What follows belongs to an exercise in optimizing a design on an open flow for small area; a production flow would make more cautious choices.
The RTL was checked by simulation tests, not by an equivalence proof against the original design.
Not every run is shown, and edits may drop behaviour that the tests do not exercise.

==> run_1/power_grid.png <==
Pins as bars on the die edge.
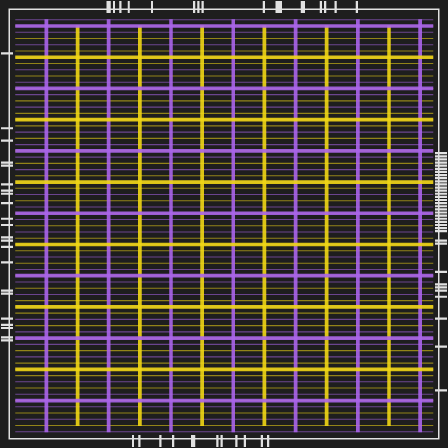
==> run_1/placement_by_type.png <==
Bar = 50 microns.
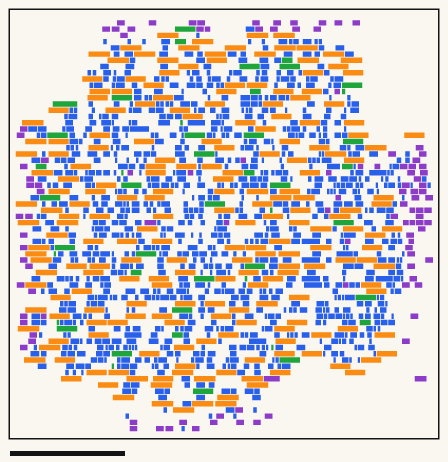
==> run_1/clk_routes.png <==
Bar = 50 microns.
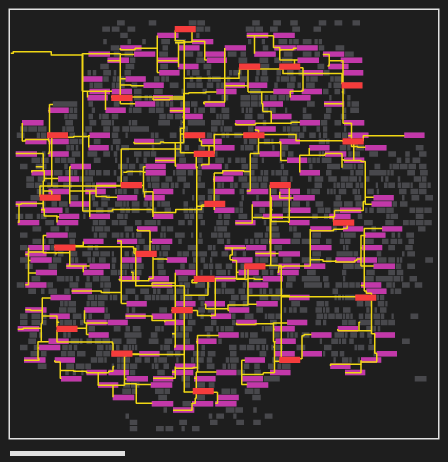
==> flow/design.v <==
module apb_slave (
	input  wire sys_clk,
	input  wire sys_rst_n,
	input  wire tim_psel,
	input  wire tim_penable,
	input  wire tim_pwrite,
	output wire tim_pready,
	output wire wr_en,
	output wire rd_en
);
	reg  apb_access;
	wire apb_access_pre;
	assign wr_en          = tim_pready  & tim_pwrite;
	assign rd_en          = tim_pready  & ~tim_pwrite;
	assign tim_pready     = apb_access  & tim_penable;
	assign apb_access_pre = tim_penable & tim_psel;
	always @(posedge sys_clk, negedge sys_rst_n) begin
		if (!sys_rst_n) begin
			apb_access <= 1'b0;
		end else begin
			apb_access <= apb_access_pre;
		end
	end
endmodule
module counter (
	input  wire sys_clk,
	input  wire sys_rst_n,
	input  wire timer_en,
	input  wire div_en,
	input  wire [3:0]  div_val,
	input  wire [63:0] cnt_tdr,
	input  wire cnt_tdr_en,
	input  wire cnt_clr,
	input  wire timer_en_nedge,
	input  wire halt_en,
	output reg  [63:0] count,
	output reg  cnt_update
);
	reg  [63:0] cnt_pre;
	wire cnt_en;
	wire pulse;
	reg  [7:0]  sub_cnt;
	wire [7:0]  sub_cnt_pre;
	reg  [7:0]  sub_cnt_cmp;
	wire sub_cnt_clr;
	wire sub_cnt_en;
	assign cnt_en = ~halt_en && timer_en && (!div_en || (div_val==0) || pulse );
	always @(posedge sys_clk, negedge sys_rst_n) begin
		if (!sys_rst_n) begin
			cnt_update <= 1'b0;
		end else begin
			cnt_update <= cnt_en;
		end
	end
	always @(*) begin
		if( ((cnt_clr & cnt_en) | timer_en_nedge) & (~halt_en) ) begin
			cnt_pre = 64'h0;
		end else begin
			if (cnt_tdr_en) begin
				cnt_pre = cnt_tdr;
			end else begin
				if (cnt_en) begin
					cnt_pre = count + 1;
				end else begin
					cnt_pre = count;
				end
			end
		end
	end
	always @(posedge sys_clk, negedge sys_rst_n) begin
		if (!sys_rst_n) begin
			count <= 64'b0;
		end else begin
			count <= cnt_pre;
		end
	end
	always @(*) begin
		case (div_val)
			4'h0: sub_cnt_cmp = 8'd0;
			4'h2: sub_cnt_cmp = 8'd3;
			4'h3: sub_cnt_cmp = 8'd7;
			4'h4: sub_cnt_cmp = 8'd15;
			4'h5: sub_cnt_cmp = 8'd31;
			4'h6: sub_cnt_cmp = 8'd63;
			4'h7: sub_cnt_cmp = 8'd127;
			4'h8: sub_cnt_cmp = 8'd255;
			default: sub_cnt_cmp = 8'd1;
		endcase
	end
	assign pulse       = sub_cnt == sub_cnt_cmp;
	assign sub_cnt_pre = sub_cnt_clr ? 8'h0 : sub_cnt_en ? sub_cnt+1 : sub_cnt;
	assign sub_cnt_clr = ~halt_en & (~timer_en | ~div_en | pulse);
	assign sub_cnt_en  = ~halt_en & timer_en & div_en & (div_val!=0);
	always @(posedge sys_clk, negedge sys_rst_n) begin
		if (!sys_rst_n) begin
			sub_cnt <= 8'b0;
		end else begin
			sub_cnt <= sub_cnt_pre;
		end
	end
endmodule
module register (
	input  wire sys_clk,
	input  wire sys_rst_n,
	input  wire wr_en,
	input  wire rd_en,
	input  wire [11:0] tim_paddr,
	input  wire [31:0] tim_pwdata,
	input  wire [3:0]  tim_pstrb,
	output reg  [31:0] tim_prdata,
	output wire tim_pslverr,
	output wire tim_int,
	input  wire dbg_mode,
	input  wire cnt_update,
	input  wire [63:0] count,
	output wire timer_en,
	output wire div_en,
	output wire [3:0]  div_val,
	output wire [63:0] cnt_tdr,
	output wire cnt_tdr_en,
	output wire cnt_clr,
	output wire timer_en_nedge,
	output wire halt_en
);
	reg  [31:0] TCR_reg;
	reg  [31:0] TDR0_reg;
	reg  [31:0] TDR1_reg;
	reg  [31:0] TCMP0_reg;
	reg  [31:0] TCMP1_reg;
	reg  [31:0] TIER_reg;
	reg  [31:0] TISR_reg;
	reg  [31:0] THCSR_reg;
	wire [5:0]  TCR_pre;
	reg  [31:0] TDR0_pre;
	reg  [31:0] TDR1_pre;
	wire [31:0] TCMP0_pre;
	wire [31:0] TCMP1_pre;
	wire THCSR_pre;
	wire TIER_pre;
	wire TISR_pre;
	wire TCR_sel0;
	wire TCR_sel1;
	wire TDR0_sel;
	wire TDR1_sel;
	wire TCMP0_sel;
	wire TCMP1_sel;
	wire TIER_sel;
	wire TISR_clr;
	wire TISR_set;
	wire THCSR_sel;
	wire prohibit_err;
	wire div_en_err;
	wire div_val_err;
	reg  timer_en_next;
	function [31:0] strobe_merge;
		input [3:0]  pstrb;
		input [31:0] pwdata;
		input [31:0] data_reg;
		reg   [31:0] mask;
		begin
			mask = {{8{pstrb[3]}},
				{8{pstrb[2]}},
				{8{pstrb[1]}},
				{8{pstrb[0]}}};
			strobe_merge = (pwdata & mask) | (data_reg & (~mask));
		end
	endfunction
	assign timer_en    = TCR_reg[0];
	assign div_en      = TCR_reg[1];
	assign div_val     = TCR_reg[11:8];
	assign cnt_tdr     = {TDR1_pre,TDR0_pre};
	assign cnt_tdr_en  = TDR0_sel | TDR1_sel;
	assign cnt_clr     = TISR_set;
	assign halt_en     = dbg_mode & THCSR_reg[0];
	assign tim_int     = TIER_reg[0] & TISR_reg[0];
	assign div_en_err  = TCR_sel0 & TCR_reg[0] & (TCR_reg[1] !== tim_pwdata[1]);
	assign div_val_err = TCR_sel1 & TCR_reg[0] & (TCR_reg[11:8] !== tim_pwdata[11:8]);
	assign prohibit_err= TCR_sel1 & (tim_pwdata[11:8]>4'h8);
	assign tim_pslverr = div_en_err | div_val_err | prohibit_err;
	assign TCR_sel0     = wr_en & (tim_paddr === 12'h0) & tim_pstrb[0];
	assign TCR_sel1     = wr_en & (tim_paddr === 12'h0) & tim_pstrb[1];
	assign TCR_pre[1:0] = TCR_sel0 & ~tim_pslverr ? tim_pwdata[1:0]  : TCR_reg[1:0];
	assign TCR_pre[5:2] = TCR_sel1 & ~tim_pslverr ? tim_pwdata[11:8] : TCR_reg[11:8];
	assign timer_en_nedge = timer_en_next & (~timer_en);
	always @(posedge sys_clk, negedge sys_rst_n) begin
		if (!sys_rst_n) begin
			timer_en_next <= 1'b0;
		end else begin
			timer_en_next <= timer_en;
		end
	end
	assign TDR0_sel = wr_en & (tim_paddr === 12'h4);
	always @(*) begin
		if(TDR0_sel) begin
			TDR0_pre = strobe_merge(tim_pstrb,tim_pwdata,TDR0_reg);
		end else begin
			if (timer_en_nedge) begin
				TDR0_pre = 32'h0;
			end else begin
				if (cnt_update) begin
					TDR0_pre = count[31:0];
				end else begin
					TDR0_pre = TDR0_reg;
				end
			end
		end
	end
	assign TDR1_sel  = wr_en & (tim_paddr === 12'h8);
	always @(*) begin
		if(TDR1_sel) begin
			TDR1_pre = strobe_merge(tim_pstrb,tim_pwdata,TDR1_reg);
		end else begin
			if (timer_en_nedge) begin
				TDR1_pre = 32'h0;
			end else begin
				if (cnt_update) begin
					TDR1_pre = count[63:32];
				end else begin
					TDR1_pre = TDR1_reg;
				end
			end
		end
	end
	assign TCMP0_sel = wr_en & (tim_paddr === 12'hC);
	assign TCMP0_pre = TCMP0_sel ? strobe_merge(tim_pstrb,tim_pwdata,TCMP0_reg) : TCMP0_reg;
	assign TCMP1_sel = wr_en & (tim_paddr === 12'h10);
	assign TCMP1_pre = TCMP1_sel ? strobe_merge(tim_pstrb,tim_pwdata,TCMP1_reg) : TCMP1_reg;
	assign TIER_sel  = wr_en & tim_pstrb[0] & (tim_paddr === 12'h14);
	assign TIER_pre  = TIER_sel ? tim_pwdata[0] : TIER_reg[0];
	assign TISR_clr  = wr_en & tim_pstrb[0] & tim_pwdata[0] & (tim_paddr === 12'h18);
	assign TISR_set  = count === {TCMP1_reg,TCMP0_reg};
	assign TISR_pre  = TISR_clr ? 1'b0 : ( TISR_set ? 1'b1 : TISR_reg[0]);
	assign THCSR_sel    = wr_en & tim_pstrb[0] & (tim_paddr === 12'h1C);
	assign THCSR_pre    = THCSR_sel ? tim_pwdata[0] : THCSR_reg[0];
	always @(*) begin
		if (rd_en) begin
			case (tim_paddr)
				12'h00: tim_prdata = TCR_reg;
				12'h04: tim_prdata = TDR0_reg;
				12'h08: tim_prdata = TDR1_reg;
				12'h0C: tim_prdata = TCMP0_reg;
				12'h10: tim_prdata = TCMP1_reg;
				12'h14: tim_prdata = TIER_reg;
				12'h18: tim_prdata = TISR_reg;
				12'h1C: tim_prdata = THCSR_reg;
				default: tim_prdata = 32'h0;
			endcase
		end else begin
			tim_prdata = 32'h0;
		end
	end
	always @(posedge sys_clk, negedge sys_rst_n) begin
		if (!sys_rst_n) begin
			TCR_reg <= 32'h0000_0100;
		end else begin
			TCR_reg[1:0]  <= TCR_pre[1:0];
			TCR_reg[11:8] <= TCR_pre[5:2];
		end
	end
	always @(posedge sys_clk, negedge sys_rst_n) begin
		if (!sys_rst_n) begin
			TDR0_reg <= 32'h0;
		end else begin
			TDR0_reg <= TDR0_pre;
		end
	end
	always @(posedge sys_clk, negedge sys_rst_n) begin
		if (!sys_rst_n) begin
			TDR1_reg <= 32'h0;
		end else begin
			TDR1_reg <= TDR1_pre;
		end
	end
	always @(posedge sys_clk, negedge sys_rst_n) begin
		if (!sys_rst_n) begin
			TCMP0_reg <= 32'hFFFF_FFFF;
		end else begin
			TCMP0_reg <= TCMP0_pre;
		end
	end
	always @(posedge sys_clk, negedge sys_rst_n) begin
		if (!sys_rst_n) begin
			TCMP1_reg <= 32'hFFFF_FFFF;
		end else begin
			TCMP1_reg <= TCMP1_pre;
		end
	end
	always @(posedge sys_clk, negedge sys_rst_n) begin
		if (!sys_rst_n) begin
			TIER_reg <= 32'h0;
		end else begin
			TIER_reg[0] <= TIER_pre;
		end
	end
	always @(posedge sys_clk, negedge sys_rst_n) begin
		if (!sys_rst_n) begin
			TISR_reg <= 32'h0;
		end else begin
			TISR_reg[0] <= TISR_pre;
		end
	end
	always @(posedge sys_clk, negedge sys_rst_n) begin
		if (!sys_rst_n) begin
			THCSR_reg <= 32'h0;
		end else begin
			THCSR_reg[0] <= THCSR_pre;
			THCSR_reg[1] <= dbg_mode & THCSR_reg[0];
		end
	end
endmodule
module timer_top (
	input  wire sys_clk,
	input  wire sys_rst_n,
	input  wire tim_psel,
	input  wire tim_penable,
	input  wire tim_pwrite,
	input  wire [11:0] tim_paddr,
	input  wire [31:0] tim_pwdata,
	input  wire [3:0]  tim_pstrb,
	output wire [31:0] tim_prdata,
	output wire tim_pslverr,
	output wire tim_pready,
	output wire tim_int,
	input  wire dbg_mode
);
	wire wr_en;
	wire rd_en;
	wire timer_en;
	wire div_en;
	wire [3:0]  div_val;
	wire [63:0] cnt_tdr;
	wire cnt_tdr_en;
	wire cnt_clr;
	wire timer_en_nedge;
	wire [63:0] count;
	wire cnt_update;
	wire halt_en;
	apb_slave apb_slave_u(
		.sys_clk        (sys_clk        ),
		.sys_rst_n      (sys_rst_n      ),
		.tim_psel       (tim_psel       ),
		.tim_penable    (tim_penable    ),
		.tim_pwrite     (tim_pwrite     ),
		.tim_pready     (tim_pready     ),
		.wr_en          (wr_en          ),
		.rd_en          (rd_en          )
	);	
	register register_u (
		.sys_clk        (sys_clk        ),
		.sys_rst_n      (sys_rst_n      ),
		.wr_en          (wr_en          ),
		.rd_en          (rd_en          ),
		.tim_paddr      (tim_paddr      ),
		.tim_pwdata     (tim_pwdata     ),
		.tim_prdata     (tim_prdata     ),
		.tim_pstrb      (tim_pstrb      ),
		.tim_pslverr    (tim_pslverr    ),
		.tim_int        (tim_int        ),
		.dbg_mode       (dbg_mode       ),
		.timer_en       (timer_en       ),
		.div_en         (div_en         ),
		.div_val        (div_val        ),
		.cnt_tdr        (cnt_tdr        ),
		.cnt_tdr_en     (cnt_tdr_en     ),	
		.cnt_clr        (cnt_clr        ),
		.timer_en_nedge (timer_en_nedge ),
		.count          (count          ),
		.cnt_update     (cnt_update     ),
		.halt_en        (halt_en        )
	);
	counter counter_u (
		.sys_clk        (sys_clk        ),
		.sys_rst_n      (sys_rst_n      ),
		.timer_en       (timer_en       ),
		.div_en         (div_en         ),
		.div_val        (div_val        ),
		.cnt_tdr        (cnt_tdr        ),
		.cnt_tdr_en     (cnt_tdr_en     ),	
		.timer_en_nedge (timer_en_nedge ),
		.cnt_clr        (cnt_clr        ),
		.count          (count          ),
		.cnt_update     (cnt_update     ),
		.halt_en        (halt_en        )
	);
endmodule
==> flow/run.sh <==
#!/bin/bash
# synth_recipe.tcl (not shown) runs the flow's synth.tcl, then flattens the netlist and writes it again
# the make line also repeats each setting of config.mk as NAME=value (left out here)
make -C /OpenROAD-flow-scripts/flow DESIGN_CONFIG=/design/flow/config.mk WORK_HOME=/design/flow/orfs CLKGATE_MAP_FILE= SYNTH_SCRIPT=/design/flow/synth_recipe.tcl finish
==> flow/config.mk <==
export PLATFORM = sky130hd
export DESIGN_NAME = timer_top
export DESIGN_NICKNAME = timer_top
export VERILOG_FILES = /design/flow/design.v
export SDC_FILE = /design/flow/constraint.sdc
export NUM_CORES = 4
export LEC_CHECK = 0
export CAP_MARGIN = 20
export CORE_MARGIN = 2
export CORE_UTILIZATION = 40
export PLACE_DENSITY = 0.6
export SLEW_MARGIN = 20
==> flow/constraint.sdc <==
create_clock -name core_clock -period 6.5 [get_ports {sys_clk}]
set_input_delay 1.3000 -clock core_clock [delete_from_list [all_inputs] [get_ports {sys_clk}]]
set_output_delay 1.3000 -clock core_clock [all_outputs]
set_load 0.01 [all_outputs]
==> results.py, run 1 <==
metrics = {
    "outcome": {
        "run_status": "finished clean",
    },
    "placement": {
        "detailed_place.area_sq_mm": 0.0145,
        "port-buffer-count": 88,
        "place.detailed.instances": 1761,
    },
    "synthesis": {
        "synthesis.instances": 1310,
        "mappedNetlistArea_sq_mm": 0.0133,
        "synth-compound-area-share_pct": 13.8,
        "ys_dominant_reg_cell": "sky130_fd_sc_hd__dfrtp_1",
        "syn-num-nets": 1366,
        "synth_top_cell_by_area": "sky130_fd_sc_hd__dfrtp_1",
        "netlist_top_cells_area": "sky130_fd_sc_hd__dfrtp_1 28%, sky130_fd_sc_hd__dfstp_2 13%, sky130_fd_sc_hd__mux2_2 9.2%, sky130_fd_sc_hd__mux2i_1 5.3%, sky130_fd_sc_hd__xor2_1 5.3%",
        "synth_most_common_cell": "sky130_fd_sc_hd__dfrtp_1",
    },
    "global_route": {
        "use_met3_pct": 4.44,
        "grt_pass1_wl_microns": 64500,
        "gr-max-usage-layer": "met2",
        "groute.layer.met2.usage_pct": 36.8,
        "global_route.usage.met1_pct": 33.3,
    },
    "route": {
        "number_of_vias_after_detailed_routing": 10600,
        "drc": 0,
        "viasPerCell": 5.86,
        "met3WireLength_microns": 2740,
        "route.antenna.remaining_nets": 0,
        "post_drt_wl_per_cell_microns": 22.8,
        "detailedRoute.firstIterationViolations": 920,
        "wl_met1_microns": 18800,
    },
    "worst_setup_path": {
        "crit_path_cells": "clkdlybuf4s50_1, nor4_1, nand3_1, or3b_2, a21oi_1, clkdlybuf4s50_1",
        "reg2reg_slack_ps": 2470,
        "cp_num_cells": 6,
        "critical_path.endpoint": "tim_prdata[21]",
        "worst_setup_path_end_kind": "primary output",
        "worstPathRequired_ps": 5200,
        "critPathBufInv": 2,
        "worst-path-max-fanout": 32,
    },
    "layout": {
        "multi_input_gates": 986,
        "design.final.nets": 1403,
        "buf_share_pct": 6.87,
        "finalInstanceArea_sq_mm": 0.0154,
        "numSequentialCells": 213,
        "area.growth.synth_to_final_pct": 15.4,
        "top_area_cell_class": "multi-input gates",
        "clock_buffers": 42,
        "buffers_excl_clock": 108,
        "instances_no_fill": 1806,
        "diode_insertion_count_for_antenna_repair": 0,
        "mostFrequentLayoutCells": "147 x sky130_fd_sc_hd__dfrtp_1, 109 x sky130_fd_sc_hd__mux2_2, 109 x sky130_fd_sc_hd__a21oi_1, 87 x sky130_fd_sc_hd__clkdlybuf4s50_1, 80 x sky130_fd_sc_hd__xor2_1",
    },
    "clock_tree": {
        "cts_buffers": 25,
        "cts_resized": 0,
        "postCtsSetupBuffers": 0,
        "cts_htree_levels": 1,
        "clk-insertion-delay-late_ps": 530,
        "clkTransAtPathRegs_ps": 60,
        "cts_hold_buffers": 0,
    },
    "timing": {
        "maxClockFrequency_mhz": 177,
        "report.final.slew_viol_count": 0,
        "tightest_slew_ps": 1090,
        "setup-tns-final_ps": 0,
        "hold_ws_ps": 522,
        "setup-violations-final": 0,
    },
    "hold_path": {
        "timing.hold.worst_endpoint": "register_u.TIER_reg[0]",
        "timing.hold.worst_path_depth": 1,
    },
    "die": {
        "chipHeight_microns": 186,
        "initial_core_utilization_pct": 40.7,
    },
}
## Picture notes: power_grid.png
Purple stands for VSS. Yellow stands for VDD.
67 met1 rails follow the rows. 13 straps on met4. 89 signal pins sit on the boundary.

## Picture notes: placement_by_type.png
Blue stands for combinational and other logic, cells 999, share of their area 51%. Orange stands for flops, cells 213, share of their area 37%. Green stands for clock drivers and dummy loads, cells 44, share of their area 5.5%. Purple stands for other buffers and delay cells, cells 108, share of their area 7.1%.

## Picture notes: clk_routes.png
Yellow stands for clock wires, length 3,190 microns. Red stands for clock drivers, count 25. Magenta stands for flip-flops, count 213.
Position of the flops: all over the die. There are 26 routed clock nets.

--- run 2 (changed files replaced; the others as in run 1) ---
==> flow/design.v <==
module timer_top (
	input  wire sys_clk,
	input  wire sys_rst_n,
	input  wire tim_psel,
	input  wire tim_penable,
	input  wire tim_pwrite,
	input  wire [11:0] tim_paddr,
	input  wire [31:0] tim_pwdata,
	input  wire [3:0]  tim_pstrb,
	output wire [31:0] tim_prdata,
	output wire tim_pslverr,
	output wire tim_pready,
	output wire tim_int,
	input  wire dbg_mode
);
	reg         apb_access;
	reg         timer_en, div_en;
	reg  [3:0]  div_val;
	reg         timer_en_prev;
	reg         cnt_update;
	reg  [7:0]  sub_cnt;
	reg  [63:0] r;
	reg         inc, z, y;
	reg  [63:0] tcmp;
	reg         tier, tisr, halt_req, halt_ack;
	assign tim_pready = apb_access & tim_penable;
	wire wr_en  = tim_pready & tim_pwrite;
	wire a_ok   = (tim_paddr[11:5] == 7'd0) & (tim_paddr[1:0] == 2'd0);
	wire [2:0] idx = tim_paddr[4:2];
	wire wsel   = wr_en & a_ok;
	wire tcr_w  = wsel & (idx == 3'd0);
	wire tdr0_w = wsel & (idx == 3'd1);
	wire tdr1_w = wsel & (idx == 3'd2);
	wire cmp0_w = wsel & (idx == 3'd3);
	wire cmp1_w = wsel & (idx == 3'd4);
	wire tier_w = wsel & (idx == 3'd5) & tim_pstrb[0];
	wire tisr_w = wsel & (idx == 3'd6) & tim_pstrb[0];
	wire hcsr_w = wsel & (idx == 3'd7) & tim_pstrb[0];
	wire tdr_w  = tdr0_w | tdr1_w;
	wire [31:0] mask = {{8{tim_pstrb[3]}}, {8{tim_pstrb[2]}}, {8{tim_pstrb[1]}}, {8{tim_pstrb[0]}}};
	wire tcr_w0 = tcr_w & tim_pstrb[0];
	wire tcr_w1 = tcr_w & tim_pstrb[1];
	assign tim_pslverr = (tcr_w0 & timer_en & (div_en != tim_pwdata[1])) |
	                     (tcr_w1 & ((timer_en & (div_val != tim_pwdata[11:8])) | (tim_pwdata[11:8] > 4'h8)));
	always @(posedge sys_clk, negedge sys_rst_n) begin
		if (!sys_rst_n) begin
			apb_access    <= 1'b0;
			timer_en      <= 1'b0;
			div_en        <= 1'b0;
			div_val       <= 4'h1;
			timer_en_prev <= 1'b0;
			tier          <= 1'b0;
			halt_req      <= 1'b0;
			halt_ack      <= 1'b0;
		end else begin
			apb_access    <= tim_penable & tim_psel;
			timer_en_prev <= timer_en;
			if (tcr_w0 & ~tim_pslverr) begin
				timer_en <= tim_pwdata[0];
				div_en   <= tim_pwdata[1];
			end
			if (tcr_w1 & ~tim_pslverr)
				div_val  <= tim_pwdata[11:8];
			if (tier_w)
				tier <= tim_pwdata[0];
			if (hcsr_w)
				halt_req <= tim_pwdata[0];
			halt_ack <= dbg_mode & halt_req;
		end
	end
	wire halt  = dbg_mode & halt_req;
	wire nedge = timer_en_prev & ~timer_en;
	reg [7:0] sub_cmp;
	always @(*) begin
		case (div_val)
			4'h0: sub_cmp = 8'd0;
			4'h2: sub_cmp = 8'd3;
			4'h3: sub_cmp = 8'd7;
			4'h4: sub_cmp = 8'd15;
			4'h5: sub_cmp = 8'd31;
			4'h6: sub_cmp = 8'd63;
			4'h7: sub_cmp = 8'd127;
			4'h8: sub_cmp = 8'd255;
			default: sub_cmp = 8'd1;
		endcase
	end
	wire pulse  = sub_cnt == sub_cmp;
	wire cnt_en = ~halt & timer_en & (~div_en | (div_val == 4'h0) | pulse);
	always @(posedge sys_clk, negedge sys_rst_n) begin
		if (!sys_rst_n)
			sub_cnt <= 8'h0;
		else if (~halt) begin
			if (~timer_en | ~div_en | pulse)
				sub_cnt <= 8'h0;
			else if (div_val != 4'h0)
				sub_cnt <= sub_cnt + 8'd1;
		end
	end
	wire [63:0] s    = r + {63'b0, inc};
	wire [63:0] cnt  = z ? {63'b0, inc} : s;
	wire [63:0] tdr  = y ? 64'b0 : r;
	wire match = cnt == tcmp;
	wire clr   = (match & cnt_en) | (nedge & ~halt);
	wire [31:0] tn0 = tdr0_w ? ((tim_pwdata & mask) | (tdr[31:0] & ~mask)) :
	                  nedge ? 32'h0 : cnt_update ? cnt[31:0] : tdr[31:0];
	wire [31:0] tn1 = tdr1_w ? ((tim_pwdata & mask) | (tdr[63:32] & ~mask)) :
	                  nedge ? 32'h0 : cnt_update ? cnt[63:32] : tdr[63:32];
	always @(posedge sys_clk, negedge sys_rst_n) begin
		if (!sys_rst_n) begin
			r          <= 64'h0;
			inc        <= 1'b0;
			z          <= 1'b0;
			y          <= 1'b0;
			cnt_update <= 1'b0;
		end else begin
			cnt_update <= cnt_en;
			if (clr | tdr_w)
				r <= {tn1, tn0};
			else if (nedge | cnt_update)
				r <= cnt;
			inc <= ~clr & ~tdr_w & cnt_en;
			z   <= clr | (z & ~tdr_w & ~cnt_update & ~nedge);
			y   <= ~clr & ~tdr_w & (nedge | (y & ~cnt_update));
		end
	end
	always @(posedge sys_clk, negedge sys_rst_n) begin
		if (!sys_rst_n) begin
			tcmp <= 64'hFFFF_FFFF_FFFF_FFFF;
			tisr <= 1'b0;
		end else begin
			if (cmp0_w)
				tcmp[31:0]  <= (tim_pwdata & mask) | (tcmp[31:0] & ~mask);
			if (cmp1_w)
				tcmp[63:32] <= (tim_pwdata & mask) | (tcmp[63:32] & ~mask);
			if (tisr_w & tim_pwdata[0])
				tisr <= 1'b0;
			else if (match)
				tisr <= 1'b1;
		end
	end
	assign tim_int = tier & tisr;
	reg [31:0] rdata;
	always @(*) begin
		case (idx)
			3'd0: rdata = {20'h0, div_val, 6'h0, div_en, timer_en};
			3'd1: rdata = tdr[31:0];
			3'd2: rdata = tdr[63:32];
			3'd3: rdata = tcmp[31:0];
			3'd4: rdata = tcmp[63:32];
			3'd5: rdata = {31'h0, tier};
			3'd6: rdata = {31'h0, tisr};
			default: rdata = {30'h0, halt_ack, halt_req};
		endcase
	end
	assign tim_prdata = a_ok ? rdata : 32'h0;
endmodule
==> flow/config.mk <==
export PLATFORM = sky130hd
export DESIGN_NAME = timer_top
export DESIGN_NICKNAME = timer_top
export VERILOG_FILES = /design/flow/design.v
export SDC_FILE = /design/flow/constraint.sdc
export NUM_CORES = 4
export LEC_CHECK = 0
export ABC_AREA = 1
export CAP_MARGIN = 20
export CORE_MARGIN = 2
export CORE_UTILIZATION = 40
export PLACE_DENSITY = 0.6
export SLEW_MARGIN = 20
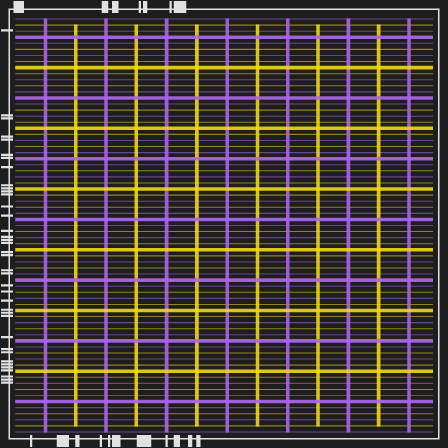
(run_2/power_grid.png)
Pins as bars on the die edge.
Yellow stands for VDD. Purple stands for VSS.
13 straps on met4. The core has 68 rows. 89 signal pins sit on the boundary. 13 straps on met5. 69 met1 rails follow the rows.

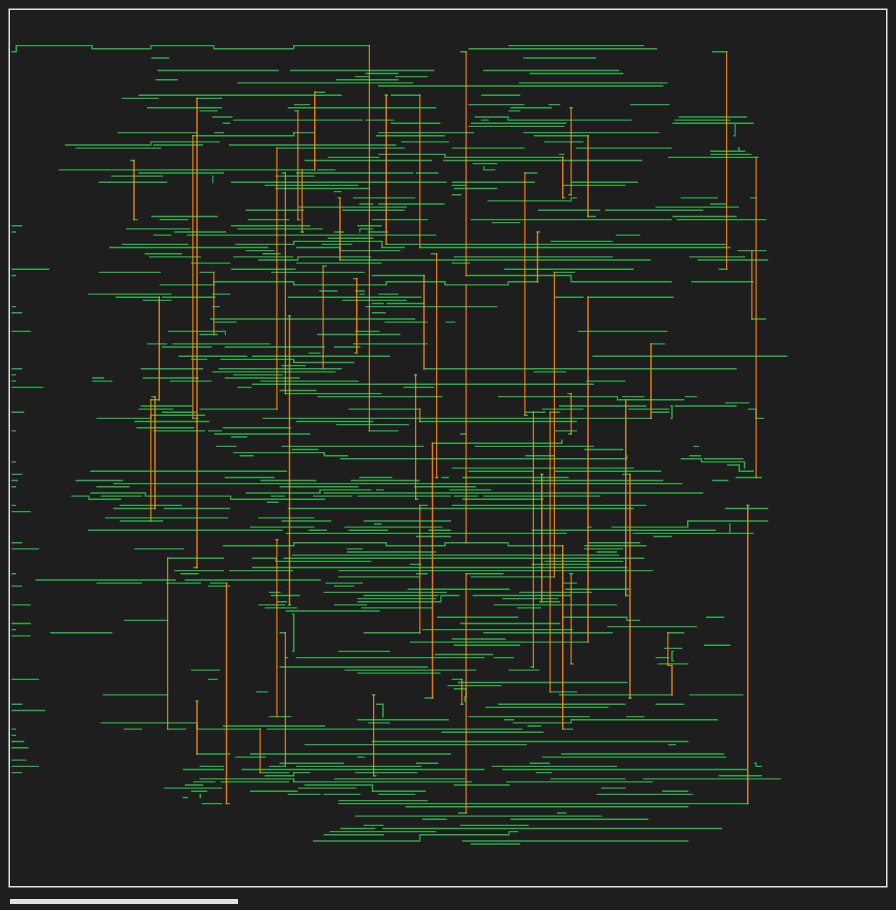
(run_2/wires.png)
Bar = 50 microns. Two of the layers only.
Orange stands for metal 4, wire length 2,010 microns. Green stands for metal 3, wire length 8,750 microns.

==> results.py, run 2 <==
metrics = {
    "synthesis": {
        "netlist_top_cells_area": "sky130_fd_sc_hd__nand2_1 22%, sky130_fd_sc_hd__dfrtp_1 15%, sky130_fd_sc_hd__dfstp_2 12%, sky130_fd_sc_hd__nand4_1 7.7%, sky130_fd_sc_hd__nor2_1 7.2%",
        "ys_dominant_reg_cell": "sky130_fd_sc_hd__dfrtp_1",
        "post_synth_edffs": 0,
        "average_size_of_a_mapped_cell_sq_um": 5.89,
        "synth-compound-area-share_pct": 16.3,
        "synth_top_cell_by_area": "sky130_fd_sc_hd__nand2_1",
        "synth_top_cells_by_count": "821 x sky130_fd_sc_hd__nand2_1, 271 x sky130_fd_sc_hd__nor2_1, 237 x sky130_fd_sc_hd__inv_1, 174 x sky130_fd_sc_hd__nand4_1, 148 x sky130_fd_sc_hd__o21ai_0",
        "synth_most_common_cell": "sky130_fd_sc_hd__nand2_1",
        "synthesis.instances": 2393,
        "mappedNetlistArea_sq_mm": 0.0141,
        "synth_simple_gate_area_share_pct": 43.1,
        "synthMuxAreaShare_pct": 0.142,
        "syn-num-nets": 2451,
        "ys_seq_elements": 152,
    },
    "worst_setup_path": {
        "timing.critical_path.max_delay_family": "buffers and inverters",
        "worst_r2r_endpoint": "r[49]",
        "worst_setup_path_end_kind": "primary output",
        "reg2reg_slack_ps": 1660,
        "critPathBufInv": 4,
        "worstPathRequired_ps": 5200,
        "worst_path_largest_cell_delay_ps": 660,
        "worst-path-max-fanout": 8,
        "critical_path.endpoint": "tim_pslverr",
        "cp_num_cells": 11,
        "crit_path_cells": "clkdlybuf4s50_1, nor2_1, and3_1, nand2_1, inv_1, nand3_1, inv_1, nand2_1, or4_1, o41ai_1, clkdlybuf4s50_1",
    },
    "route": {
        "post_drt_wl_per_cell_microns": 22.8,
        "number_of_vias_after_detailed_routing": 17200,
        "dr.max_layer_used": "met4",
        "met3WireLength_microns": 8750,
        "drtPass1Iterations": 6,
        "detailedRoute.firstIterationViolations": 2495,
        "viasPerCell": 6.01,
        "wl_met1_microns": 28400,
        "route.antenna.remaining_nets": 0,
        "drc": 0,
    },
    "layout": {
        "numSequentialCells": 152,
        "area.growth.synth_to_final_pct": 12.9,
        "flip_flop_and_latch_area_sq_mm": 0.00389,
        "mostFrequentLayoutCells": "820 x sky130_fd_sc_hd__nand2_1, 268 x sky130_fd_sc_hd__nor2_1, 235 x sky130_fd_sc_hd__inv_1, 174 x sky130_fd_sc_hd__nand4_1, 148 x sky130_fd_sc_hd__o21ai_0",
        "multi_input_gates": 1858,
        "design.final.nets": 2454,
        "finalInstanceArea_sq_mm": 0.0159,
        "buffers_excl_clock": 111,
        "fillers": 3656,
        "instances_no_fill": 2864,
        "buf_share_pct": 6.88,
        "footprint_of_the_multi_input_gates_sq_mm": 0.00874,
        "clock_buffers": 18,
        "diode_insertion_count_for_antenna_repair": 0,
        "nonClockInverterCount": 256,
        "top_area_cell_class": "multi-input gates",
    },
    "die": {
        "initial_core_utilization_pct": 40.7,
        "n_tap_cell": 455,
        "chipHeight_microns": 192,
        "row_count": 68,
        "die_area_sq_mm": 0.0368,
        "boundaryPins": 89,
    },
    "timing": {
        "maxClockFrequency_mhz": 188,
        "skew_ps": 12.7,
        "hold_ws_ps": 506,
        "setup-tns-final_ps": 0,
        "setup-violations-final": 0,
        "fin_crit_sh_pct": 82.0,
        "tightest_slew_ps": 1130,
        "grt_setup_unrepaired": "false",
        "final_critical_path_required_period_ps": 5330,
        "finalHoldViolCount": 0,
        "report.final.slew_viol_count": 0,
    },
    "hold_path": {
        "timing.hold.worst_path_depth": 2,
        "hold_class": "flop to flop",
    },
    "placement": {
        "detailed_place.area_sq_mm": 0.0152,
        "place.detailed.instances": 2831,
        "port-buffer-count": 88,
        "globalplace.congestion": 0.988,
        "placed_wire_length_estimate_after_detailed_placement_microns": 47900,
    },
    "global_route": {
        "gr-max-usage-layer": "met1",
        "global_route.usage.met1_pct": 52.4,
        "groute.layer.met2.usage_pct": 50.3,
        "antenna_violations_before_repair": 0,
        "use_met3_pct": 9.70,
        "grt_pass1_wl_microns": 97800,
    },
    "clock_tree": {
        "clkTransAtPathRegs_ps": 70,
        "clk-insertion-delay-late_ps": 460,
        "cts.path.max_buffers": 2,
        "cts.root.buffer_cell": "sky130_fd_sc_hd__clkbuf_16",
        "postCtsSetupBuffers": 0,
        "cts_buffers": 17,
        "cts_resized": 0,
        "cts_sinks": 152,
        "cts_hold_buffers": 0,
        "cts_htree_levels": 4,
    },
    "outcome": {
        "run_status": "finished clean",
    },
}
==> run_2/clk_routes.png <==
Bar = 50 microns.
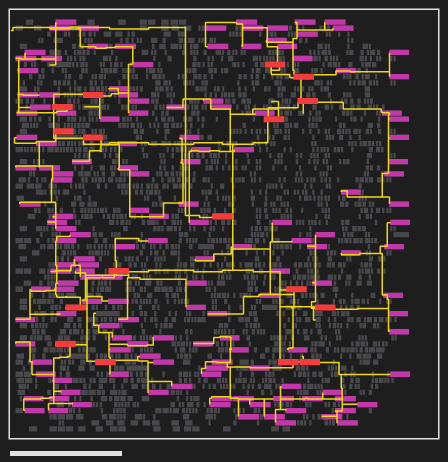

## Run 3: what changed since run 2
--- a/flow/config.mk
+++ b/flow/config.mk
@@ -5,7 +5,6 @@
 export SDC_FILE = /design/flow/constraint.sdc
 export NUM_CORES = 4
 export LEC_CHECK = 0
-export ABC_AREA = 1
 export CAP_MARGIN = 20
 export CORE_MARGIN = 2
 export CORE_UTILIZATION = 40
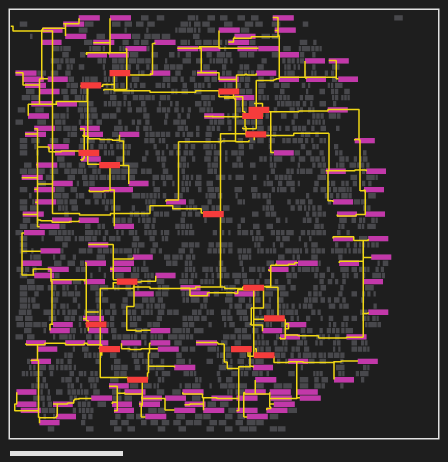
(run_3/clk_routes.png)
Bar = 50 microns.
Yellow stands for clock wires, length 2,610 microns. Red stands for clock drivers, count 17. Magenta stands for flip-flops, count 152.
There are 18 routed clock nets. Position of the flops: all over the die.

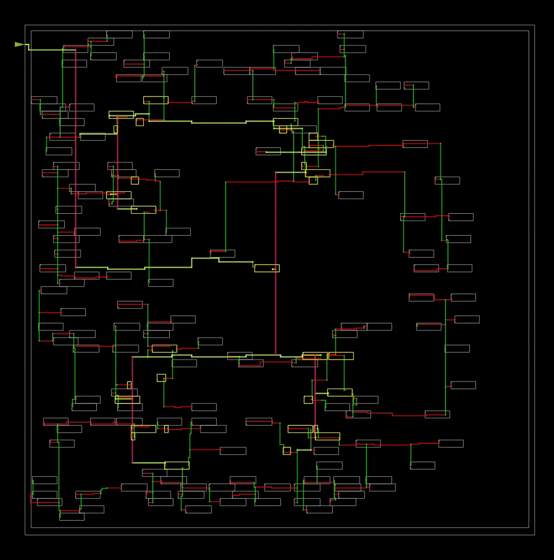
(run_3/clocks.png)
clock tree buffer count of the final layout: 23
total number of sequential cells: 152
worst skew pair latency: 450 ps

==> results.py, run 3 <==
metrics = {
    "synthesis": {
        "yosys.area_share.xor_xnor_pct": 5.01,
        "synth-compound-area-share_pct": 23.9,
        "yosysSeqAreaShare_pct": 28.1,
        "ys_dominant_reg_cell": "sky130_fd_sc_hd__dfrtp_1",
        "synth_top_cells_by_count": "166 x sky130_fd_sc_hd__nand2_1, 154 x sky130_fd_sc_hd__a21oi_1, 151 x sky130_fd_sc_hd__clkbuf_1, 142 x sky130_fd_sc_hd__nor2_1, 100 x sky130_fd_sc_hd__mux2_2",
        "synth_simple_gate_area_share_pct": 24.1,
        "mappedNetlistArea_sq_mm": 0.0138,
        "synth_top_family_by_area": "simple AND/OR/NAND/NOR gates",
        "synthesis.instances": 1785,
        "synth_most_common_cell": "sky130_fd_sc_hd__nand2_1",
        "ys_seq_elements": 152,
        "synth_top_cell_by_area": "sky130_fd_sc_hd__dfrtp_1",
        "netlist_top_cells_area": "sky130_fd_sc_hd__dfrtp_1 16%, sky130_fd_sc_hd__dfstp_2 12%, sky130_fd_sc_hd__mux2_2 8.2%, sky130_fd_sc_hd__a21oi_1 5.6%, sky130_fd_sc_hd__a22oi_1 5.3%",
        "syn-num-nets": 1843,
        "post_synth_edffs": 0,
        "share_of_synthesized_registers_carrying_an_async_set_or_reset_pct": 100,
        "synth_top_area_share_pct": 15.8,
        "synth_cell_type_count": 69,
        "synthMuxAreaShare_pct": 12.5,
        "synth-warning-count": 1,
        "average_size_of_a_mapped_cell_sq_um": 7.74,
    },
    "route": {
        "detailedRoute.firstIterationViolations": 2068,
        "routed_wl_microns": 61000,
        "route.antenna.remaining_nets": 0,
        "viasPerCell": 6.81,
        "post_drt_wl_per_cell_microns": 27.3,
        "routed-wl-met2_microns": 26100,
        "dr.max_layer_used": "met4",
        "wl_met1_microns": 24400,
        "drc": 0,
        "number_of_vias_after_detailed_routing": 15200,
        "drtPass1Iterations": 6,
        "met3WireLength_microns": 7230,
    },
    "timing": {
        "grt_setup_unrepaired": "false",
        "tightest_slew_ps": 1110,
        "final_critical_path_required_period_ps": 5530,
        "skew_ps": 11.2,
        "finalHoldViolCount": 0,
        "report.final.slew_viol_count": 0,
        "max_slew_headroom_pct": 25.6,
        "fin_crit_sh_pct": 85.1,
        "setup-violations-final": 0,
        "final.setup.worst_slack_ps": 969,
        "hold_ws_ps": 564,
        "maxClockFrequency_mhz": 181,
        "setup-tns-final_ps": 0,
    },
    "global_route": {
        "grt_pass1_wl_microns": 92300,
        "grt_max_degree": 94,
        "antenna_violations_before_repair": 0,
        "use_met3_pct": 8.02,
        "global_route.usage.met1_pct": 46.5,
        "groute.layer.met2.usage_pct": 49.7,
        "grt_pass1_vias": 14300,
        "gr-max-usage-layer": "met2",
    },
    "layout": {
        "mostFrequentLayoutCells": "165 x sky130_fd_sc_hd__nand2_1, 154 x sky130_fd_sc_hd__a21oi_1, 139 x sky130_fd_sc_hd__nor2_1, 100 x sky130_fd_sc_hd__mux2_2, 99 x sky130_fd_sc_hd__o21ai_0",
        "clock_tree_area_fraction_pct": 3.48,
        "fillers": 3487,
        "top_area_cell_class": "multi-input gates",
        "design.final.nets": 1821,
        "multi_input_area_share_pct": 58.9,
        "footprint_of_the_multi_input_gates_sq_mm": 0.00914,
        "layout-drive-gt1-share_pct": 14.9,
        "finalInstanceArea_sq_mm": 0.0155,
        "multi_input_gates": 1430,
        "area.share.sequential_pct": 25.1,
        "diode_insertion_count_for_antenna_repair": 0,
        "finish.utilization_pct": 45.2,
        "buf_share_pct": 8.22,
        "flip_flop_and_latch_area_sq_mm": 0.00389,
        "nonClockInverterCount": 25,
        "buffers_excl_clock": 137,
        "instances_no_fill": 2231,
        "area.growth.synth_to_final_pct": 12.3,
        "layout_commonest_cell": "sky130_fd_sc_hd__nand2_1",
    },
    "hold_path": {
        "min-delay-start": "halt_req",
        "hold_class": "flop to flop",
        "timing.hold.worst_path_depth": 1,
        "timing.hold.worst_endpoint": "halt_req",
    },
    "worst_setup_path": {
        "startpoint_type": "primary input",
        "regToRegStartpoint": "r[19]",
        "timing.critical_path.max_delay_family": "buffers and inverters",
        "worst_path_class_setup": "primary input to primary output",
        "worst_r2r_endpoint": "r[18]",
        "worst-path-max-fanout": 19,
        "worstPathRequired_ps": 5200,
        "critical_path.endpoint": "tim_prdata[29]",
        "cp_num_cells": 8,
        "crit_path_cells": "clkdlybuf4s50_1, buf_4, nor2b_1, and2_1, buf_4, a221oi_1, nor2_1, clkdlybuf4s50_1",
        "worst_r2r_path_depth": 13,
        "worst_path_largest_cell_delay_ps": 850,
        "critPathBufInv": 4,
        "cp_max_stage_cell": "sky130_fd_sc_hd__and2_1",
        "reg2reg_slack_ps": 1080,
        "worst_setup_path_end_kind": "primary output",
    },
    "die": {
        "boundaryPins": 89,
        "row_count": 68,
        "n_tap_cell": 455,
        "die_width_microns": 190,
        "chipHeight_microns": 190,
        "die_area_sq_mm": 0.0360,
        "core_area_sq_mm": 0.0343,
        "initial_core_utilization_pct": 40.3,
    },
    "clock_tree": {
        "cts_htree_levels": 4,
        "cts.path.max_buffers": 2,
        "cts_buffers": 17,
        "cts_tree": "yes",
        "postCtsSetupBuffers": 0,
        "cts_hold_buffers": 0,
        "cts.root.buffer_cell": "sky130_fd_sc_hd__clkbuf_16",
        "clkTransAtPathRegs_ps": 70,
        "cts_resized": 0,
        "cts_sinks": 152,
    },
    "placement": {
        "place.detailed.instances": 2199,
        "detailed_place.area_sq_mm": 0.0150,
        "dpl_worst_slack_ps": 1060,
        "placed_wire_length_estimate_after_detailed_placement_microns": 43500,
        "port-buffer-count": 88,
        "globalplace.congestion": 1.07,
    },
    "outcome": {
        "run_status": "finished clean",
    },
}
--- run 4 (changed files replaced; the others as in run 3) ---
==> flow/design.v <==
module timer_top (
	input  wire sys_clk,
	input  wire sys_rst_n,
	input  wire tim_psel,
	input  wire tim_penable,
	input  wire tim_pwrite,
	input  wire [11:0] tim_paddr,
	input  wire [31:0] tim_pwdata,
	input  wire [3:0]  tim_pstrb,
	output wire [31:0] tim_prdata,
	output wire tim_pslverr,
	output wire tim_pready,
	output wire tim_int,
	input  wire dbg_mode
);
	reg         apb_access;
	reg         timer_en, div_en;
	reg  [3:0]  div_val;
	reg         timer_en_prev;
	reg         cnt_update;
	reg  [7:0]  sub_cnt;
	reg  [63:0] r;
	reg         inc, z, y;
	reg  [63:0] tcmp;
	reg         tier, tisr, halt_req, halt_ack;
	assign tim_pready = apb_access & tim_penable;
	wire wr_en  = tim_pready & tim_pwrite;
	wire a_ok   = (tim_paddr[11:5] == 7'd0) & (tim_paddr[1:0] == 2'd0);
	wire [2:0] idx = tim_paddr[4:2];
	wire wsel   = wr_en & a_ok;
	wire tcr_w  = wsel & (idx == 3'd0);
	wire tdr0_w = wsel & (idx == 3'd1);
	wire tdr1_w = wsel & (idx == 3'd2);
	wire cmp0_w = wsel & (idx == 3'd3);
	wire cmp1_w = wsel & (idx == 3'd4);
	wire tier_w = wsel & (idx == 3'd5) & tim_pstrb[0];
	wire tisr_w = wsel & (idx == 3'd6) & tim_pstrb[0];
	wire hcsr_w = wsel & (idx == 3'd7) & tim_pstrb[0];
	wire tdr_w  = tdr0_w | tdr1_w;
	wire tcr_w0 = tcr_w & tim_pstrb[0];
	wire tcr_w1 = tcr_w & tim_pstrb[1];
	assign tim_pslverr = (tcr_w0 & timer_en & (div_en != tim_pwdata[1])) |
	                     (tcr_w1 & ((timer_en & (div_val != tim_pwdata[11:8])) | (tim_pwdata[11:8] > 4'h8)));
	always @(posedge sys_clk, negedge sys_rst_n) begin
		if (!sys_rst_n) begin
			apb_access    <= 1'b0;
			timer_en      <= 1'b0;
			div_en        <= 1'b0;
			div_val       <= 4'h1;
			timer_en_prev <= 1'b0;
			tier          <= 1'b0;
			halt_req      <= 1'b0;
			halt_ack      <= 1'b0;
		end else begin
			apb_access    <= tim_penable & tim_psel;
			timer_en_prev <= timer_en;
			if (tcr_w0 & ~tim_pslverr) begin
				timer_en <= tim_pwdata[0];
				div_en   <= tim_pwdata[1];
			end
			if (tcr_w1 & ~tim_pslverr)
				div_val  <= tim_pwdata[11:8];
			if (tier_w)
				tier <= tim_pwdata[0];
			if (hcsr_w)
				halt_req <= tim_pwdata[0];
			halt_ack <= dbg_mode & halt_req;
		end
	end
	wire halt  = dbg_mode & halt_req;
	wire nedge = timer_en_prev & ~timer_en;
	reg [7:0] sub_cmp;
	always @(*) begin
		case (div_val)
			4'h0: sub_cmp = 8'd0;
			4'h2: sub_cmp = 8'd3;
			4'h3: sub_cmp = 8'd7;
			4'h4: sub_cmp = 8'd15;
			4'h5: sub_cmp = 8'd31;
			4'h6: sub_cmp = 8'd63;
			4'h7: sub_cmp = 8'd127;
			4'h8: sub_cmp = 8'd255;
			default: sub_cmp = 8'd1;
		endcase
	end
	wire pulse  = sub_cnt == sub_cmp;
	wire cnt_en = ~halt & timer_en & (~div_en | (div_val == 4'h0) | pulse);
	always @(posedge sys_clk, negedge sys_rst_n) begin
		if (!sys_rst_n)
			sub_cnt <= 8'h0;
		else if (~halt) begin
			if (~timer_en | ~div_en | pulse)
				sub_cnt <= 8'h0;
			else if (div_val != 4'h0)
				sub_cnt <= sub_cnt + 8'd1;
		end
	end
	wire [7:0] allone;
	wire [8:0] bc;
	wire [63:0] carry;
	genvar gb, gi;
	generate
		for (gb = 0; gb < 8; gb = gb + 1) begin : g_byte
			assign allone[gb] = &r[8*gb+7:8*gb];
			assign carry[8*gb] = bc[gb];
			for (gi = 1; gi < 8; gi = gi + 1) begin : g_bit
				assign carry[8*gb+gi] = carry[8*gb+gi-1] & r[8*gb+gi-1];
			end
		end
		for (gb = 0; gb < 9; gb = gb + 1) begin : g_bc
			if (gb == 0) begin : g_first
				assign bc[gb] = inc;
			end else begin : g_rest
				assign bc[gb] = inc & (&allone[gb-1:0]);
			end
		end
	endgenerate
	wire [63:0] s = r ^ carry;
	wire [63:0] cnt = z ? {63'b0, inc} : s;
	wire match = z ? ((tcmp[63:1] == 63'd0) & (tcmp[0] == inc)) : (s == tcmp);
	wire clr   = (match & cnt_en) | (nedge & ~halt);
	wire load = clr | tdr_w;
	wire [7:0] bw;
	assign bw[3:0] = {4{tdr0_w}} & tim_pstrb;
	assign bw[7:4] = {4{tdr1_w}} & tim_pstrb;
	wire sel_cnt_nw = load ? (~nedge & cnt_update) : (nedge | cnt_update);
	wire sel_r_nw   = load ? (~nedge & ~cnt_update & ~y) : (~nedge & ~cnt_update);
	wire [63:0] rn;
	generate
		for (gb = 0; gb < 8; gb = gb + 1) begin : g_sel
			wire wsel_b = (gb < 4) ? tdr0_w : tdr1_w;
			wire sp = bw[gb];
			wire sc = ~wsel_b & sel_cnt_nw;
			wire sr = wsel_b ? (~bw[gb] & ~y) : sel_r_nw;
			assign rn[8*gb+7:8*gb] = ({8{sp}} & tim_pwdata[8*(gb%4)+7:8*(gb%4)]) |
			                         ({8{sc}} & cnt[8*gb+7:8*gb]) |
			                         ({8{sr}} & r[8*gb+7:8*gb]);
		end
	endgenerate
	always @(posedge sys_clk, negedge sys_rst_n) begin
		if (!sys_rst_n) begin
			r          <= 64'h0;
			inc        <= 1'b0;
			z          <= 1'b0;
			y          <= 1'b0;
			cnt_update <= 1'b0;
		end else begin
			cnt_update <= cnt_en;
			r   <= rn;
			inc <= ~load & cnt_en;
			z   <= clr | (z & ~tdr_w & ~cnt_update & ~nedge);
			y   <= ~load & (nedge | (y & ~cnt_update));
		end
	end
	wire [31:0] mask = {{8{tim_pstrb[3]}}, {8{tim_pstrb[2]}}, {8{tim_pstrb[1]}}, {8{tim_pstrb[0]}}};
	always @(posedge sys_clk, negedge sys_rst_n) begin
		if (!sys_rst_n) begin
			tcmp <= 64'hFFFF_FFFF_FFFF_FFFF;
			tisr <= 1'b0;
		end else begin
			if (cmp0_w)
				tcmp[31:0]  <= (tim_pwdata & mask) | (tcmp[31:0] & ~mask);
			if (cmp1_w)
				tcmp[63:32] <= (tim_pwdata & mask) | (tcmp[63:32] & ~mask);
			if (tisr_w & tim_pwdata[0])
				tisr <= 1'b0;
			else if (match)
				tisr <= 1'b1;
		end
	end
	assign tim_int = tier & tisr;
	wire rs_tdr0 = a_ok & (idx == 3'd1) & ~y;
	wire rs_tdr1 = a_ok & (idx == 3'd2) & ~y;
	wire rs_cmp0 = a_ok & (idx == 3'd3);
	wire rs_cmp1 = a_ok & (idx == 3'd4);
	wire rs_tcr  = a_ok & (idx == 3'd0);
	wire rs_tier = a_ok & (idx == 3'd5);
	wire rs_tisr = a_ok & (idx == 3'd6);
	wire rs_hcsr = a_ok & (idx == 3'd7);
	assign tim_prdata = ({32{rs_tdr0}} & r[31:0]) | ({32{rs_tdr1}} & r[63:32]) |
	                    ({32{rs_cmp0}} & tcmp[31:0]) | ({32{rs_cmp1}} & tcmp[63:32]) |
	                    ({32{rs_tcr}}  & {20'h0, div_val, 6'h0, div_en, timer_en}) |
	                    ({32{rs_tier}} & {31'h0, tier}) |
	                    ({32{rs_tisr}} & {31'h0, tisr}) |
	                    ({32{rs_hcsr}} & {30'h0, halt_ack, halt_req});
endmodule
==> flow/config.mk <==
export PLATFORM = sky130hd
export DESIGN_NAME = timer_top
export DESIGN_NICKNAME = timer_top
export VERILOG_FILES = /design/flow/design.v
export SDC_FILE = /design/flow/constraint.sdc
export NUM_CORES = 4
export LEC_CHECK = 0
export CAP_MARGIN = 20
export CORE_MARGIN = 2
export CORE_UTILIZATION = 65
export PLACE_DENSITY = 0.75
export SLEW_MARGIN = 20
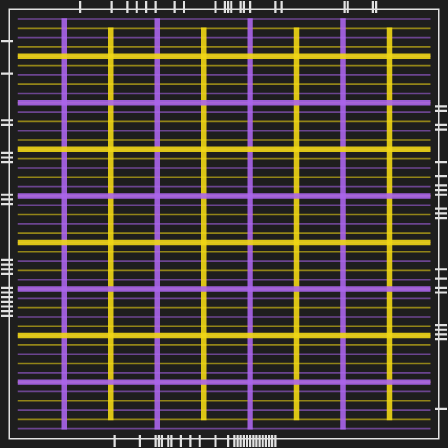
(run_4/power_grid.png)
Pins as bars on the die edge.
Purple stands for VSS. Yellow stands for VDD.
The core has 44 rows. 8 straps on met4. 89 signal pins sit on the boundary. 8 straps on met5.

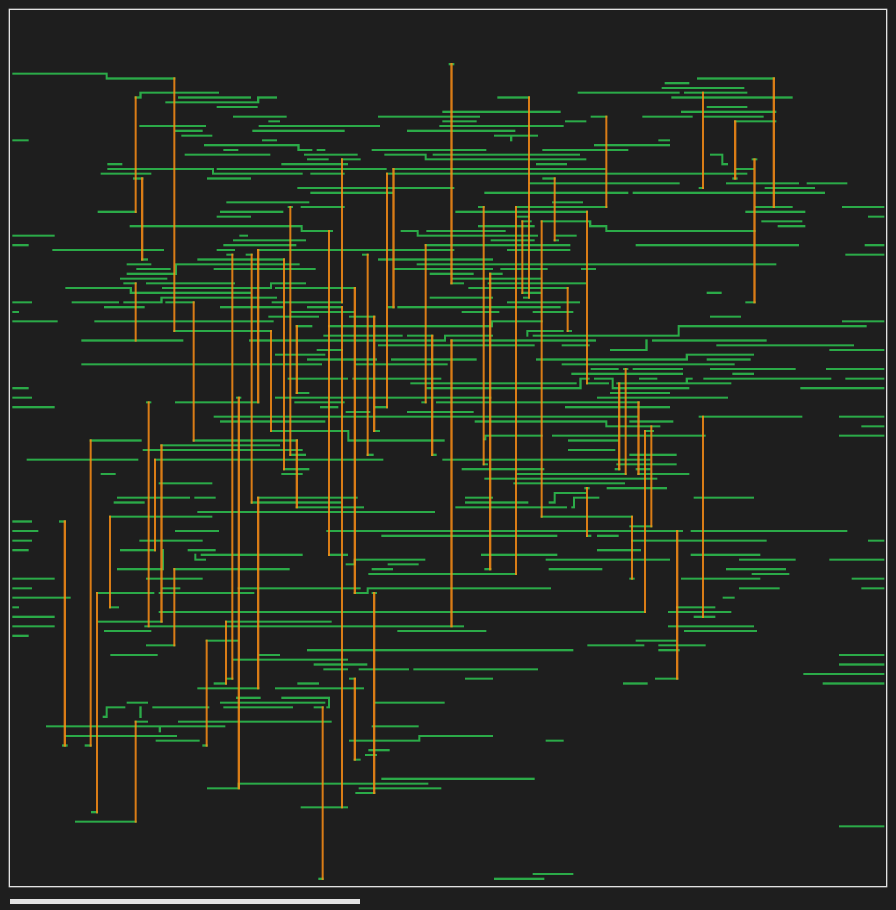
(run_4/wires.png)
Bar = 50 microns. Two of the layers only.
Orange stands for metal 4, wire length 1,550 microns. Green stands for metal 3, wire length 4,060 microns.

==> results.py, run 4 <==
metrics = {
    "outcome": {
        "run_status": "finished clean",
    },
    "clock_tree": {
        "cts_sinks": 152,
        "cts_htree_levels": 4,
        "clkTransAtPathRegs_ps": 60,
        "cts.root.buffer_cell": "sky130_fd_sc_hd__clkbuf_16",
        "clk-insertion-delay-late_ps": 430,
        "cts_hold_buffers": 0,
        "cts_buffers": 17,
        "cts_resized": 0,
        "cts_tree": "yes",
        "cts.path.max_buffers": 2,
        "postCtsSetupBuffers": 0,
    },
    "job": {
        "timing.max_cap.violations": 0,
    },
    "global_route": {
        "antenna_violations_before_repair": 0,
        "global_route_total_overflow": 0,
        "gr-max-usage-layer": "met2",
        "gr-usage-all-layers_pct": 40.3,
        "groute.layer.met2.usage_pct": 58.5,
        "grt_max_degree": 98,
        "grt_pass1_vias": 8573,
        "grt_pass1_wl_microns": 49200,
        "use_met3_pct": 10.6,
        "global_route.usage.met1_pct": 56.5,
    },
    "timing": {
        "maxClockFrequency_mhz": 184,
        "fin_crit_sh_pct": 83.7,
        "tightest_slew_ps": 1100,
        "report.final.slew_viol_count": 0,
        "max_slew_headroom_pct": 25.1,
        "final.setup.worst_slack_ps": 1060,
        "final_critical_path_required_period_ps": 5440,
        "setup-violations-final": 0,
        "skew_ps": 11.2,
        "hold_ws_ps": 497,
        "finalHoldViolCount": 0,
        "setup-tns-final_ps": 0,
        "grt_setup_unrepaired": "false",
    },
    "layout": {
        "diode_insertion_count_for_antenna_repair": 0,
        "finalInstanceArea_sq_mm": 0.0112,
        "design.final.nets": 1146,
        "footprint_of_the_multi_input_gates_sq_mm": 0.00543,
        "layout-drive-gt1-share_pct": 18.7,
        "fillers": 1002,
        "mostFrequentLayoutCells": "130 x sky130_fd_sc_hd__nand2_1, 87 x sky130_fd_sc_hd__dfrtp_1, 87 x sky130_fd_sc_hd__clkdlybuf4s50_1, 71 x sky130_fd_sc_hd__o21ai_0, 69 x sky130_fd_sc_hd__mux2_2",
        "finish.utilization_pct": 77.7,
        "clock_buffers": 18,
        "area.growth.synth_to_final_pct": 17.8,
        "numSequentialCells": 152,
        "buffers_excl_clock": 101,
        "area.share.sequential_pct": 34.6,
        "clock_tree_area_fraction_pct": 5.67,
        "buf_share_pct": 8.74,
        "flip_flop_and_latch_area_sq_mm": 0.00388,
        "multi_input_gates": 748,
        "instances_no_fill": 1232,
        "top_area_cell_class": "multi-input gates",
        "layout_commonest_cell": "sky130_fd_sc_hd__nand2_1",
        "nonClockInverterCount": 15,
        "multi_input_area_share_pct": 48.4,
    },
    "die": {
        "die_area_sq_mm": 0.0156,
        "core_area_sq_mm": 0.0144,
        "chipHeight_microns": 125,
        "initial_core_utilization_pct": 66.0,
        "boundaryPins": 89,
        "die_width_microns": 125,
        "n_tap_cell": 184,
        "row_count": 44,
    },
    "synthesis": {
        "synthMuxAreaShare_pct": 8.48,
        "synth_top_family_by_area": "simple AND/OR/NAND/NOR gates",
        "synth_cell_type_count": 62,
        "synth-warning-count": 1,
        "yosys.area_share.xor_xnor_pct": 7.91,
        "mappedNetlistArea_sq_mm": 0.00952,
        "synth_top_cell_by_area": "sky130_fd_sc_hd__dfrtp_1",
        "netlist_top_cells_area": "sky130_fd_sc_hd__dfrtp_1 23%, sky130_fd_sc_hd__dfstp_2 18%, sky130_fd_sc_hd__mux2_2 8.2%, sky130_fd_sc_hd__ha_1 7.5%, sky130_fd_sc_hd__xor2_1 6.2%",
        "yosysSeqAreaShare_pct": 40.8,
        "synth_simple_gate_area_share_pct": 16.5,
        "share_of_synthesized_registers_carrying_an_async_set_or_reset_pct": 100,
        "ys_dominant_reg_cell": "sky130_fd_sc_hd__dfrtp_1",
        "ys_seq_elements": 152,
        "synthesis.instances": 964,
        "synth-adder-area-share_pct": 7.49,
        "syn-num-nets": 1075,
        "post_synth_edffs": 0,
        "synth_top_area_share_pct": 22.9,
        "average_size_of_a_mapped_cell_sq_um": 9.88,
        "synth-compound-area-share_pct": 16.2,
        "synth_top_cells_by_count": "130 x sky130_fd_sc_hd__nand2_1, 87 x sky130_fd_sc_hd__dfrtp_1, 71 x sky130_fd_sc_hd__o21ai_0, 69 x sky130_fd_sc_hd__mux2_2, 67 x sky130_fd_sc_hd__xor2_1",
        "synth_most_common_cell": "sky130_fd_sc_hd__nand2_1",
    },
    "worst_setup_path": {
        "reg2reg_slack_ps": 1350,
        "startpoint_type": "primary input",
        "regToRegStartpoint": "r[19]",
        "worst_setup_path_end_kind": "primary output",
        "cp_num_cells": 8,
        "worst_path_largest_cell_delay_ps": 580,
        "crit_path_cells": "clkdlybuf4s50_1, nor4_1, nand3_1, nor4_2, buf_4, a22oi_1, o21ai_0, clkdlybuf4s50_1",
        "worst_r2r_endpoint": "r[42]",
        "cp_max_stage_cell": "sky130_fd_sc_hd__clkdlybuf4s50_1",
        "critPathBufInv": 3,
        "timing.critical_path.max_delay_family": "buffers and inverters",
        "critical_path.endpoint": "tim_prdata[0]",
        "worstPathRequired_ps": 5200,
        "worst-path-max-fanout": 32,
        "crit_path_start": "tim_paddr[1]",
        "worst_r2r_path_depth": 22,
        "crit_path_frequent_cell": "sky130_fd_sc_hd__clkdlybuf4s50_1",
        "arrival_ps": 4140,
        "worst_path_class_setup": "primary input to primary output",
    },
    "hold_path": {
        "hold_class": "flop to flop",
        "timing.hold.worst_endpoint": "timer_en_prev",
        "min-delay-start": "timer_en",
        "timing.hold.worst_path_depth": 0,
    },
    "placement": {
        "globalplace.congestion": 1.02,
        "port-buffer-count": 88,
        "place.detailed.instances": 1200,
        "detailed_place.area_sq_mm": 0.0106,
        "placed_wire_length_estimate_after_detailed_placement_microns": 21800,
        "dpl_worst_slack_ps": 1090,
    },
    "route": {
        "route.antenna.remaining_nets": 0,
        "dr.max_layer_used": "met4",
        "viasPerCell": 7.24,
        "drtPass1Iterations": 12,
        "wl_met1_microns": 12100,
        "number_of_vias_after_detailed_routing": 8915,
        "routed-wl-met2_microns": 13700,
        "drc": 0,
        "post_drt_wl_per_cell_microns": 25.5,
        "routed_wl_microns": 31400,
        "met3WireLength_microns": 4060,
        "detailedRoute.firstIterationViolations": 1659,
    },
}
## Run 5: what changed since run 4
--- a/flow/config.mk
+++ b/flow/config.mk
@@ -7,6 +7,6 @@
 export LEC_CHECK = 0
 export CAP_MARGIN = 20
 export CORE_MARGIN = 2
-export CORE_UTILIZATION = 65
-export PLACE_DENSITY = 0.75
+export CORE_UTILIZATION = 40
+export PLACE_DENSITY = 0.6
 export SLEW_MARGIN = 20
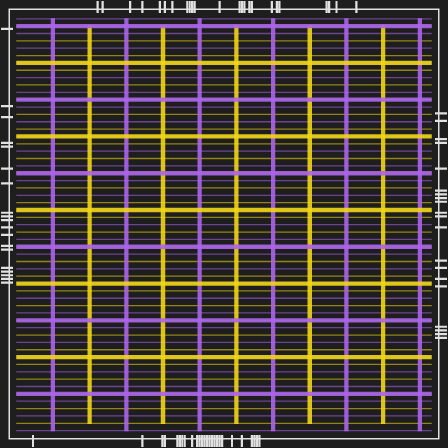
(run_5/power_grid.png)
Pins as bars on the die edge.
Yellow stands for VDD. Purple stands for VSS.
11 straps on met4. 57 met1 rails follow the rows. 89 signal pins sit on the boundary.

==> results.py, run 5 <==
metrics = {
    "outcome": {
        "run_status": "finished clean",
    },
    "global_route": {
        "grt_pass1_wl_microns": 50100,
        "global_route_total_overflow": 0,
        "gr-usage-all-layers_pct": 26.8,
        "groute.layer.met2.usage_pct": 38.8,
        "grt_pass1_vias": 8293,
        "gr-max-usage-layer": "met2",
        "antenna_violations_before_repair": 1,
        "global_route.usage.met1_pct": 38.3,
        "grt_max_degree": 88,
        "use_met3_pct": 5.66,
    },
    "synthesis": {
        "synthesis.instances": 964,
        "yosysSeqAreaShare_pct": 40.8,
        "syn-num-nets": 1075,
        "synth_cell_type_count": 62,
        "ys_dominant_reg_cell": "sky130_fd_sc_hd__dfrtp_1",
        "synth_top_cell_by_area": "sky130_fd_sc_hd__dfrtp_1",
        "synth_top_cells_by_count": "130 x sky130_fd_sc_hd__nand2_1, 87 x sky130_fd_sc_hd__dfrtp_1, 71 x sky130_fd_sc_hd__o21ai_0, 69 x sky130_fd_sc_hd__mux2_2, 67 x sky130_fd_sc_hd__xor2_1",
        "ys_seq_elements": 152,
        "synthMuxAreaShare_pct": 8.48,
        "yosys.area_share.xor_xnor_pct": 7.91,
        "synth-compound-area-share_pct": 16.2,
        "share_of_synthesized_registers_carrying_an_async_set_or_reset_pct": 100,
        "synth_simple_gate_area_share_pct": 16.5,
        "synth-warning-count": 1,
        "netlist_top_cells_area": "sky130_fd_sc_hd__dfrtp_1 23%, sky130_fd_sc_hd__dfstp_2 18%, sky130_fd_sc_hd__mux2_2 8.2%, sky130_fd_sc_hd__ha_1 7.5%, sky130_fd_sc_hd__xor2_1 6.2%",
        "synth_top_family_by_area": "simple AND/OR/NAND/NOR gates",
        "synth_most_common_cell": "sky130_fd_sc_hd__nand2_1",
        "average_size_of_a_mapped_cell_sq_um": 9.88,
        "synth_top_area_share_pct": 22.9,
        "mappedNetlistArea_sq_mm": 0.00952,
        "post_synth_edffs": 0,
        "synth-adder-area-share_pct": 7.49,
    },
    "route": {
        "dr.max_layer_used": "met4",
        "drc": 0,
        "number_of_vias_after_detailed_routing": 8431,
        "routed-wl-met2_microns": 14100,
        "post_drt_wl_per_cell_microns": 23.6,
        "drtPass1Iterations": 6,
        "route.antenna.remaining_nets": 0,
        "detailedRoute.firstIterationViolations": 989,
        "routed_wl_microns": 32200,
        "viasPerCell": 6.17,
        "met3WireLength_microns": 2680,
        "wl_met1_microns": 14200,
    },
    "layout": {
        "mostFrequentLayoutCells": "130 x sky130_fd_sc_hd__nand2_1, 87 x sky130_fd_sc_hd__dfrtp_1, 87 x sky130_fd_sc_hd__clkdlybuf4s50_1, 71 x sky130_fd_sc_hd__o21ai_0, 69 x sky130_fd_sc_hd__mux2_2",
        "layout-drive-gt1-share_pct": 18.7,
        "top_area_cell_class": "multi-input gates",
        "buffers_excl_clock": 100,
        "finalInstanceArea_sq_mm": 0.0113,
        "area.growth.synth_to_final_pct": 18.9,
        "clock_tree_area_fraction_pct": 5.06,
        "footprint_of_the_multi_input_gates_sq_mm": 0.00543,
        "nonClockInverterCount": 15,
        "area.share.sequential_pct": 34.3,
        "instances_no_fill": 1367,
        "layout_commonest_cell": "sky130_fd_sc_hd__nand2_1",
        "buf_share_pct": 8.59,
        "multi_input_area_share_pct": 48.0,
        "fillers": 2228,
        "flip_flop_and_latch_area_sq_mm": 0.00388,
        "numSequentialCells": 152,
        "clock_buffers": 20,
        "diode_insertion_count_for_antenna_repair": 1,
        "multi_input_gates": 748,
        "design.final.nets": 1145,
    },
    "timing": {
        "hold_ws_ps": 493,
        "finalHoldViolCount": 0,
        "skew_ps": 18.2,
        "final_critical_path_required_period_ps": 5430,
        "report.final.slew_viol_count": 0,
        "final.setup.worst_slack_ps": 1070,
        "max_slew_headroom_pct": 28.3,
        "setup-tns-final_ps": 0,
        "grt_setup_unrepaired": "false",
        "setup-violations-final": 0,
        "fin_crit_sh_pct": 83.5,
        "tightest_slew_ps": 1070,
        "maxClockFrequency_mhz": 184,
    },
    "worst_setup_path": {
        "worst_setup_path_end_kind": "primary output",
        "cp_num_cells": 8,
        "worst_r2r_endpoint": "r[45]",
        "critPathBufInv": 3,
        "worstPathRequired_ps": 5200,
        "crit_path_frequent_cell": "sky130_fd_sc_hd__clkdlybuf4s50_1",
        "worst_path_largest_cell_delay_ps": 580,
        "arrival_ps": 4130,
        "regToRegStartpoint": "inc",
        "worst_path_class_setup": "primary input to primary output",
        "reg2reg_slack_ps": 1420,
        "worst-path-max-fanout": 32,
        "critical_path.endpoint": "tim_prdata[1]",
        "timing.critical_path.max_delay_family": "buffers and inverters",
        "cp_max_stage_cell": "sky130_fd_sc_hd__clkdlybuf4s50_1",
        "startpoint_type": "primary input",
        "worst_r2r_path_depth": 21,
        "crit_path_cells": "clkdlybuf4s50_1, nor4_1, nand3_1, nor4_2, buf_4, a22oi_1, o21ai_0, clkdlybuf4s50_1",
        "crit_path_start": "tim_paddr[1]",
    },
    "clock_tree": {
        "cts_tree": "yes",
        "cts.root.buffer_cell": "sky130_fd_sc_hd__clkbuf_16",
        "cts_htree_levels": 4,
        "cts.path.max_buffers": 2,
        "cts_resized": 0,
        "postCtsSetupBuffers": 0,
        "clkTransAtPathRegs_ps": 50,
        "cts_sinks": 152,
        "cts_buffers": 17,
        "clk-insertion-delay-late_ps": 440,
        "cts_hold_buffers": 0,
    },
    "hold_path": {
        "min-delay-start": "timer_en",
        "timing.hold.worst_endpoint": "timer_en_prev",
        "hold_class": "flop to flop",
        "timing.hold.worst_path_depth": 0,
    },
    "die": {
        "initial_core_utilization_pct": 40.7,
        "chipHeight_microns": 158,
        "n_tap_cell": 319,
        "die_area_sq_mm": 0.0251,
        "row_count": 56,
        "die_width_microns": 158,
        "boundaryPins": 89,
    },
    "placement": {
        "port-buffer-count": 88,
        "dpl_worst_slack_ps": 1030,
        "globalplace.congestion": 0.950,
        "placed_wire_length_estimate_after_detailed_placement_microns": 23000,
        "place.detailed.instances": 1334,
        "detailed_place.area_sq_mm": 0.0107,
    },
    "job": {
        "timing.max_cap.violations": 0,
    },
}
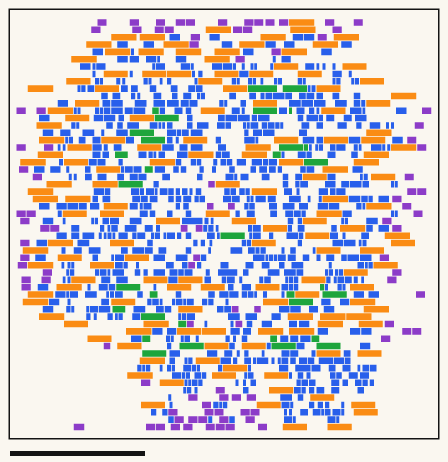
(run_5/placement_by_type.png)
Bar = 50 microns.
area inside the core boundary: 0.0234 sq mm
core occupancy in the finished layout: 48.4%

==> run_5/wires.png <==
Bar = 50 microns. Two of the layers only.
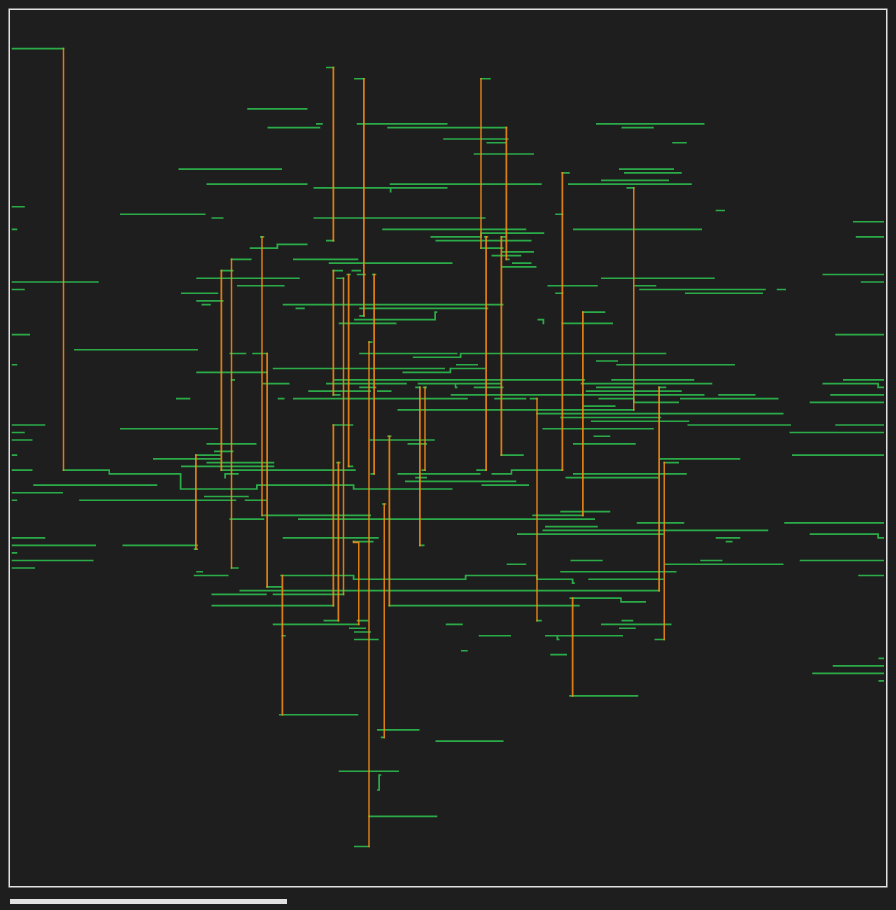

## Run 6: what changed since run 5
--- a/flow/design.v
+++ b/flow/design.v
@@ -21,7 +21,7 @@
 	reg  [7:0]  sub_cnt;
 	reg  [63:0] r;
 	reg         inc, z, y;
-	reg  [63:0] tcmp;
+	reg  [63:0] tcmp_n;    
 	reg         tier, tisr, halt_req, halt_ack;
 	assign tim_pready = apb_access & tim_penable;
 	wire wr_en  = tim_pready & tim_pwrite;
@@ -69,29 +69,24 @@
 	end
 	wire halt  = dbg_mode & halt_req;
 	wire nedge = timer_en_prev & ~timer_en;
-	reg [7:0] sub_cmp;
-	always @(*) begin
-		case (div_val)
-			4'h0: sub_cmp = 8'd0;
-			4'h2: sub_cmp = 8'd3;
-			4'h3: sub_cmp = 8'd7;
-			4'h4: sub_cmp = 8'd15;
-			4'h5: sub_cmp = 8'd31;
-			4'h6: sub_cmp = 8'd63;
-			4'h7: sub_cmp = 8'd127;
-			4'h8: sub_cmp = 8'd255;
-			default: sub_cmp = 8'd1;
-		endcase
-	end
+	wire [7:0] sub_cmp;
+	assign sub_cmp[0] = div_val[3] | div_val[2] | div_val[1] | div_val[0];
+	assign sub_cmp[1] = div_val[3] | div_val[2] | div_val[1];
+	assign sub_cmp[2] = div_val[3] | div_val[2] | (div_val[1] & div_val[0]);
+	assign sub_cmp[3] = div_val[3] | div_val[2];
+	assign sub_cmp[4] = div_val[3] | (div_val[2] & (div_val[1] | div_val[0]));
+	assign sub_cmp[5] = div_val[3] | (div_val[2] & div_val[1]);
+	assign sub_cmp[6] = div_val[3] | (div_val[2] & div_val[1] & div_val[0]);
+	assign sub_cmp[7] = div_val[3];
 	wire pulse  = sub_cnt == sub_cmp;
-	wire cnt_en = ~halt & timer_en & (~div_en | (div_val == 4'h0) | pulse);
+	wire cnt_en = ~halt & timer_en & (~div_en | ~sub_cmp[0] | pulse);
 	always @(posedge sys_clk, negedge sys_rst_n) begin
 		if (!sys_rst_n)
 			sub_cnt <= 8'h0;
 		else if (~halt) begin
 			if (~timer_en | ~div_en | pulse)
 				sub_cnt <= 8'h0;
-			else if (div_val != 4'h0)
+			else if (sub_cmp[0])
 				sub_cnt <= sub_cnt + 8'd1;
 		end
 	end
@@ -117,7 +112,7 @@
 	endgenerate
 	wire [63:0] s = r ^ carry;
 	wire [63:0] cnt = z ? {63'b0, inc} : s;
-	wire match = z ? ((tcmp[63:1] == 63'd0) & (tcmp[0] == inc)) : (s == tcmp);
+	wire match = z ? ((&tcmp_n[63:1]) & (tcmp_n[0] != inc)) : ((s ^ tcmp_n) == 64'hFFFF_FFFF_FFFF_FFFF);
 	wire clr   = (match & cnt_en) | (nedge & ~halt);
 	wire load = clr | tdr_w;
 	wire [7:0] bw;
@@ -155,19 +150,26 @@
 	wire [31:0] mask = {{8{tim_pstrb[3]}}, {8{tim_pstrb[2]}}, {8{tim_pstrb[1]}}, {8{tim_pstrb[0]}}};
 	always @(posedge sys_clk, negedge sys_rst_n) begin
 		if (!sys_rst_n) begin
-			tcmp <= 64'hFFFF_FFFF_FFFF_FFFF;
 			tisr <= 1'b0;
 		end else begin
-			if (cmp0_w)
-				tcmp[31:0]  <= (tim_pwdata & mask) | (tcmp[31:0] & ~mask);
-			if (cmp1_w)
-				tcmp[63:32] <= (tim_pwdata & mask) | (tcmp[63:32] & ~mask);
 			if (tisr_w & tim_pwdata[0])
 				tisr <= 1'b0;
 			else if (match)
 				tisr <= 1'b1;
 		end
 	end
+	genvar gc;
+	generate
+		for (gc = 0; gc < 8; gc = gc + 1) begin : g_cmp
+			wire we = ((gc < 4) ? cmp0_w : cmp1_w) & tim_pstrb[gc % 4];
+			always @(posedge sys_clk, negedge sys_rst_n) begin
+				if (!sys_rst_n)
+					tcmp_n[8*gc+7:8*gc] <= 8'h0;
+				else if (we)
+					tcmp_n[8*gc+7:8*gc] <= ~tim_pwdata[8*(gc%4)+7:8*(gc%4)];
+			end
+		end
+	endgenerate
 	assign tim_int = tier & tisr;
 	wire rs_tdr0 = a_ok & (idx == 3'd1) & ~y;
 	wire rs_tdr1 = a_ok & (idx == 3'd2) & ~y;
@@ -178,7 +180,7 @@
 	wire rs_tisr = a_ok & (idx == 3'd6);
 	wire rs_hcsr = a_ok & (idx == 3'd7);
 	assign tim_prdata = ({32{rs_tdr0}} & r[31:0]) | ({32{rs_tdr1}} & r[63:32]) |
-	                    ({32{rs_cmp0}} & tcmp[31:0]) | ({32{rs_cmp1}} & tcmp[63:32]) |
+	                    ({32{rs_cmp0}} & ~tcmp_n[31:0]) | ({32{rs_cmp1}} & ~tcmp_n[63:32]) |
 	                    ({32{rs_tcr}}  & {20'h0, div_val, 6'h0, div_en, timer_en}) |
 	                    ({32{rs_tier}} & {31'h0, tier}) |
 	                    ({32{rs_tisr}} & {31'h0, tisr}) |
==> flow/flow/run.sh (new file) <==
#!/bin/bash
# Standard ORFS layout (standard.sh) with these changes:
#  - synthesis maps with flow/abc_map.script, an area-oriented ABC script, in place
#    of ORFS's speed script (same synthesis script otherwise, same registers)
#  - the port buffers that global placement inserts are buf_1 cells
#  - CTS inserts no dummy loads and uses the buffers named in CTS_BUFS
set -euo pipefail
W=$PWD
CTS_BUFS="-buf_list sky130_fd_sc_hd__clkbuf_8"
rm -rf "$W/scripts"
cp -r "$FLOW_HOME/scripts" "$W/scripts"
cp "$W/flow/abc_map.script" "$W/scripts/abc_speed.script"
bash standard.sh SCRIPTS_DIR="$W/scripts" synth > synth.log 2>&1
export BUFFER_PORTS_ARGS="-buffer_cell sky130_fd_sc_hd__buf_1"
export CTS_ARGS="-sink_clustering_enable -repair_clock_nets -dont_use_dummy_load $CTS_BUFS"
bash standard.sh finish > layout.log 2>&1
==> flow/flow/abc_map.script (new file) <==
&get -n
&st
&syn2
&dch -f
&nf -R 1000 -p
&put
topo
stime -c
==> flow/standard.sh (new file) <==
#!/bin/bash
# synth_recipe.tcl (not shown) runs the flow's synth.tcl, then flattens the netlist and writes it again
# the make line also repeats each setting of config.mk as NAME=value (left out here)
make -C /OpenROAD-flow-scripts/flow DESIGN_CONFIG=/design/flow/config.mk WORK_HOME=/design/flow/orfs CLKGATE_MAP_FILE= SYNTH_SCRIPT=/design/flow/synth_recipe.tcl "${@:-finish}"
removed: flow/run.sh
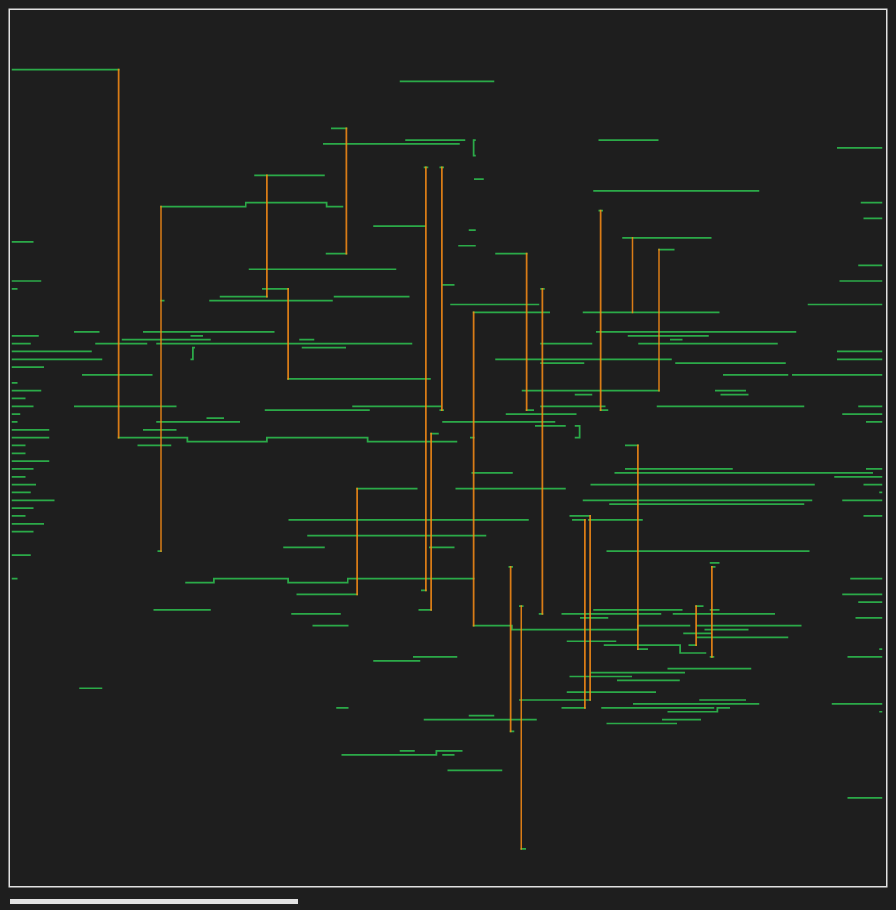
(run_6/wires.png)
Bar = 50 microns. Two of the layers only.
Orange stands for metal 4, wire length 750 microns. Green stands for metal 3, wire length 1,990 microns.

==> results.py, run 6 <==
metrics = {
    "outcome": {
        "run_status": "finished clean",
    },
    "synthesis": {
        "synth_top_cells_by_count": "233 x sky130_fd_sc_hd__nand2_1, 151 x sky130_fd_sc_hd__dfrtp_1, 110 x sky130_fd_sc_hd__o21ai_0, 63 x sky130_fd_sc_hd__a22oi_1, 57 x sky130_fd_sc_hd__ha_1",
        "yosysSeqAreaShare_pct": 43.4,
        "syn-num-nets": 1080,
        "netlist_top_cells_area": "sky130_fd_sc_hd__dfrtp_1 43%, sky130_fd_sc_hd__nand2_1 10%, sky130_fd_sc_hd__ha_1 8.1%, sky130_fd_sc_hd__o21ai_0 6.3%, sky130_fd_sc_hd__a22oi_1 5.4%",
        "share_of_synthesized_registers_carrying_an_async_set_or_reset_pct": 100,
        "synthesis.instances": 969,
        "average_size_of_a_mapped_cell_sq_um": 9.06,
        "synth_top_cell_by_area": "sky130_fd_sc_hd__dfrtp_1",
        "ys_seq_elements": 152,
        "synth_top_family_by_area": "simple AND/OR/NAND/NOR gates",
        "mappedNetlistArea_sq_mm": 0.00878,
        "synth-warning-count": 1,
        "synth_most_common_cell": "sky130_fd_sc_hd__nand2_1",
        "synth-compound-area-share_pct": 18.3,
        "synth_simple_gate_area_share_pct": 20.9,
        "synth_top_area_share_pct": 43.1,
        "yosys.area_share.xor_xnor_pct": 7.68,
        "synthMuxAreaShare_pct": 1.14,
        "synth-adder-area-share_pct": 8.13,
        "synth_cell_type_count": 38,
        "ys_dominant_reg_cell": "sky130_fd_sc_hd__dfrtp_1",
    },
    "layout": {
        "design.final.nets": 1206,
        "layout_commonest_cell": "sky130_fd_sc_hd__nand2_1",
        "flip_flop_and_latch_area_sq_mm": 0.00380,
        "clock_buffers": 17,
        "footprint_of_the_multi_input_gates_sq_mm": 0.00498,
        "buffers_excl_clock": 107,
        "finish.utilization_pct": 45.7,
        "mostFrequentLayoutCells": "233 x sky130_fd_sc_hd__nand2_1, 151 x sky130_fd_sc_hd__dfrtp_1, 110 x sky130_fd_sc_hd__o21ai_0, 87 x sky130_fd_sc_hd__buf_1, 63 x sky130_fd_sc_hd__a22oi_1",
        "area.growth.synth_to_final_pct": 13.0,
        "finalInstanceArea_sq_mm": 0.00992,
        "nonClockInverterCount": 11,
        "multi_input_area_share_pct": 50.3,
        "fillers": 2163,
        "buf_share_pct": 5.06,
        "top_area_cell_class": "multi-input gates",
        "multi_input_gates": 806,
        "area.share.sequential_pct": 38.4,
        "numSequentialCells": 152,
        "clock_tree_area_fraction_pct": 2.36,
    },
    "worst_setup_path": {
        "worst_path_class_setup": "flop to flop",
        "critPathBufInv": 2,
        "worst-path-max-fanout": 21,
        "timing.critical_path.max_delay_family": "simple AND/OR/NAND/NOR gates",
        "cp_num_cells": 27,
        "arrival_ps": 6410,
        "worst_r2r_endpoint": "r[55]",
        "worst_path_largest_cell_delay_ps": 440,
        "worstPathRequired_ps": 6840,
        "reg2reg_slack_ps": 430,
        "startpoint_type": "flop",
        "critical_path.endpoint": "r[55]",
        "worst_r2r_path_depth": 27,
        "crit_path_start": "r[5]",
        "crit_path_frequent_cell": "sky130_fd_sc_hd__ha_1",
        "cp_max_stage_cell": "sky130_fd_sc_hd__or3_1",
    },
    "timing": {
        "maxClockFrequency_mhz": 165,
        "final_critical_path_required_period_ps": 6070,
        "finalHoldViolCount": 0,
        "fin_crit_sh_pct": 93.3,
        "hold_ws_ps": 515,
        "setup-violations-final": 0,
        "setup-tns-final_ps": 0,
        "grt_setup_unrepaired": "false",
        "tightest_slew_ps": 991,
        "max_slew_headroom_pct": 33.9,
        "skew_ps": 31.8,
    },
    "placement": {
        "detailed_place.area_sq_mm": 0.00964,
        "dpl_worst_slack_ps": 9.86,
        "placed_wire_length_estimate_after_detailed_placement_microns": 21000,
        "place.detailed.instances": 1355,
        "port-buffer-count": 88,
    },
    "clock_tree": {
        "cts_hold_buffers": 0,
        "cts_tree": "yes",
        "cts.path.max_buffers": 2,
        "clkTransAtPathRegs_ps": 80,
        "clk-insertion-delay-late_ps": 460,
        "cts_htree_levels": 4,
        "cts_resized": 1,
        "cts.root.buffer_cell": "sky130_fd_sc_hd__clkbuf_8",
        "postCtsSetupBuffers": 0,
        "cts_sinks": 152,
    },
    "route": {
        "met3WireLength_microns": 1990,
        "wl_met1_microns": 13200,
        "dr.max_layer_used": "met4",
        "drtPass1Iterations": 6,
        "post_drt_wl_per_cell_microns": 21.2,
        "number_of_vias_after_detailed_routing": 8082,
        "route.antenna.remaining_nets": 0,
        "routed_wl_microns": 29100,
        "viasPerCell": 5.89,
        "drc": 0,
        "routed-wl-met2_microns": 13100,
    },
    "hold_path": {
        "timing.hold.worst_path_depth": 1,
        "timing.hold.worst_endpoint": "sub_cnt[7]",
        "hold_class": "flop to flop",
        "min-delay-start": "sub_cnt[7]",
    },
    "global_route": {
        "grt_max_degree": 87,
        "antenna_violations_before_repair": 0,
        "grt_pass1_vias": 8003,
        "grt_pass1_wl_microns": 45800,
        "use_met3_pct": 4.91,
        "gr-max-usage-layer": "met2",
        "groute.layer.met2.usage_pct": 38.7,
        "gr-usage-all-layers_pct": 25.4,
        "global_route.usage.met1_pct": 36.3,
        "global_route_total_overflow": 0,
    },
    "die": {
        "die_area_sq_mm": 0.0231,
        "chipHeight_microns": 152,
        "core_area_sq_mm": 0.0217,
        "boundaryPins": 89,
        "die_width_microns": 152,
    },
    "job": {
        "timing.max_cap.violations": 0,
    },
}
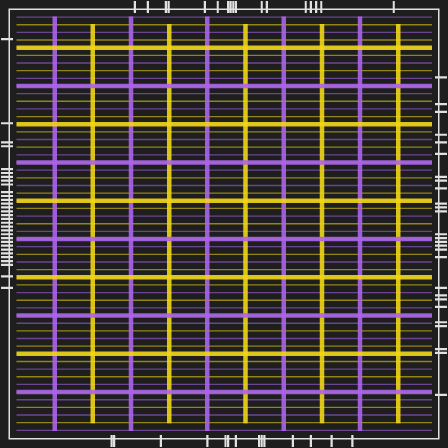
(run_6/power_grid.png)
Pins as bars on the die edge.
Purple stands for VSS. Yellow stands for VDD.
55 met1 rails follow the rows. 10 straps on met4. 89 signal pins sit on the boundary. The core has 54 rows. 10 straps on met5.

## Run 7: what changed since run 6
==> flow/flow/abc_map.script (replaced) <==
&get -n
&st
&dc2
&syn2
&dc2
&dch -f
&nf -R 1000 -p
&put
topo
stime -c
--- a/flow/config.mk
+++ b/flow/config.mk
@@ -5,8 +5,8 @@
 export SDC_FILE = /design/flow/constraint.sdc
 export NUM_CORES = 4
 export LEC_CHECK = 0
-export CAP_MARGIN = 20
+export CAP_MARGIN = 0
 export CORE_MARGIN = 2
 export CORE_UTILIZATION = 40
 export PLACE_DENSITY = 0.6
-export SLEW_MARGIN = 20
+export SLEW_MARGIN = 0
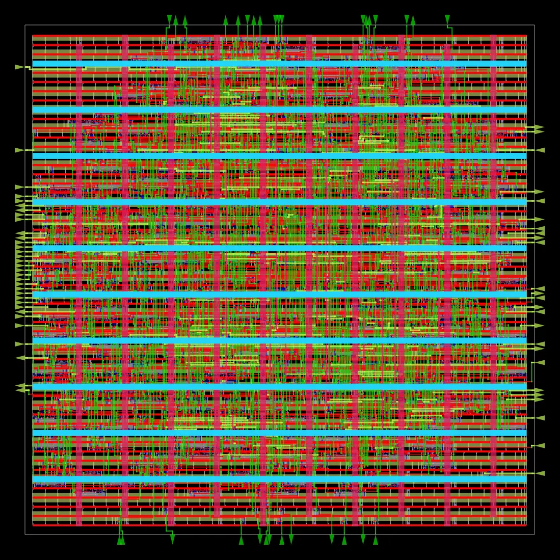
(run_7/layout.png)
fin area: 0.00969 sq mm
core occupancy in the finished layout: 46.3%
FP Rows: 53
die footprint: 0.0225 sq mm

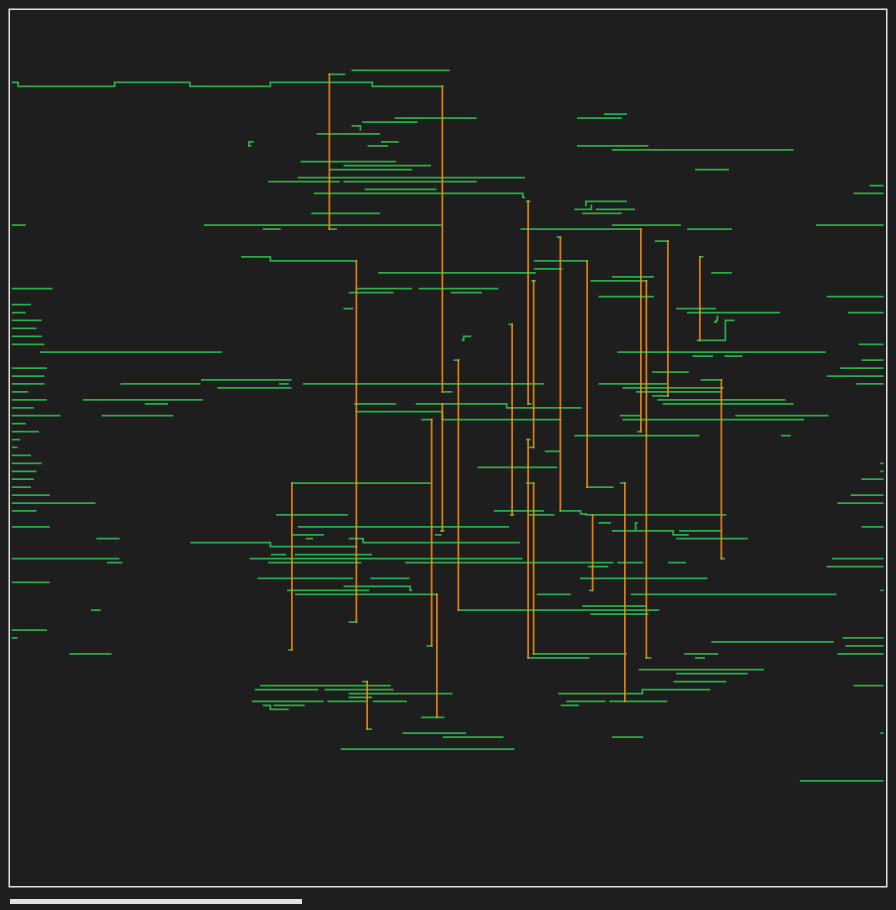
(run_7/wires.png)
Bar = 50 microns. Two of the layers only.
Orange stands for metal 4, wire length 771 microns. Green stands for metal 3, wire length 2,250 microns.

==> results.py, run 7 <==
metrics = {
    "global_route": {
        "grt_pass1_wl_microns": 48100,
        "global_route_total_overflow": 0,
        "grt_max_degree": 58,
        "gr-max-usage-layer": "met2",
        "antenna_violations_before_repair": 0,
        "grt_pass1_vias": 7867,
    },
    "hold_path": {
        "hold_class": "flop to flop",
        "timing.hold.worst_path_depth": 0,
    },
    "worst_setup_path": {
        "startpoint_type": "flop",
        "critical_path.endpoint": "r[47]",
        "cp_max_stage_cell": "sky130_fd_sc_hd__dfrtp_1",
        "crit_path_start": "r[14]",
        "timing.critical_path.max_delay_family": "simple AND/OR/NAND/NOR gates",
        "worst_r2r_endpoint": "r[47]",
        "worst_r2r_path_depth": 29,
        "worst_path_largest_cell_delay_ps": 440,
        "worst_path_class_setup": "flop to flop",
        "cp_num_cells": 29,
        "arrival_ps": 6240,
        "reg2reg_slack_ps": 610,
        "critPathBufInv": 1,
    },
    "timing": {
        "tightest_slew_ps": 1150,
        "finalHoldViolCount": 0,
        "setup-tns-final_ps": 0,
        "fin_crit_sh_pct": 90.6,
        "hold_ws_ps": 526,
        "grt_setup_unrepaired": "false",
        "setup-violations-final": 0,
        "max_slew_headroom_pct": 23.0,
    },
    "synthesis": {
        "ys_dominant_reg_cell": "sky130_fd_sc_hd__dfrtp_1",
        "synth-warning-count": 1,
        "synth-adder-area-share_pct": 8.35,
        "synth_top_cells_by_count": "154 x sky130_fd_sc_hd__nand2_1, 151 x sky130_fd_sc_hd__dfrtp_1, 82 x sky130_fd_sc_hd__nor2_1, 57 x sky130_fd_sc_hd__ha_1, 49 x sky130_fd_sc_hd__a21oi_1",
        "average_size_of_a_mapped_cell_sq_um": 9.45,
        "synth_cell_type_count": 46,
        "synth_top_cell_by_area": "sky130_fd_sc_hd__dfrtp_1",
        "syn-num-nets": 1014,
        "netlist_top_cells_area": "sky130_fd_sc_hd__dfrtp_1 44%, sky130_fd_sc_hd__ha_1 8.4%, sky130_fd_sc_hd__nand2_1 6.8%, sky130_fd_sc_hd__a22oi_1 4.0%, sky130_fd_sc_hd__nor2_1 3.6%",
        "yosys.area_share.xor_xnor_pct": 4.21,
        "synthMuxAreaShare_pct": 0.909,
        "synth_most_common_cell": "sky130_fd_sc_hd__nand2_1",
    },
    "layout": {
        "design.final.nets": 1138,
        "fillers": 2108,
        "numSequentialCells": 152,
        "nonClockInverterCount": 32,
        "area.growth.synth_to_final_pct": 13.5,
        "top_area_cell_class": "multi-input gates",
        "clock_buffers": 17,
        "clock_tree_area_fraction_pct": 2.41,
        "flip_flop_and_latch_area_sq_mm": 0.00380,
        "multi_input_area_share_pct": 48.4,
        "area.share.sequential_pct": 39.3,
        "footprint_of_the_multi_input_gates_sq_mm": 0.00469,
    },
    "route": {
        "dr.max_layer_used": "met4",
        "met3WireLength_microns": 2250,
        "post_drt_wl_per_cell_microns": 23.9,
        "routed-wl-met2_microns": 14500,
        "routed_wl_microns": 31000,
        "route.antenna.remaining_nets": 0,
        "viasPerCell": 6.29,
        "drtPass1Iterations": 7,
    },
    "job": {
        "timing.max_cap.violations": 0,
    },
    "clock_tree": {
        "clkTransAtPathRegs_ps": 90,
        "clk-insertion-delay-late_ps": 470,
        "postCtsSetupBuffers": 0,
        "cts_hold_buffers": 0,
        "cts_tree": "yes",
        "cts_sinks": 152,
    },
    "placement": {
        "dpl_worst_slack_ps": -121,
        "place.detailed.instances": 1282,
        "detailed_place.area_sq_mm": 0.00939,
        "port-buffer-count": 88,
    },
    "outcome": {
        "run_status": "finished clean",
    },
    "die": {
        "boundaryPins": 89,
        "die_width_microns": 150,
        "chipHeight_microns": 150,
    },
}
## Run 8: what changed since run 7
--- a/flow/flow/run.sh
+++ b/flow/flow/run.sh
@@ -6,7 +6,7 @@
 #  - CTS inserts no dummy loads and uses the buffers named in CTS_BUFS
 set -euo pipefail
 W=$PWD
-CTS_BUFS="-buf_list sky130_fd_sc_hd__clkbuf_8"
+CTS_BUFS="-buf_list \"sky130_fd_sc_hd__clkbuf_2 sky130_fd_sc_hd__clkbuf_4 sky130_fd_sc_hd__clkbuf_8\""
 rm -rf "$W/scripts"
 cp -r "$FLOW_HOME/scripts" "$W/scripts"
 cp "$W/flow/abc_map.script" "$W/scripts/abc_speed.script"
--- a/flow/config.mk
+++ b/flow/config.mk
@@ -5,8 +5,8 @@
 export SDC_FILE = /design/flow/constraint.sdc
 export NUM_CORES = 4
 export LEC_CHECK = 0
-export CAP_MARGIN = 0
+export CAP_MARGIN = 20
 export CORE_MARGIN = 2
 export CORE_UTILIZATION = 40
 export PLACE_DENSITY = 0.6
-export SLEW_MARGIN = 0
+export SLEW_MARGIN = 20
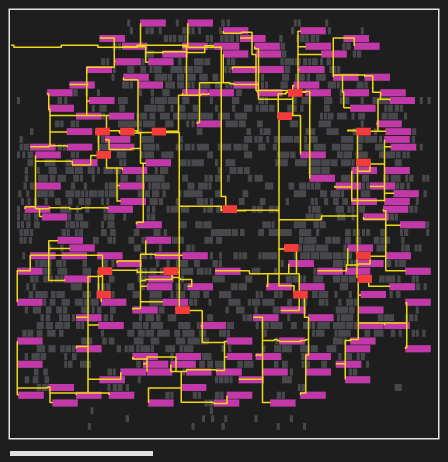
(run_8/clk_routes.png)
Bar = 50 microns.
Red stands for clock drivers, count 17. Magenta stands for flip-flops, count 152. Yellow stands for clock wires, length 2,100 microns.
Position of the flops: all over the die. There are 18 routed clock nets.

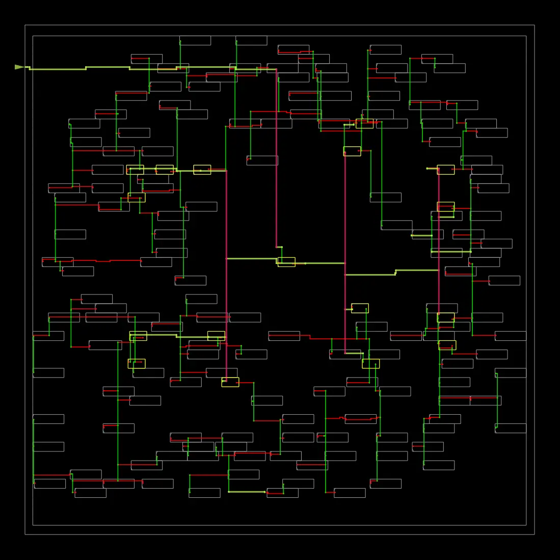
(run_8/clocks.png)
worst skew pair latency: 470 ps
worst setup skew after layout: 33.5 ps

==> results.py, run 8 <==
metrics = {
    "outcome": {
        "run_status": "finished clean",
    },
    "clock_tree": {
        "clkTransAtPathRegs_ps": 80,
        "cts_hold_buffers": 0,
        "cts_tree": "yes",
        "cts_sinks": 152,
    },
    "layout": {
        "fillers": 2110,
        "finalInstanceArea_sq_mm": 0.00969,
        "area.growth.synth_to_final_pct": 13.5,
        "clock_buffers": 17,
        "clock_tree_area_fraction_pct": 2.41,
        "multi_input_area_share_pct": 48.4,
        "flip_flop_and_latch_area_sq_mm": 0.00380,
        "footprint_of_the_multi_input_gates_sq_mm": 0.00469,
        "finish.utilization_pct": 46.2,
        "numSequentialCells": 152,
    },
    "die": {
        "die_area_sq_mm": 0.0225,
        "boundaryPins": 89,
        "chipHeight_microns": 150,
        "row_count": 53,
    },
    "worst_setup_path": {
        "worst_r2r_endpoint": "r[40]",
        "worst_r2r_path_depth": 29,
        "worst_path_class_setup": "flop to flop",
        "critPathBufInv": 1,
        "crit_path_start": "r[5]",
        "critical_path.endpoint": "r[40]",
        "arrival_ps": 6190,
        "timing.critical_path.max_delay_family": "simple AND/OR/NAND/NOR gates",
        "worst_path_largest_cell_delay_ps": 410,
        "reg2reg_slack_ps": 640,
    },
    "placement": {
        "detailed_place.area_sq_mm": 0.00939,
        "port-buffer-count": 88,
        "place.detailed.instances": 1282,
    },
    "synthesis": {
        "netlist_top_cells_area": "sky130_fd_sc_hd__dfrtp_1 44%, sky130_fd_sc_hd__ha_1 8.4%, sky130_fd_sc_hd__nand2_1 6.8%, sky130_fd_sc_hd__a22oi_1 4.0%, sky130_fd_sc_hd__nor2_1 3.6%",
        "average_size_of_a_mapped_cell_sq_um": 9.45,
        "syn-num-nets": 1014,
        "ys_dominant_reg_cell": "sky130_fd_sc_hd__dfrtp_1",
        "synth_most_common_cell": "sky130_fd_sc_hd__nand2_1",
        "yosys.area_share.xor_xnor_pct": 4.21,
        "synth-adder-area-share_pct": 8.35,
    },
    "global_route": {
        "global_route_total_overflow": 0,
        "antenna_violations_before_repair": 0,
        "grt_pass1_wl_microns": 48100,
        "grt_pass1_vias": 7867,
        "grt_max_degree": 58,
        "gr-max-usage-layer": "met2",
    },
    "route": {
        "post_drt_wl_per_cell_microns": 23.8,
        "route.antenna.remaining_nets": 0,
        "drtPass1Iterations": 9,
        "viasPerCell": 6.29,
    },
    "job": {
        "timing.max_cap.violations": 0,
    },
    "timing": {
        "setup-tns-final_ps": 0,
        "setup-violations-final": 0,
        "max_slew_headroom_pct": 29.3,
        "hold_ws_ps": 524,
        "tightest_slew_ps": 1060,
        "finalHoldViolCount": 0,
    },
    "hold_path": {
        "hold_class": "flop to flop",
    },
}
## Run 9: what changed since run 8
--- a/flow/flow/run.sh
+++ b/flow/flow/run.sh
@@ -6,7 +6,7 @@
 #  - CTS inserts no dummy loads and uses the buffers named in CTS_BUFS
 set -euo pipefail
 W=$PWD
-CTS_BUFS="-buf_list \"sky130_fd_sc_hd__clkbuf_2 sky130_fd_sc_hd__clkbuf_4 sky130_fd_sc_hd__clkbuf_8\""
+CTS_BUFS="-buf_list sky130_fd_sc_hd__clkbuf_8 -sink_clustering_size 25 -sink_clustering_max_diameter 100"
 rm -rf "$W/scripts"
 cp -r "$FLOW_HOME/scripts" "$W/scripts"
 cp "$W/flow/abc_map.script" "$W/scripts/abc_speed.script"
==> results.py, run 9 <==
metrics = {
    "die": {
        "row_count": 53,
        "die_area_sq_mm": 0.0225,
    },
    "synthesis": {
        "synth_most_common_cell": "sky130_fd_sc_hd__nand2_1",
        "average_size_of_a_mapped_cell_sq_um": 9.45,
        "yosys.area_share.xor_xnor_pct": 4.21,
        "synth-warning-count": 1,
        "synth-compound-area-share_pct": 22.6,
        "synth-adder-area-share_pct": 8.35,
        "synthMuxAreaShare_pct": 0.909,
        "ys_dominant_reg_cell": "sky130_fd_sc_hd__dfrtp_1",
        "syn-num-nets": 1014,
        "netlist_top_cells_area": "sky130_fd_sc_hd__dfrtp_1 44%, sky130_fd_sc_hd__ha_1 8.4%, sky130_fd_sc_hd__nand2_1 6.8%, sky130_fd_sc_hd__a22oi_1 4.0%, sky130_fd_sc_hd__nor2_1 3.6%",
    },
    "global_route": {
        "antenna_violations_before_repair": 0,
        "grt_max_degree": 58,
        "global_route_total_overflow": 0,
        "gr-max-usage-layer": "met2",
        "grt_pass1_wl_microns": 48100,
        "grt_pass1_vias": 7867,
    },
    "worst_setup_path": {
        "worst_r2r_endpoint": "r[40]",
        "worst_r2r_path_depth": 29,
        "crit_path_start": "r[5]",
        "cp_num_cells": 29,
        "worst_path_largest_cell_delay_ps": 410,
        "worst_path_class_setup": "flop to flop",
        "regToRegStartpoint": "r[5]",
        "critPathBufInv": 1,
        "critical_path.endpoint": "r[40]",
        "timing.critical_path.max_delay_family": "simple AND/OR/NAND/NOR gates",
        "reg2reg_slack_ps": 640,
    },
    "timing": {
        "setup-violations-final": 0,
        "hold_ws_ps": 524,
        "skew_ps": 33.5,
        "setup-tns-final_ps": 0,
        "finalHoldViolCount": 0,
        "tightest_slew_ps": 1060,
        "max_slew_headroom_pct": 29.3,
    },
    "outcome": {
        "run_status": "finished clean",
    },
    "layout": {
        "flip_flop_and_latch_area_sq_mm": 0.00380,
        "clock_tree_area_fraction_pct": 2.41,
        "clock_buffers": 17,
        "multi_input_area_share_pct": 48.4,
        "mostFrequentLayoutCells": "154 x sky130_fd_sc_hd__nand2_1, 151 x sky130_fd_sc_hd__dfrtp_1, 87 x sky130_fd_sc_hd__buf_1, 77 x sky130_fd_sc_hd__nor2_1, 57 x sky130_fd_sc_hd__ha_1",
        "numSequentialCells": 152,
        "fillers": 2110,
        "area.growth.synth_to_final_pct": 13.5,
        "finalInstanceArea_sq_mm": 0.00969,
        "finish.utilization_pct": 46.2,
    },
    "clock_tree": {
        "cts_resized": 5,
        "clk-insertion-delay-late_ps": 470,
        "clkTransAtPathRegs_ps": 80,
        "cts_buffers": 17,
        "cts_sinks": 152,
        "cts_tree": "yes",
        "cts_hold_buffers": 0,
    },
    "placement": {
        "globalplace.congestion": 0.971,
        "detailed_place.area_sq_mm": 0.00939,
        "port-buffer-count": 88,
        "place.detailed.instances": 1282,
        "dpl_worst_slack_ps": -121,
    },
    "job": {
        "timing.max_cap.violations": 0,
    },
    "route": {
        "route.antenna.remaining_nets": 0,
        "viasPerCell": 6.29,
        "drtPass1Iterations": 9,
        "post_drt_wl_per_cell_microns": 23.8,
    },
    "hold_path": {
        "hold_class": "flop to flop",
    },
}
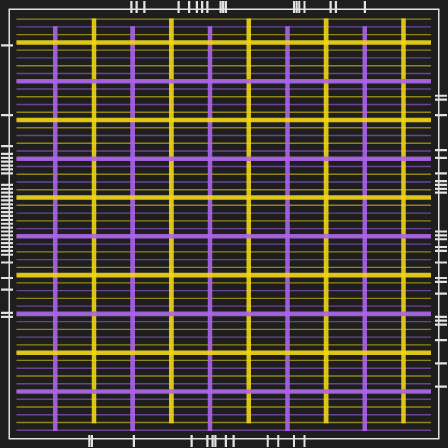
(run_9/power_grid.png)
Pins as bars on the die edge.
Yellow stands for VDD. Purple stands for VSS.
10 straps on met5. 54 met1 rails follow the rows. 10 straps on met4. The core has 53 rows. 89 signal pins sit on the boundary.

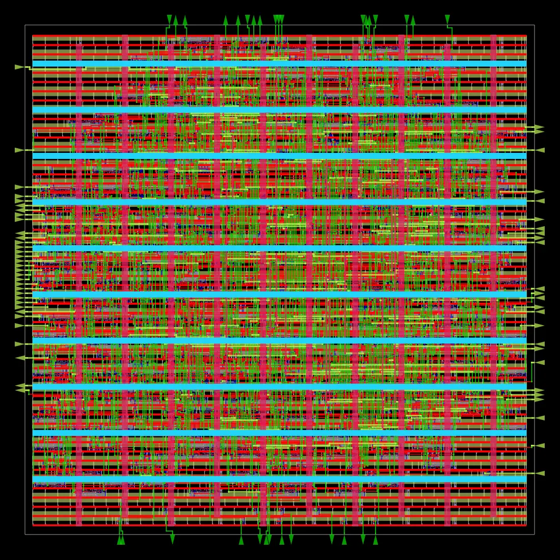
(run_9/layout.png)
IO Pins: 89
DIE WIDTH: 150 microns

==> run_9/wires.png <==
Bar = 50 microns. Two of the layers only.
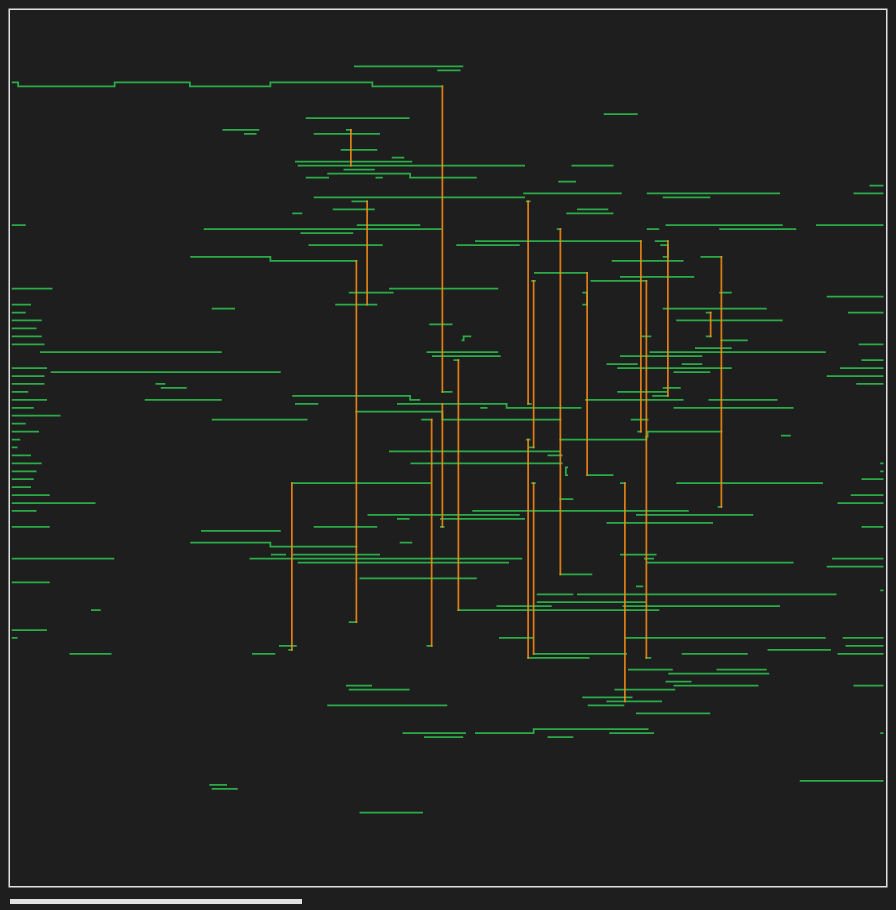

## Run 10: what changed since run 9
--- a/flow/flow/run.sh
+++ b/flow/flow/run.sh
@@ -6,7 +6,7 @@
 #  - CTS inserts no dummy loads and uses the buffers named in CTS_BUFS
 set -euo pipefail
 W=$PWD
-CTS_BUFS="-buf_list sky130_fd_sc_hd__clkbuf_8 -sink_clustering_size 25 -sink_clustering_max_diameter 100"
+CTS_BUFS="-buf_list sky130_fd_sc_hd__clkbuf_16 -sink_clustering_size 30 -sink_clustering_max_diameter 120"
 rm -rf "$W/scripts"
 cp -r "$FLOW_HOME/scripts" "$W/scripts"
 cp "$W/flow/abc_map.script" "$W/scripts/abc_speed.script"
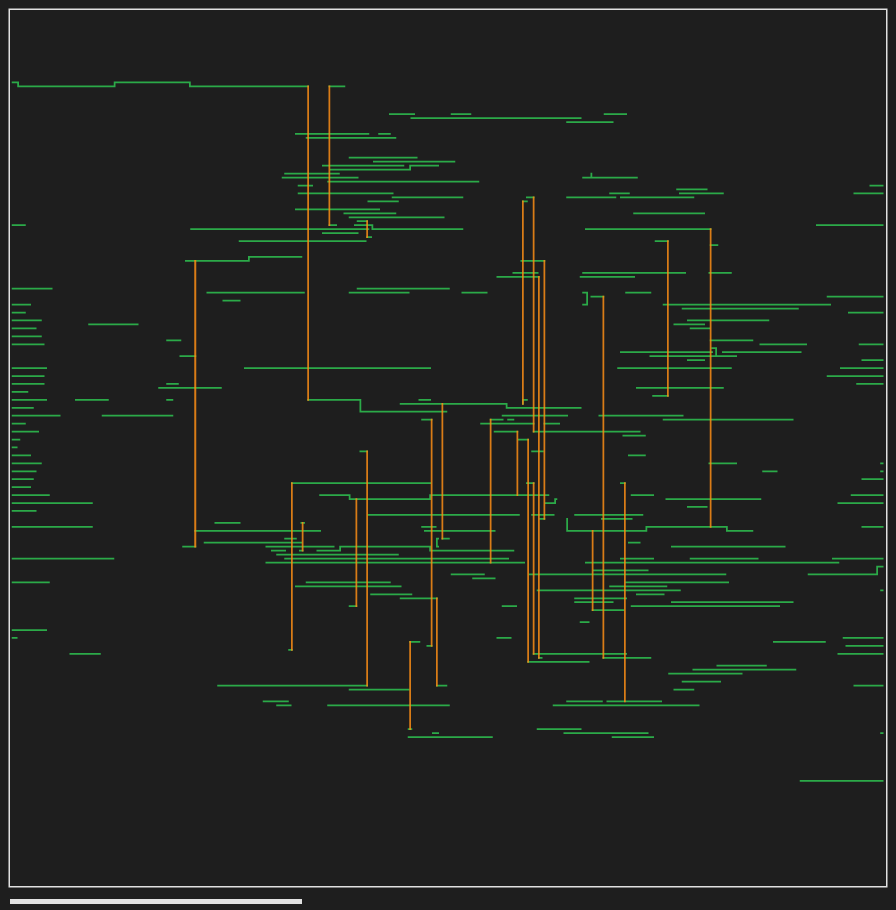
(run_10/wires.png)
Bar = 50 microns. Two of the layers only.
Green stands for metal 3, wire length 2,260 microns. Orange stands for metal 4, wire length 790 microns.

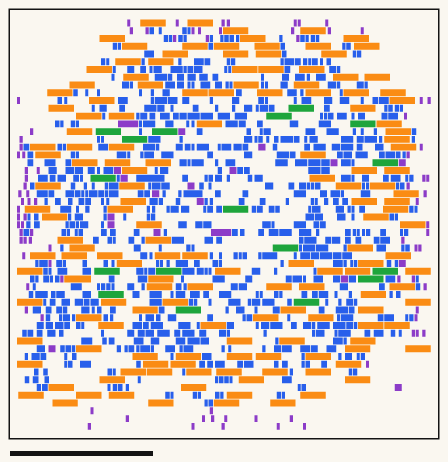
(run_10/placement_by_type.png)
Bar = 50 microns.
Purple stands for other buffers and delay cells, cells 106, share of their area 5.2%. Blue stands for combinational and other logic, cells 751, share of their area 50%. Orange stands for flops, cells 152, share of their area 40%. Green stands for clock drivers, cells 17, share of their area 4.5%.

==> results.py, run 10 <==
metrics = {
    "outcome": {
        "run_status": "finished clean",
    },
    "worst_setup_path": {
        "cp_num_cells": 29,
        "worst_r2r_path_depth": 29,
        "worst-path-max-fanout": 8,
        "worst_setup_path_end_kind": "flop",
        "reg2reg_slack_ps": 600,
        "crit_path_start": "r[5]",
        "timing.critical_path.max_delay_family": "simple AND/OR/NAND/NOR gates",
        "critical_path.endpoint": "r[47]",
        "startpoint_type": "flop",
        "crit_path_frequent_cell": "sky130_fd_sc_hd__ha_1",
        "worst_path_largest_cell_delay_ps": 410,
        "worst_r2r_endpoint": "r[47]",
        "critPathBufInv": 1,
        "worst_path_class_setup": "flop to flop",
        "regToRegStartpoint": "r[5]",
        "worstPathRequired_ps": 6810,
    },
    "layout": {
        "layout_commonest_cell": "sky130_fd_sc_hd__nand2_1",
        "nonClockInverterCount": 32,
        "clock_buffers": 17,
        "finish.utilization_pct": 47.1,
        "mostFrequentLayoutCells": "154 x sky130_fd_sc_hd__nand2_1, 151 x sky130_fd_sc_hd__dfrtp_1, 87 x sky130_fd_sc_hd__buf_1, 77 x sky130_fd_sc_hd__nor2_1, 57 x sky130_fd_sc_hd__ha_1",
        "multi_input_area_share_pct": 47.5,
        "finalInstanceArea_sq_mm": 0.00988,
        "clock_tree_area_fraction_pct": 4.31,
        "area.growth.synth_to_final_pct": 15.7,
        "multi_input_gates": 719,
        "numSequentialCells": 152,
        "layout-drive-gt1-share_pct": 4.97,
        "buffers_excl_clock": 106,
        "instances_no_fill": 1301,
        "buf_share_pct": 5.00,
        "fillers": 2095,
        "flip_flop_and_latch_area_sq_mm": 0.00380,
        "top_area_cell_class": "multi-input gates",
    },
    "job": {
        "timing.max_cap.violations": 0,
    },
    "route": {
        "post_drt_wl_per_cell_microns": 23.8,
        "viasPerCell": 6.28,
        "wl_met1_microns": 13500,
        "drtPass1Iterations": 8,
        "drc": 0,
        "met3WireLength_microns": 2260,
        "route.antenna.remaining_nets": 0,
        "dr.max_layer_used": "met4",
        "number_of_vias_after_detailed_routing": 8168,
        "routed_wl_microns": 31000,
        "detailedRoute.firstIterationViolations": 847,
    },
    "placement": {
        "placed_wire_length_estimate_after_detailed_placement_microns": 23200,
        "globalplace.congestion": 0.971,
        "port-buffer-count": 88,
        "detailed_place.area_sq_mm": 0.00939,
        "dpl_worst_slack_ps": -121,
        "place.detailed.instances": 1282,
    },
    "synthesis": {
        "synth_top_cells_by_count": "154 x sky130_fd_sc_hd__nand2_1, 151 x sky130_fd_sc_hd__dfrtp_1, 82 x sky130_fd_sc_hd__nor2_1, 57 x sky130_fd_sc_hd__ha_1, 49 x sky130_fd_sc_hd__a21oi_1",
        "synth-compound-area-share_pct": 22.6,
        "synth-adder-area-share_pct": 8.35,
        "average_size_of_a_mapped_cell_sq_um": 9.45,
        "post_synth_edffs": 0,
        "synth-warning-count": 1,
        "ys_seq_elements": 152,
        "synthesis.instances": 903,
        "yosys.area_share.xor_xnor_pct": 4.21,
        "synth_top_area_share_pct": 44.3,
        "synth_top_cell_by_area": "sky130_fd_sc_hd__dfrtp_1",
        "share_of_synthesized_registers_carrying_an_async_set_or_reset_pct": 100,
        "synth_top_family_by_area": "compound AO/OA/AOI/OAI gates",
        "syn-num-nets": 1014,
        "synth_most_common_cell": "sky130_fd_sc_hd__nand2_1",
        "ys_dominant_reg_cell": "sky130_fd_sc_hd__dfrtp_1",
        "synth_cell_type_count": 46,
        "mappedNetlistArea_sq_mm": 0.00854,
        "netlist_top_cells_area": "sky130_fd_sc_hd__dfrtp_1 44%, sky130_fd_sc_hd__ha_1 8.4%, sky130_fd_sc_hd__nand2_1 6.8%, sky130_fd_sc_hd__a22oi_1 4.0%, sky130_fd_sc_hd__nor2_1 3.6%",
        "synthMuxAreaShare_pct": 0.909,
    },
    "clock_tree": {
        "cts.root.buffer_cell": "sky130_fd_sc_hd__clkbuf_16",
        "cts.path.max_buffers": 2,
        "cts_hold_buffers": 0,
        "postCtsSetupBuffers": 0,
        "cts_tree": "yes",
        "clk-insertion-delay-late_ps": 430,
        "clkTransAtPathRegs_ps": 70,
        "cts_buffers": 17,
        "cts_sinks": 152,
        "cts_resized": 5,
        "cts_htree_levels": 4,
    },
    "timing": {
        "finalHoldViolCount": 0,
        "setup-violations-final": 0,
        "skew_ps": 20.9,
        "tightest_slew_ps": 1050,
        "report.final.slew_viol_count": 0,
        "maxClockFrequency_mhz": 169,
        "setup-tns-final_ps": 0,
        "fin_crit_sh_pct": 90.8,
        "max_slew_headroom_pct": 29.9,
        "hold_ws_ps": 521,
        "final_critical_path_required_period_ps": 5900,
    },
    "global_route": {
        "grt_pass1_wl_microns": 48000,
        "gr-max-usage-layer": "met2",
        "global_route_total_overflow": 0,
        "grt_pass1_vias": 7881,
        "antenna_violations_before_repair": 0,
        "global_route.usage.met1_pct": 40.2,
        "gr-usage-all-layers_pct": 28.4,
        "use_met3_pct": 4.67,
        "grt_max_degree": 58,
    },
    "hold_path": {
        "min-delay-start": "tier",
        "timing.hold.worst_endpoint": "tier",
        "hold_class": "flop to flop",
        "timing.hold.worst_path_depth": 1,
    },
    "die": {
        "boundaryPins": 89,
        "chipHeight_microns": 150,
        "die_area_sq_mm": 0.0225,
        "row_count": 53,
        "core_area_sq_mm": 0.0210,
        "die_width_microns": 150,
        "n_tap_cell": 275,
    },
}
## Run 11: what changed since run 10
--- a/flow/flow/run.sh
+++ b/flow/flow/run.sh
@@ -6,7 +6,7 @@
 #  - CTS inserts no dummy loads and uses the buffers named in CTS_BUFS
 set -euo pipefail
 W=$PWD
-CTS_BUFS="-buf_list sky130_fd_sc_hd__clkbuf_16 -sink_clustering_size 30 -sink_clustering_max_diameter 120"
+CTS_BUFS="-buf_list sky130_fd_sc_hd__clkbuf_16 -sink_buffer_max_cap_derate 0.1"
 rm -rf "$W/scripts"
 cp -r "$FLOW_HOME/scripts" "$W/scripts"
 cp "$W/flow/abc_map.script" "$W/scripts/abc_speed.script"
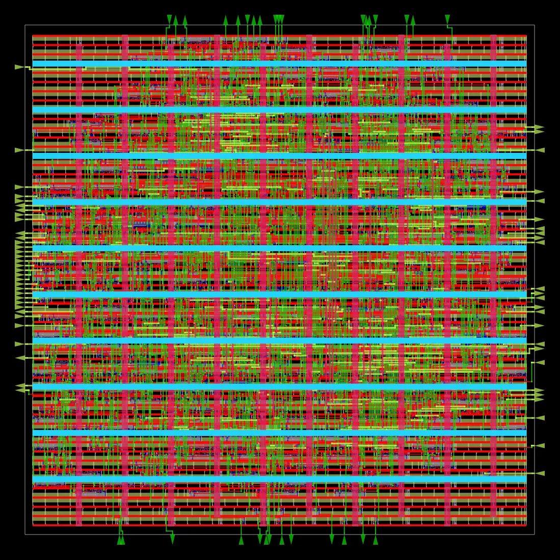
(run_11/layout.png)
fin area: 0.00988 sq mm
sum of routed wire length over all layers: 31,000 microns
core occupancy in the finished layout: 47.1%
non-filler instance count after layout: 1,301

==> results.py, run 11 <==
metrics = {
    "synthesis": {
        "synth_cell_type_count": 46,
        "ys_seq_elements": 152,
        "synth_most_common_cell": "sky130_fd_sc_hd__nand2_1",
        "synth_top_cell_by_area": "sky130_fd_sc_hd__dfrtp_1",
        "synthMuxAreaShare_pct": 0.909,
        "synth_top_family_by_area": "compound AO/OA/AOI/OAI gates",
        "ys_dominant_reg_cell": "sky130_fd_sc_hd__dfrtp_1",
        "synth_top_cells_by_count": "154 x sky130_fd_sc_hd__nand2_1, 151 x sky130_fd_sc_hd__dfrtp_1, 82 x sky130_fd_sc_hd__nor2_1, 57 x sky130_fd_sc_hd__ha_1, 49 x sky130_fd_sc_hd__a21oi_1",
        "mappedNetlistArea_sq_mm": 0.00854,
        "average_size_of_a_mapped_cell_sq_um": 9.45,
        "synth-compound-area-share_pct": 22.6,
        "synth-warning-count": 1,
        "synthesis.instances": 903,
        "share_of_synthesized_registers_carrying_an_async_set_or_reset_pct": 100,
    },
    "route": {
        "met3WireLength_microns": 2260,
        "dr.max_layer_used": "met4",
        "route.antenna.remaining_nets": 0,
        "post_drt_wl_per_cell_microns": 23.8,
        "number_of_vias_after_detailed_routing": 8168,
    },
    "global_route": {
        "use_met3_pct": 4.67,
        "grt_max_degree": 58,
        "antenna_violations_before_repair": 0,
    },
    "layout": {
        "flip_flop_and_latch_area_sq_mm": 0.00380,
        "nonClockInverterCount": 32,
        "mostFrequentLayoutCells": "154 x sky130_fd_sc_hd__nand2_1, 151 x sky130_fd_sc_hd__dfrtp_1, 87 x sky130_fd_sc_hd__buf_1, 77 x sky130_fd_sc_hd__nor2_1, 57 x sky130_fd_sc_hd__ha_1",
        "buffers_excl_clock": 106,
        "top_area_cell_class": "multi-input gates",
        "clock_buffers": 17,
        "layout-drive-gt1-share_pct": 4.97,
        "clock_tree_area_fraction_pct": 4.31,
        "fillers": 2095,
    },
    "clock_tree": {
        "cts.path.max_buffers": 2,
        "cts_sinks": 152,
        "cts_tree": "yes",
    },
    "timing": {
        "final_critical_path_required_period_ps": 5900,
        "finalHoldViolCount": 0,
        "report.final.slew_viol_count": 0,
        "max_slew_headroom_pct": 29.9,
        "setup-tns-final_ps": 0,
        "fin_crit_sh_pct": 90.8,
    },
    "placement": {
        "detailed_place.area_sq_mm": 0.00939,
        "globalplace.congestion": 0.971,
    },
    "worst_setup_path": {
        "reg2reg_slack_ps": 600,
        "critical_path.endpoint": "r[47]",
        "worst_setup_path_end_kind": "flop",
        "worst_path_class_setup": "flop to flop",
        "worstPathRequired_ps": 6810,
    },
    "hold_path": {
        "hold_class": "flop to flop",
        "min-delay-start": "tier",
    },
    "die": {
        "die_area_sq_mm": 0.0225,
        "die_width_microns": 150,
        "boundaryPins": 89,
        "row_count": 53,
        "chipHeight_microns": 150,
        "core_area_sq_mm": 0.0210,
    },
    "outcome": {
        "run_status": "finished clean",
    },
    "job": {
        "timing.max_cap.violations": 0,
    },
}
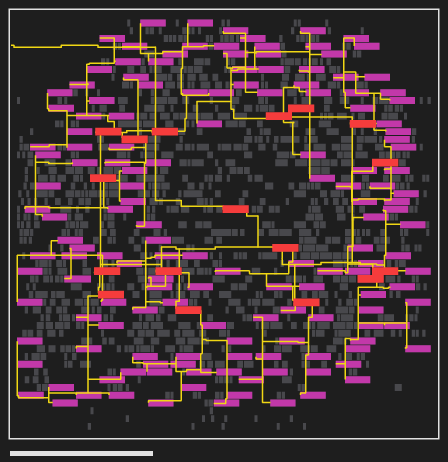
(run_11/clk_routes.png)
Bar = 50 microns.
worst setup skew after layout: 20.9 ps
worst skew pair latency: 430 ps

[port drivers added, routing unchanged]
No port has a modelled driver above. Below, the same layouts with a new extraction and two added sets of constraints.
Step 1 sets driving cells, clkbuf_16 on the clock port and buf_2 on the other inputs (assumed; they add their load-dependent delay and slew).
Step 2 adds t to the input delays and takes it off the output delays; t is the mean of the earliest and latest rising clock arrival at the registers after step 1. Input paths then give back, and output paths get back, about the clock's delay inside the block.
Slacks: no drivers / after step 1 / after step 2; pairs: no drivers / after step 1.
| run | t, ns | setup slack, ns | worst setup path at the end | worst data-port slew with drivers (ns) | cell pins on the clock port's net |
|---|---|---|---|---|---|
| run 1 | 0.577 | 0.853 / 0.824 / 0.824 | input to output | 0.05 | 1 |
| run 2 | 0.510 | 1.169 / 1.149 / 1.149 | input to output | 0.06 | 1 |
| run 3 | 0.502 | 0.969 / 0.943 / 0.943 | input to output | 0.04 | 1 |
| run 4 | 0.474 | 1.059 / 1.036 / 1.036 | input to output | 0.05 | 1 |
| run 5 | 0.480 | 1.075 / 1.053 / 1.053 | input to output | 0.04 | 1 |
| run 6 | 0.492 | 0.435 / 0.435 / 0.435 | register to register | 0.04 | 1 |
| run 7 | 0.496 | 0.614 / 0.614 / 0.614 | register to register | 0.04 | 1 |
| run 8 | 0.499 | 0.643 / 0.643 / 0.643 | register to register | 0.04 | 1 |
| run 9 | 0.499 | 0.643 / 0.643 / 0.643 | register to register | 0.04 | 1 |
| run 10 | 0.468 | 0.597 / 0.597 / 0.597 | register to register | 0.04 | 1 |
| run 11 | 0.468 | 0.597 / 0.597 / 0.597 | register to register | 0.04 | 1 |
After both steps every run listed still meets setup and hold. The setup slack of run 1, which loses most, moves by -0.029 ns with the drivers and by -0.029 ns with both steps.
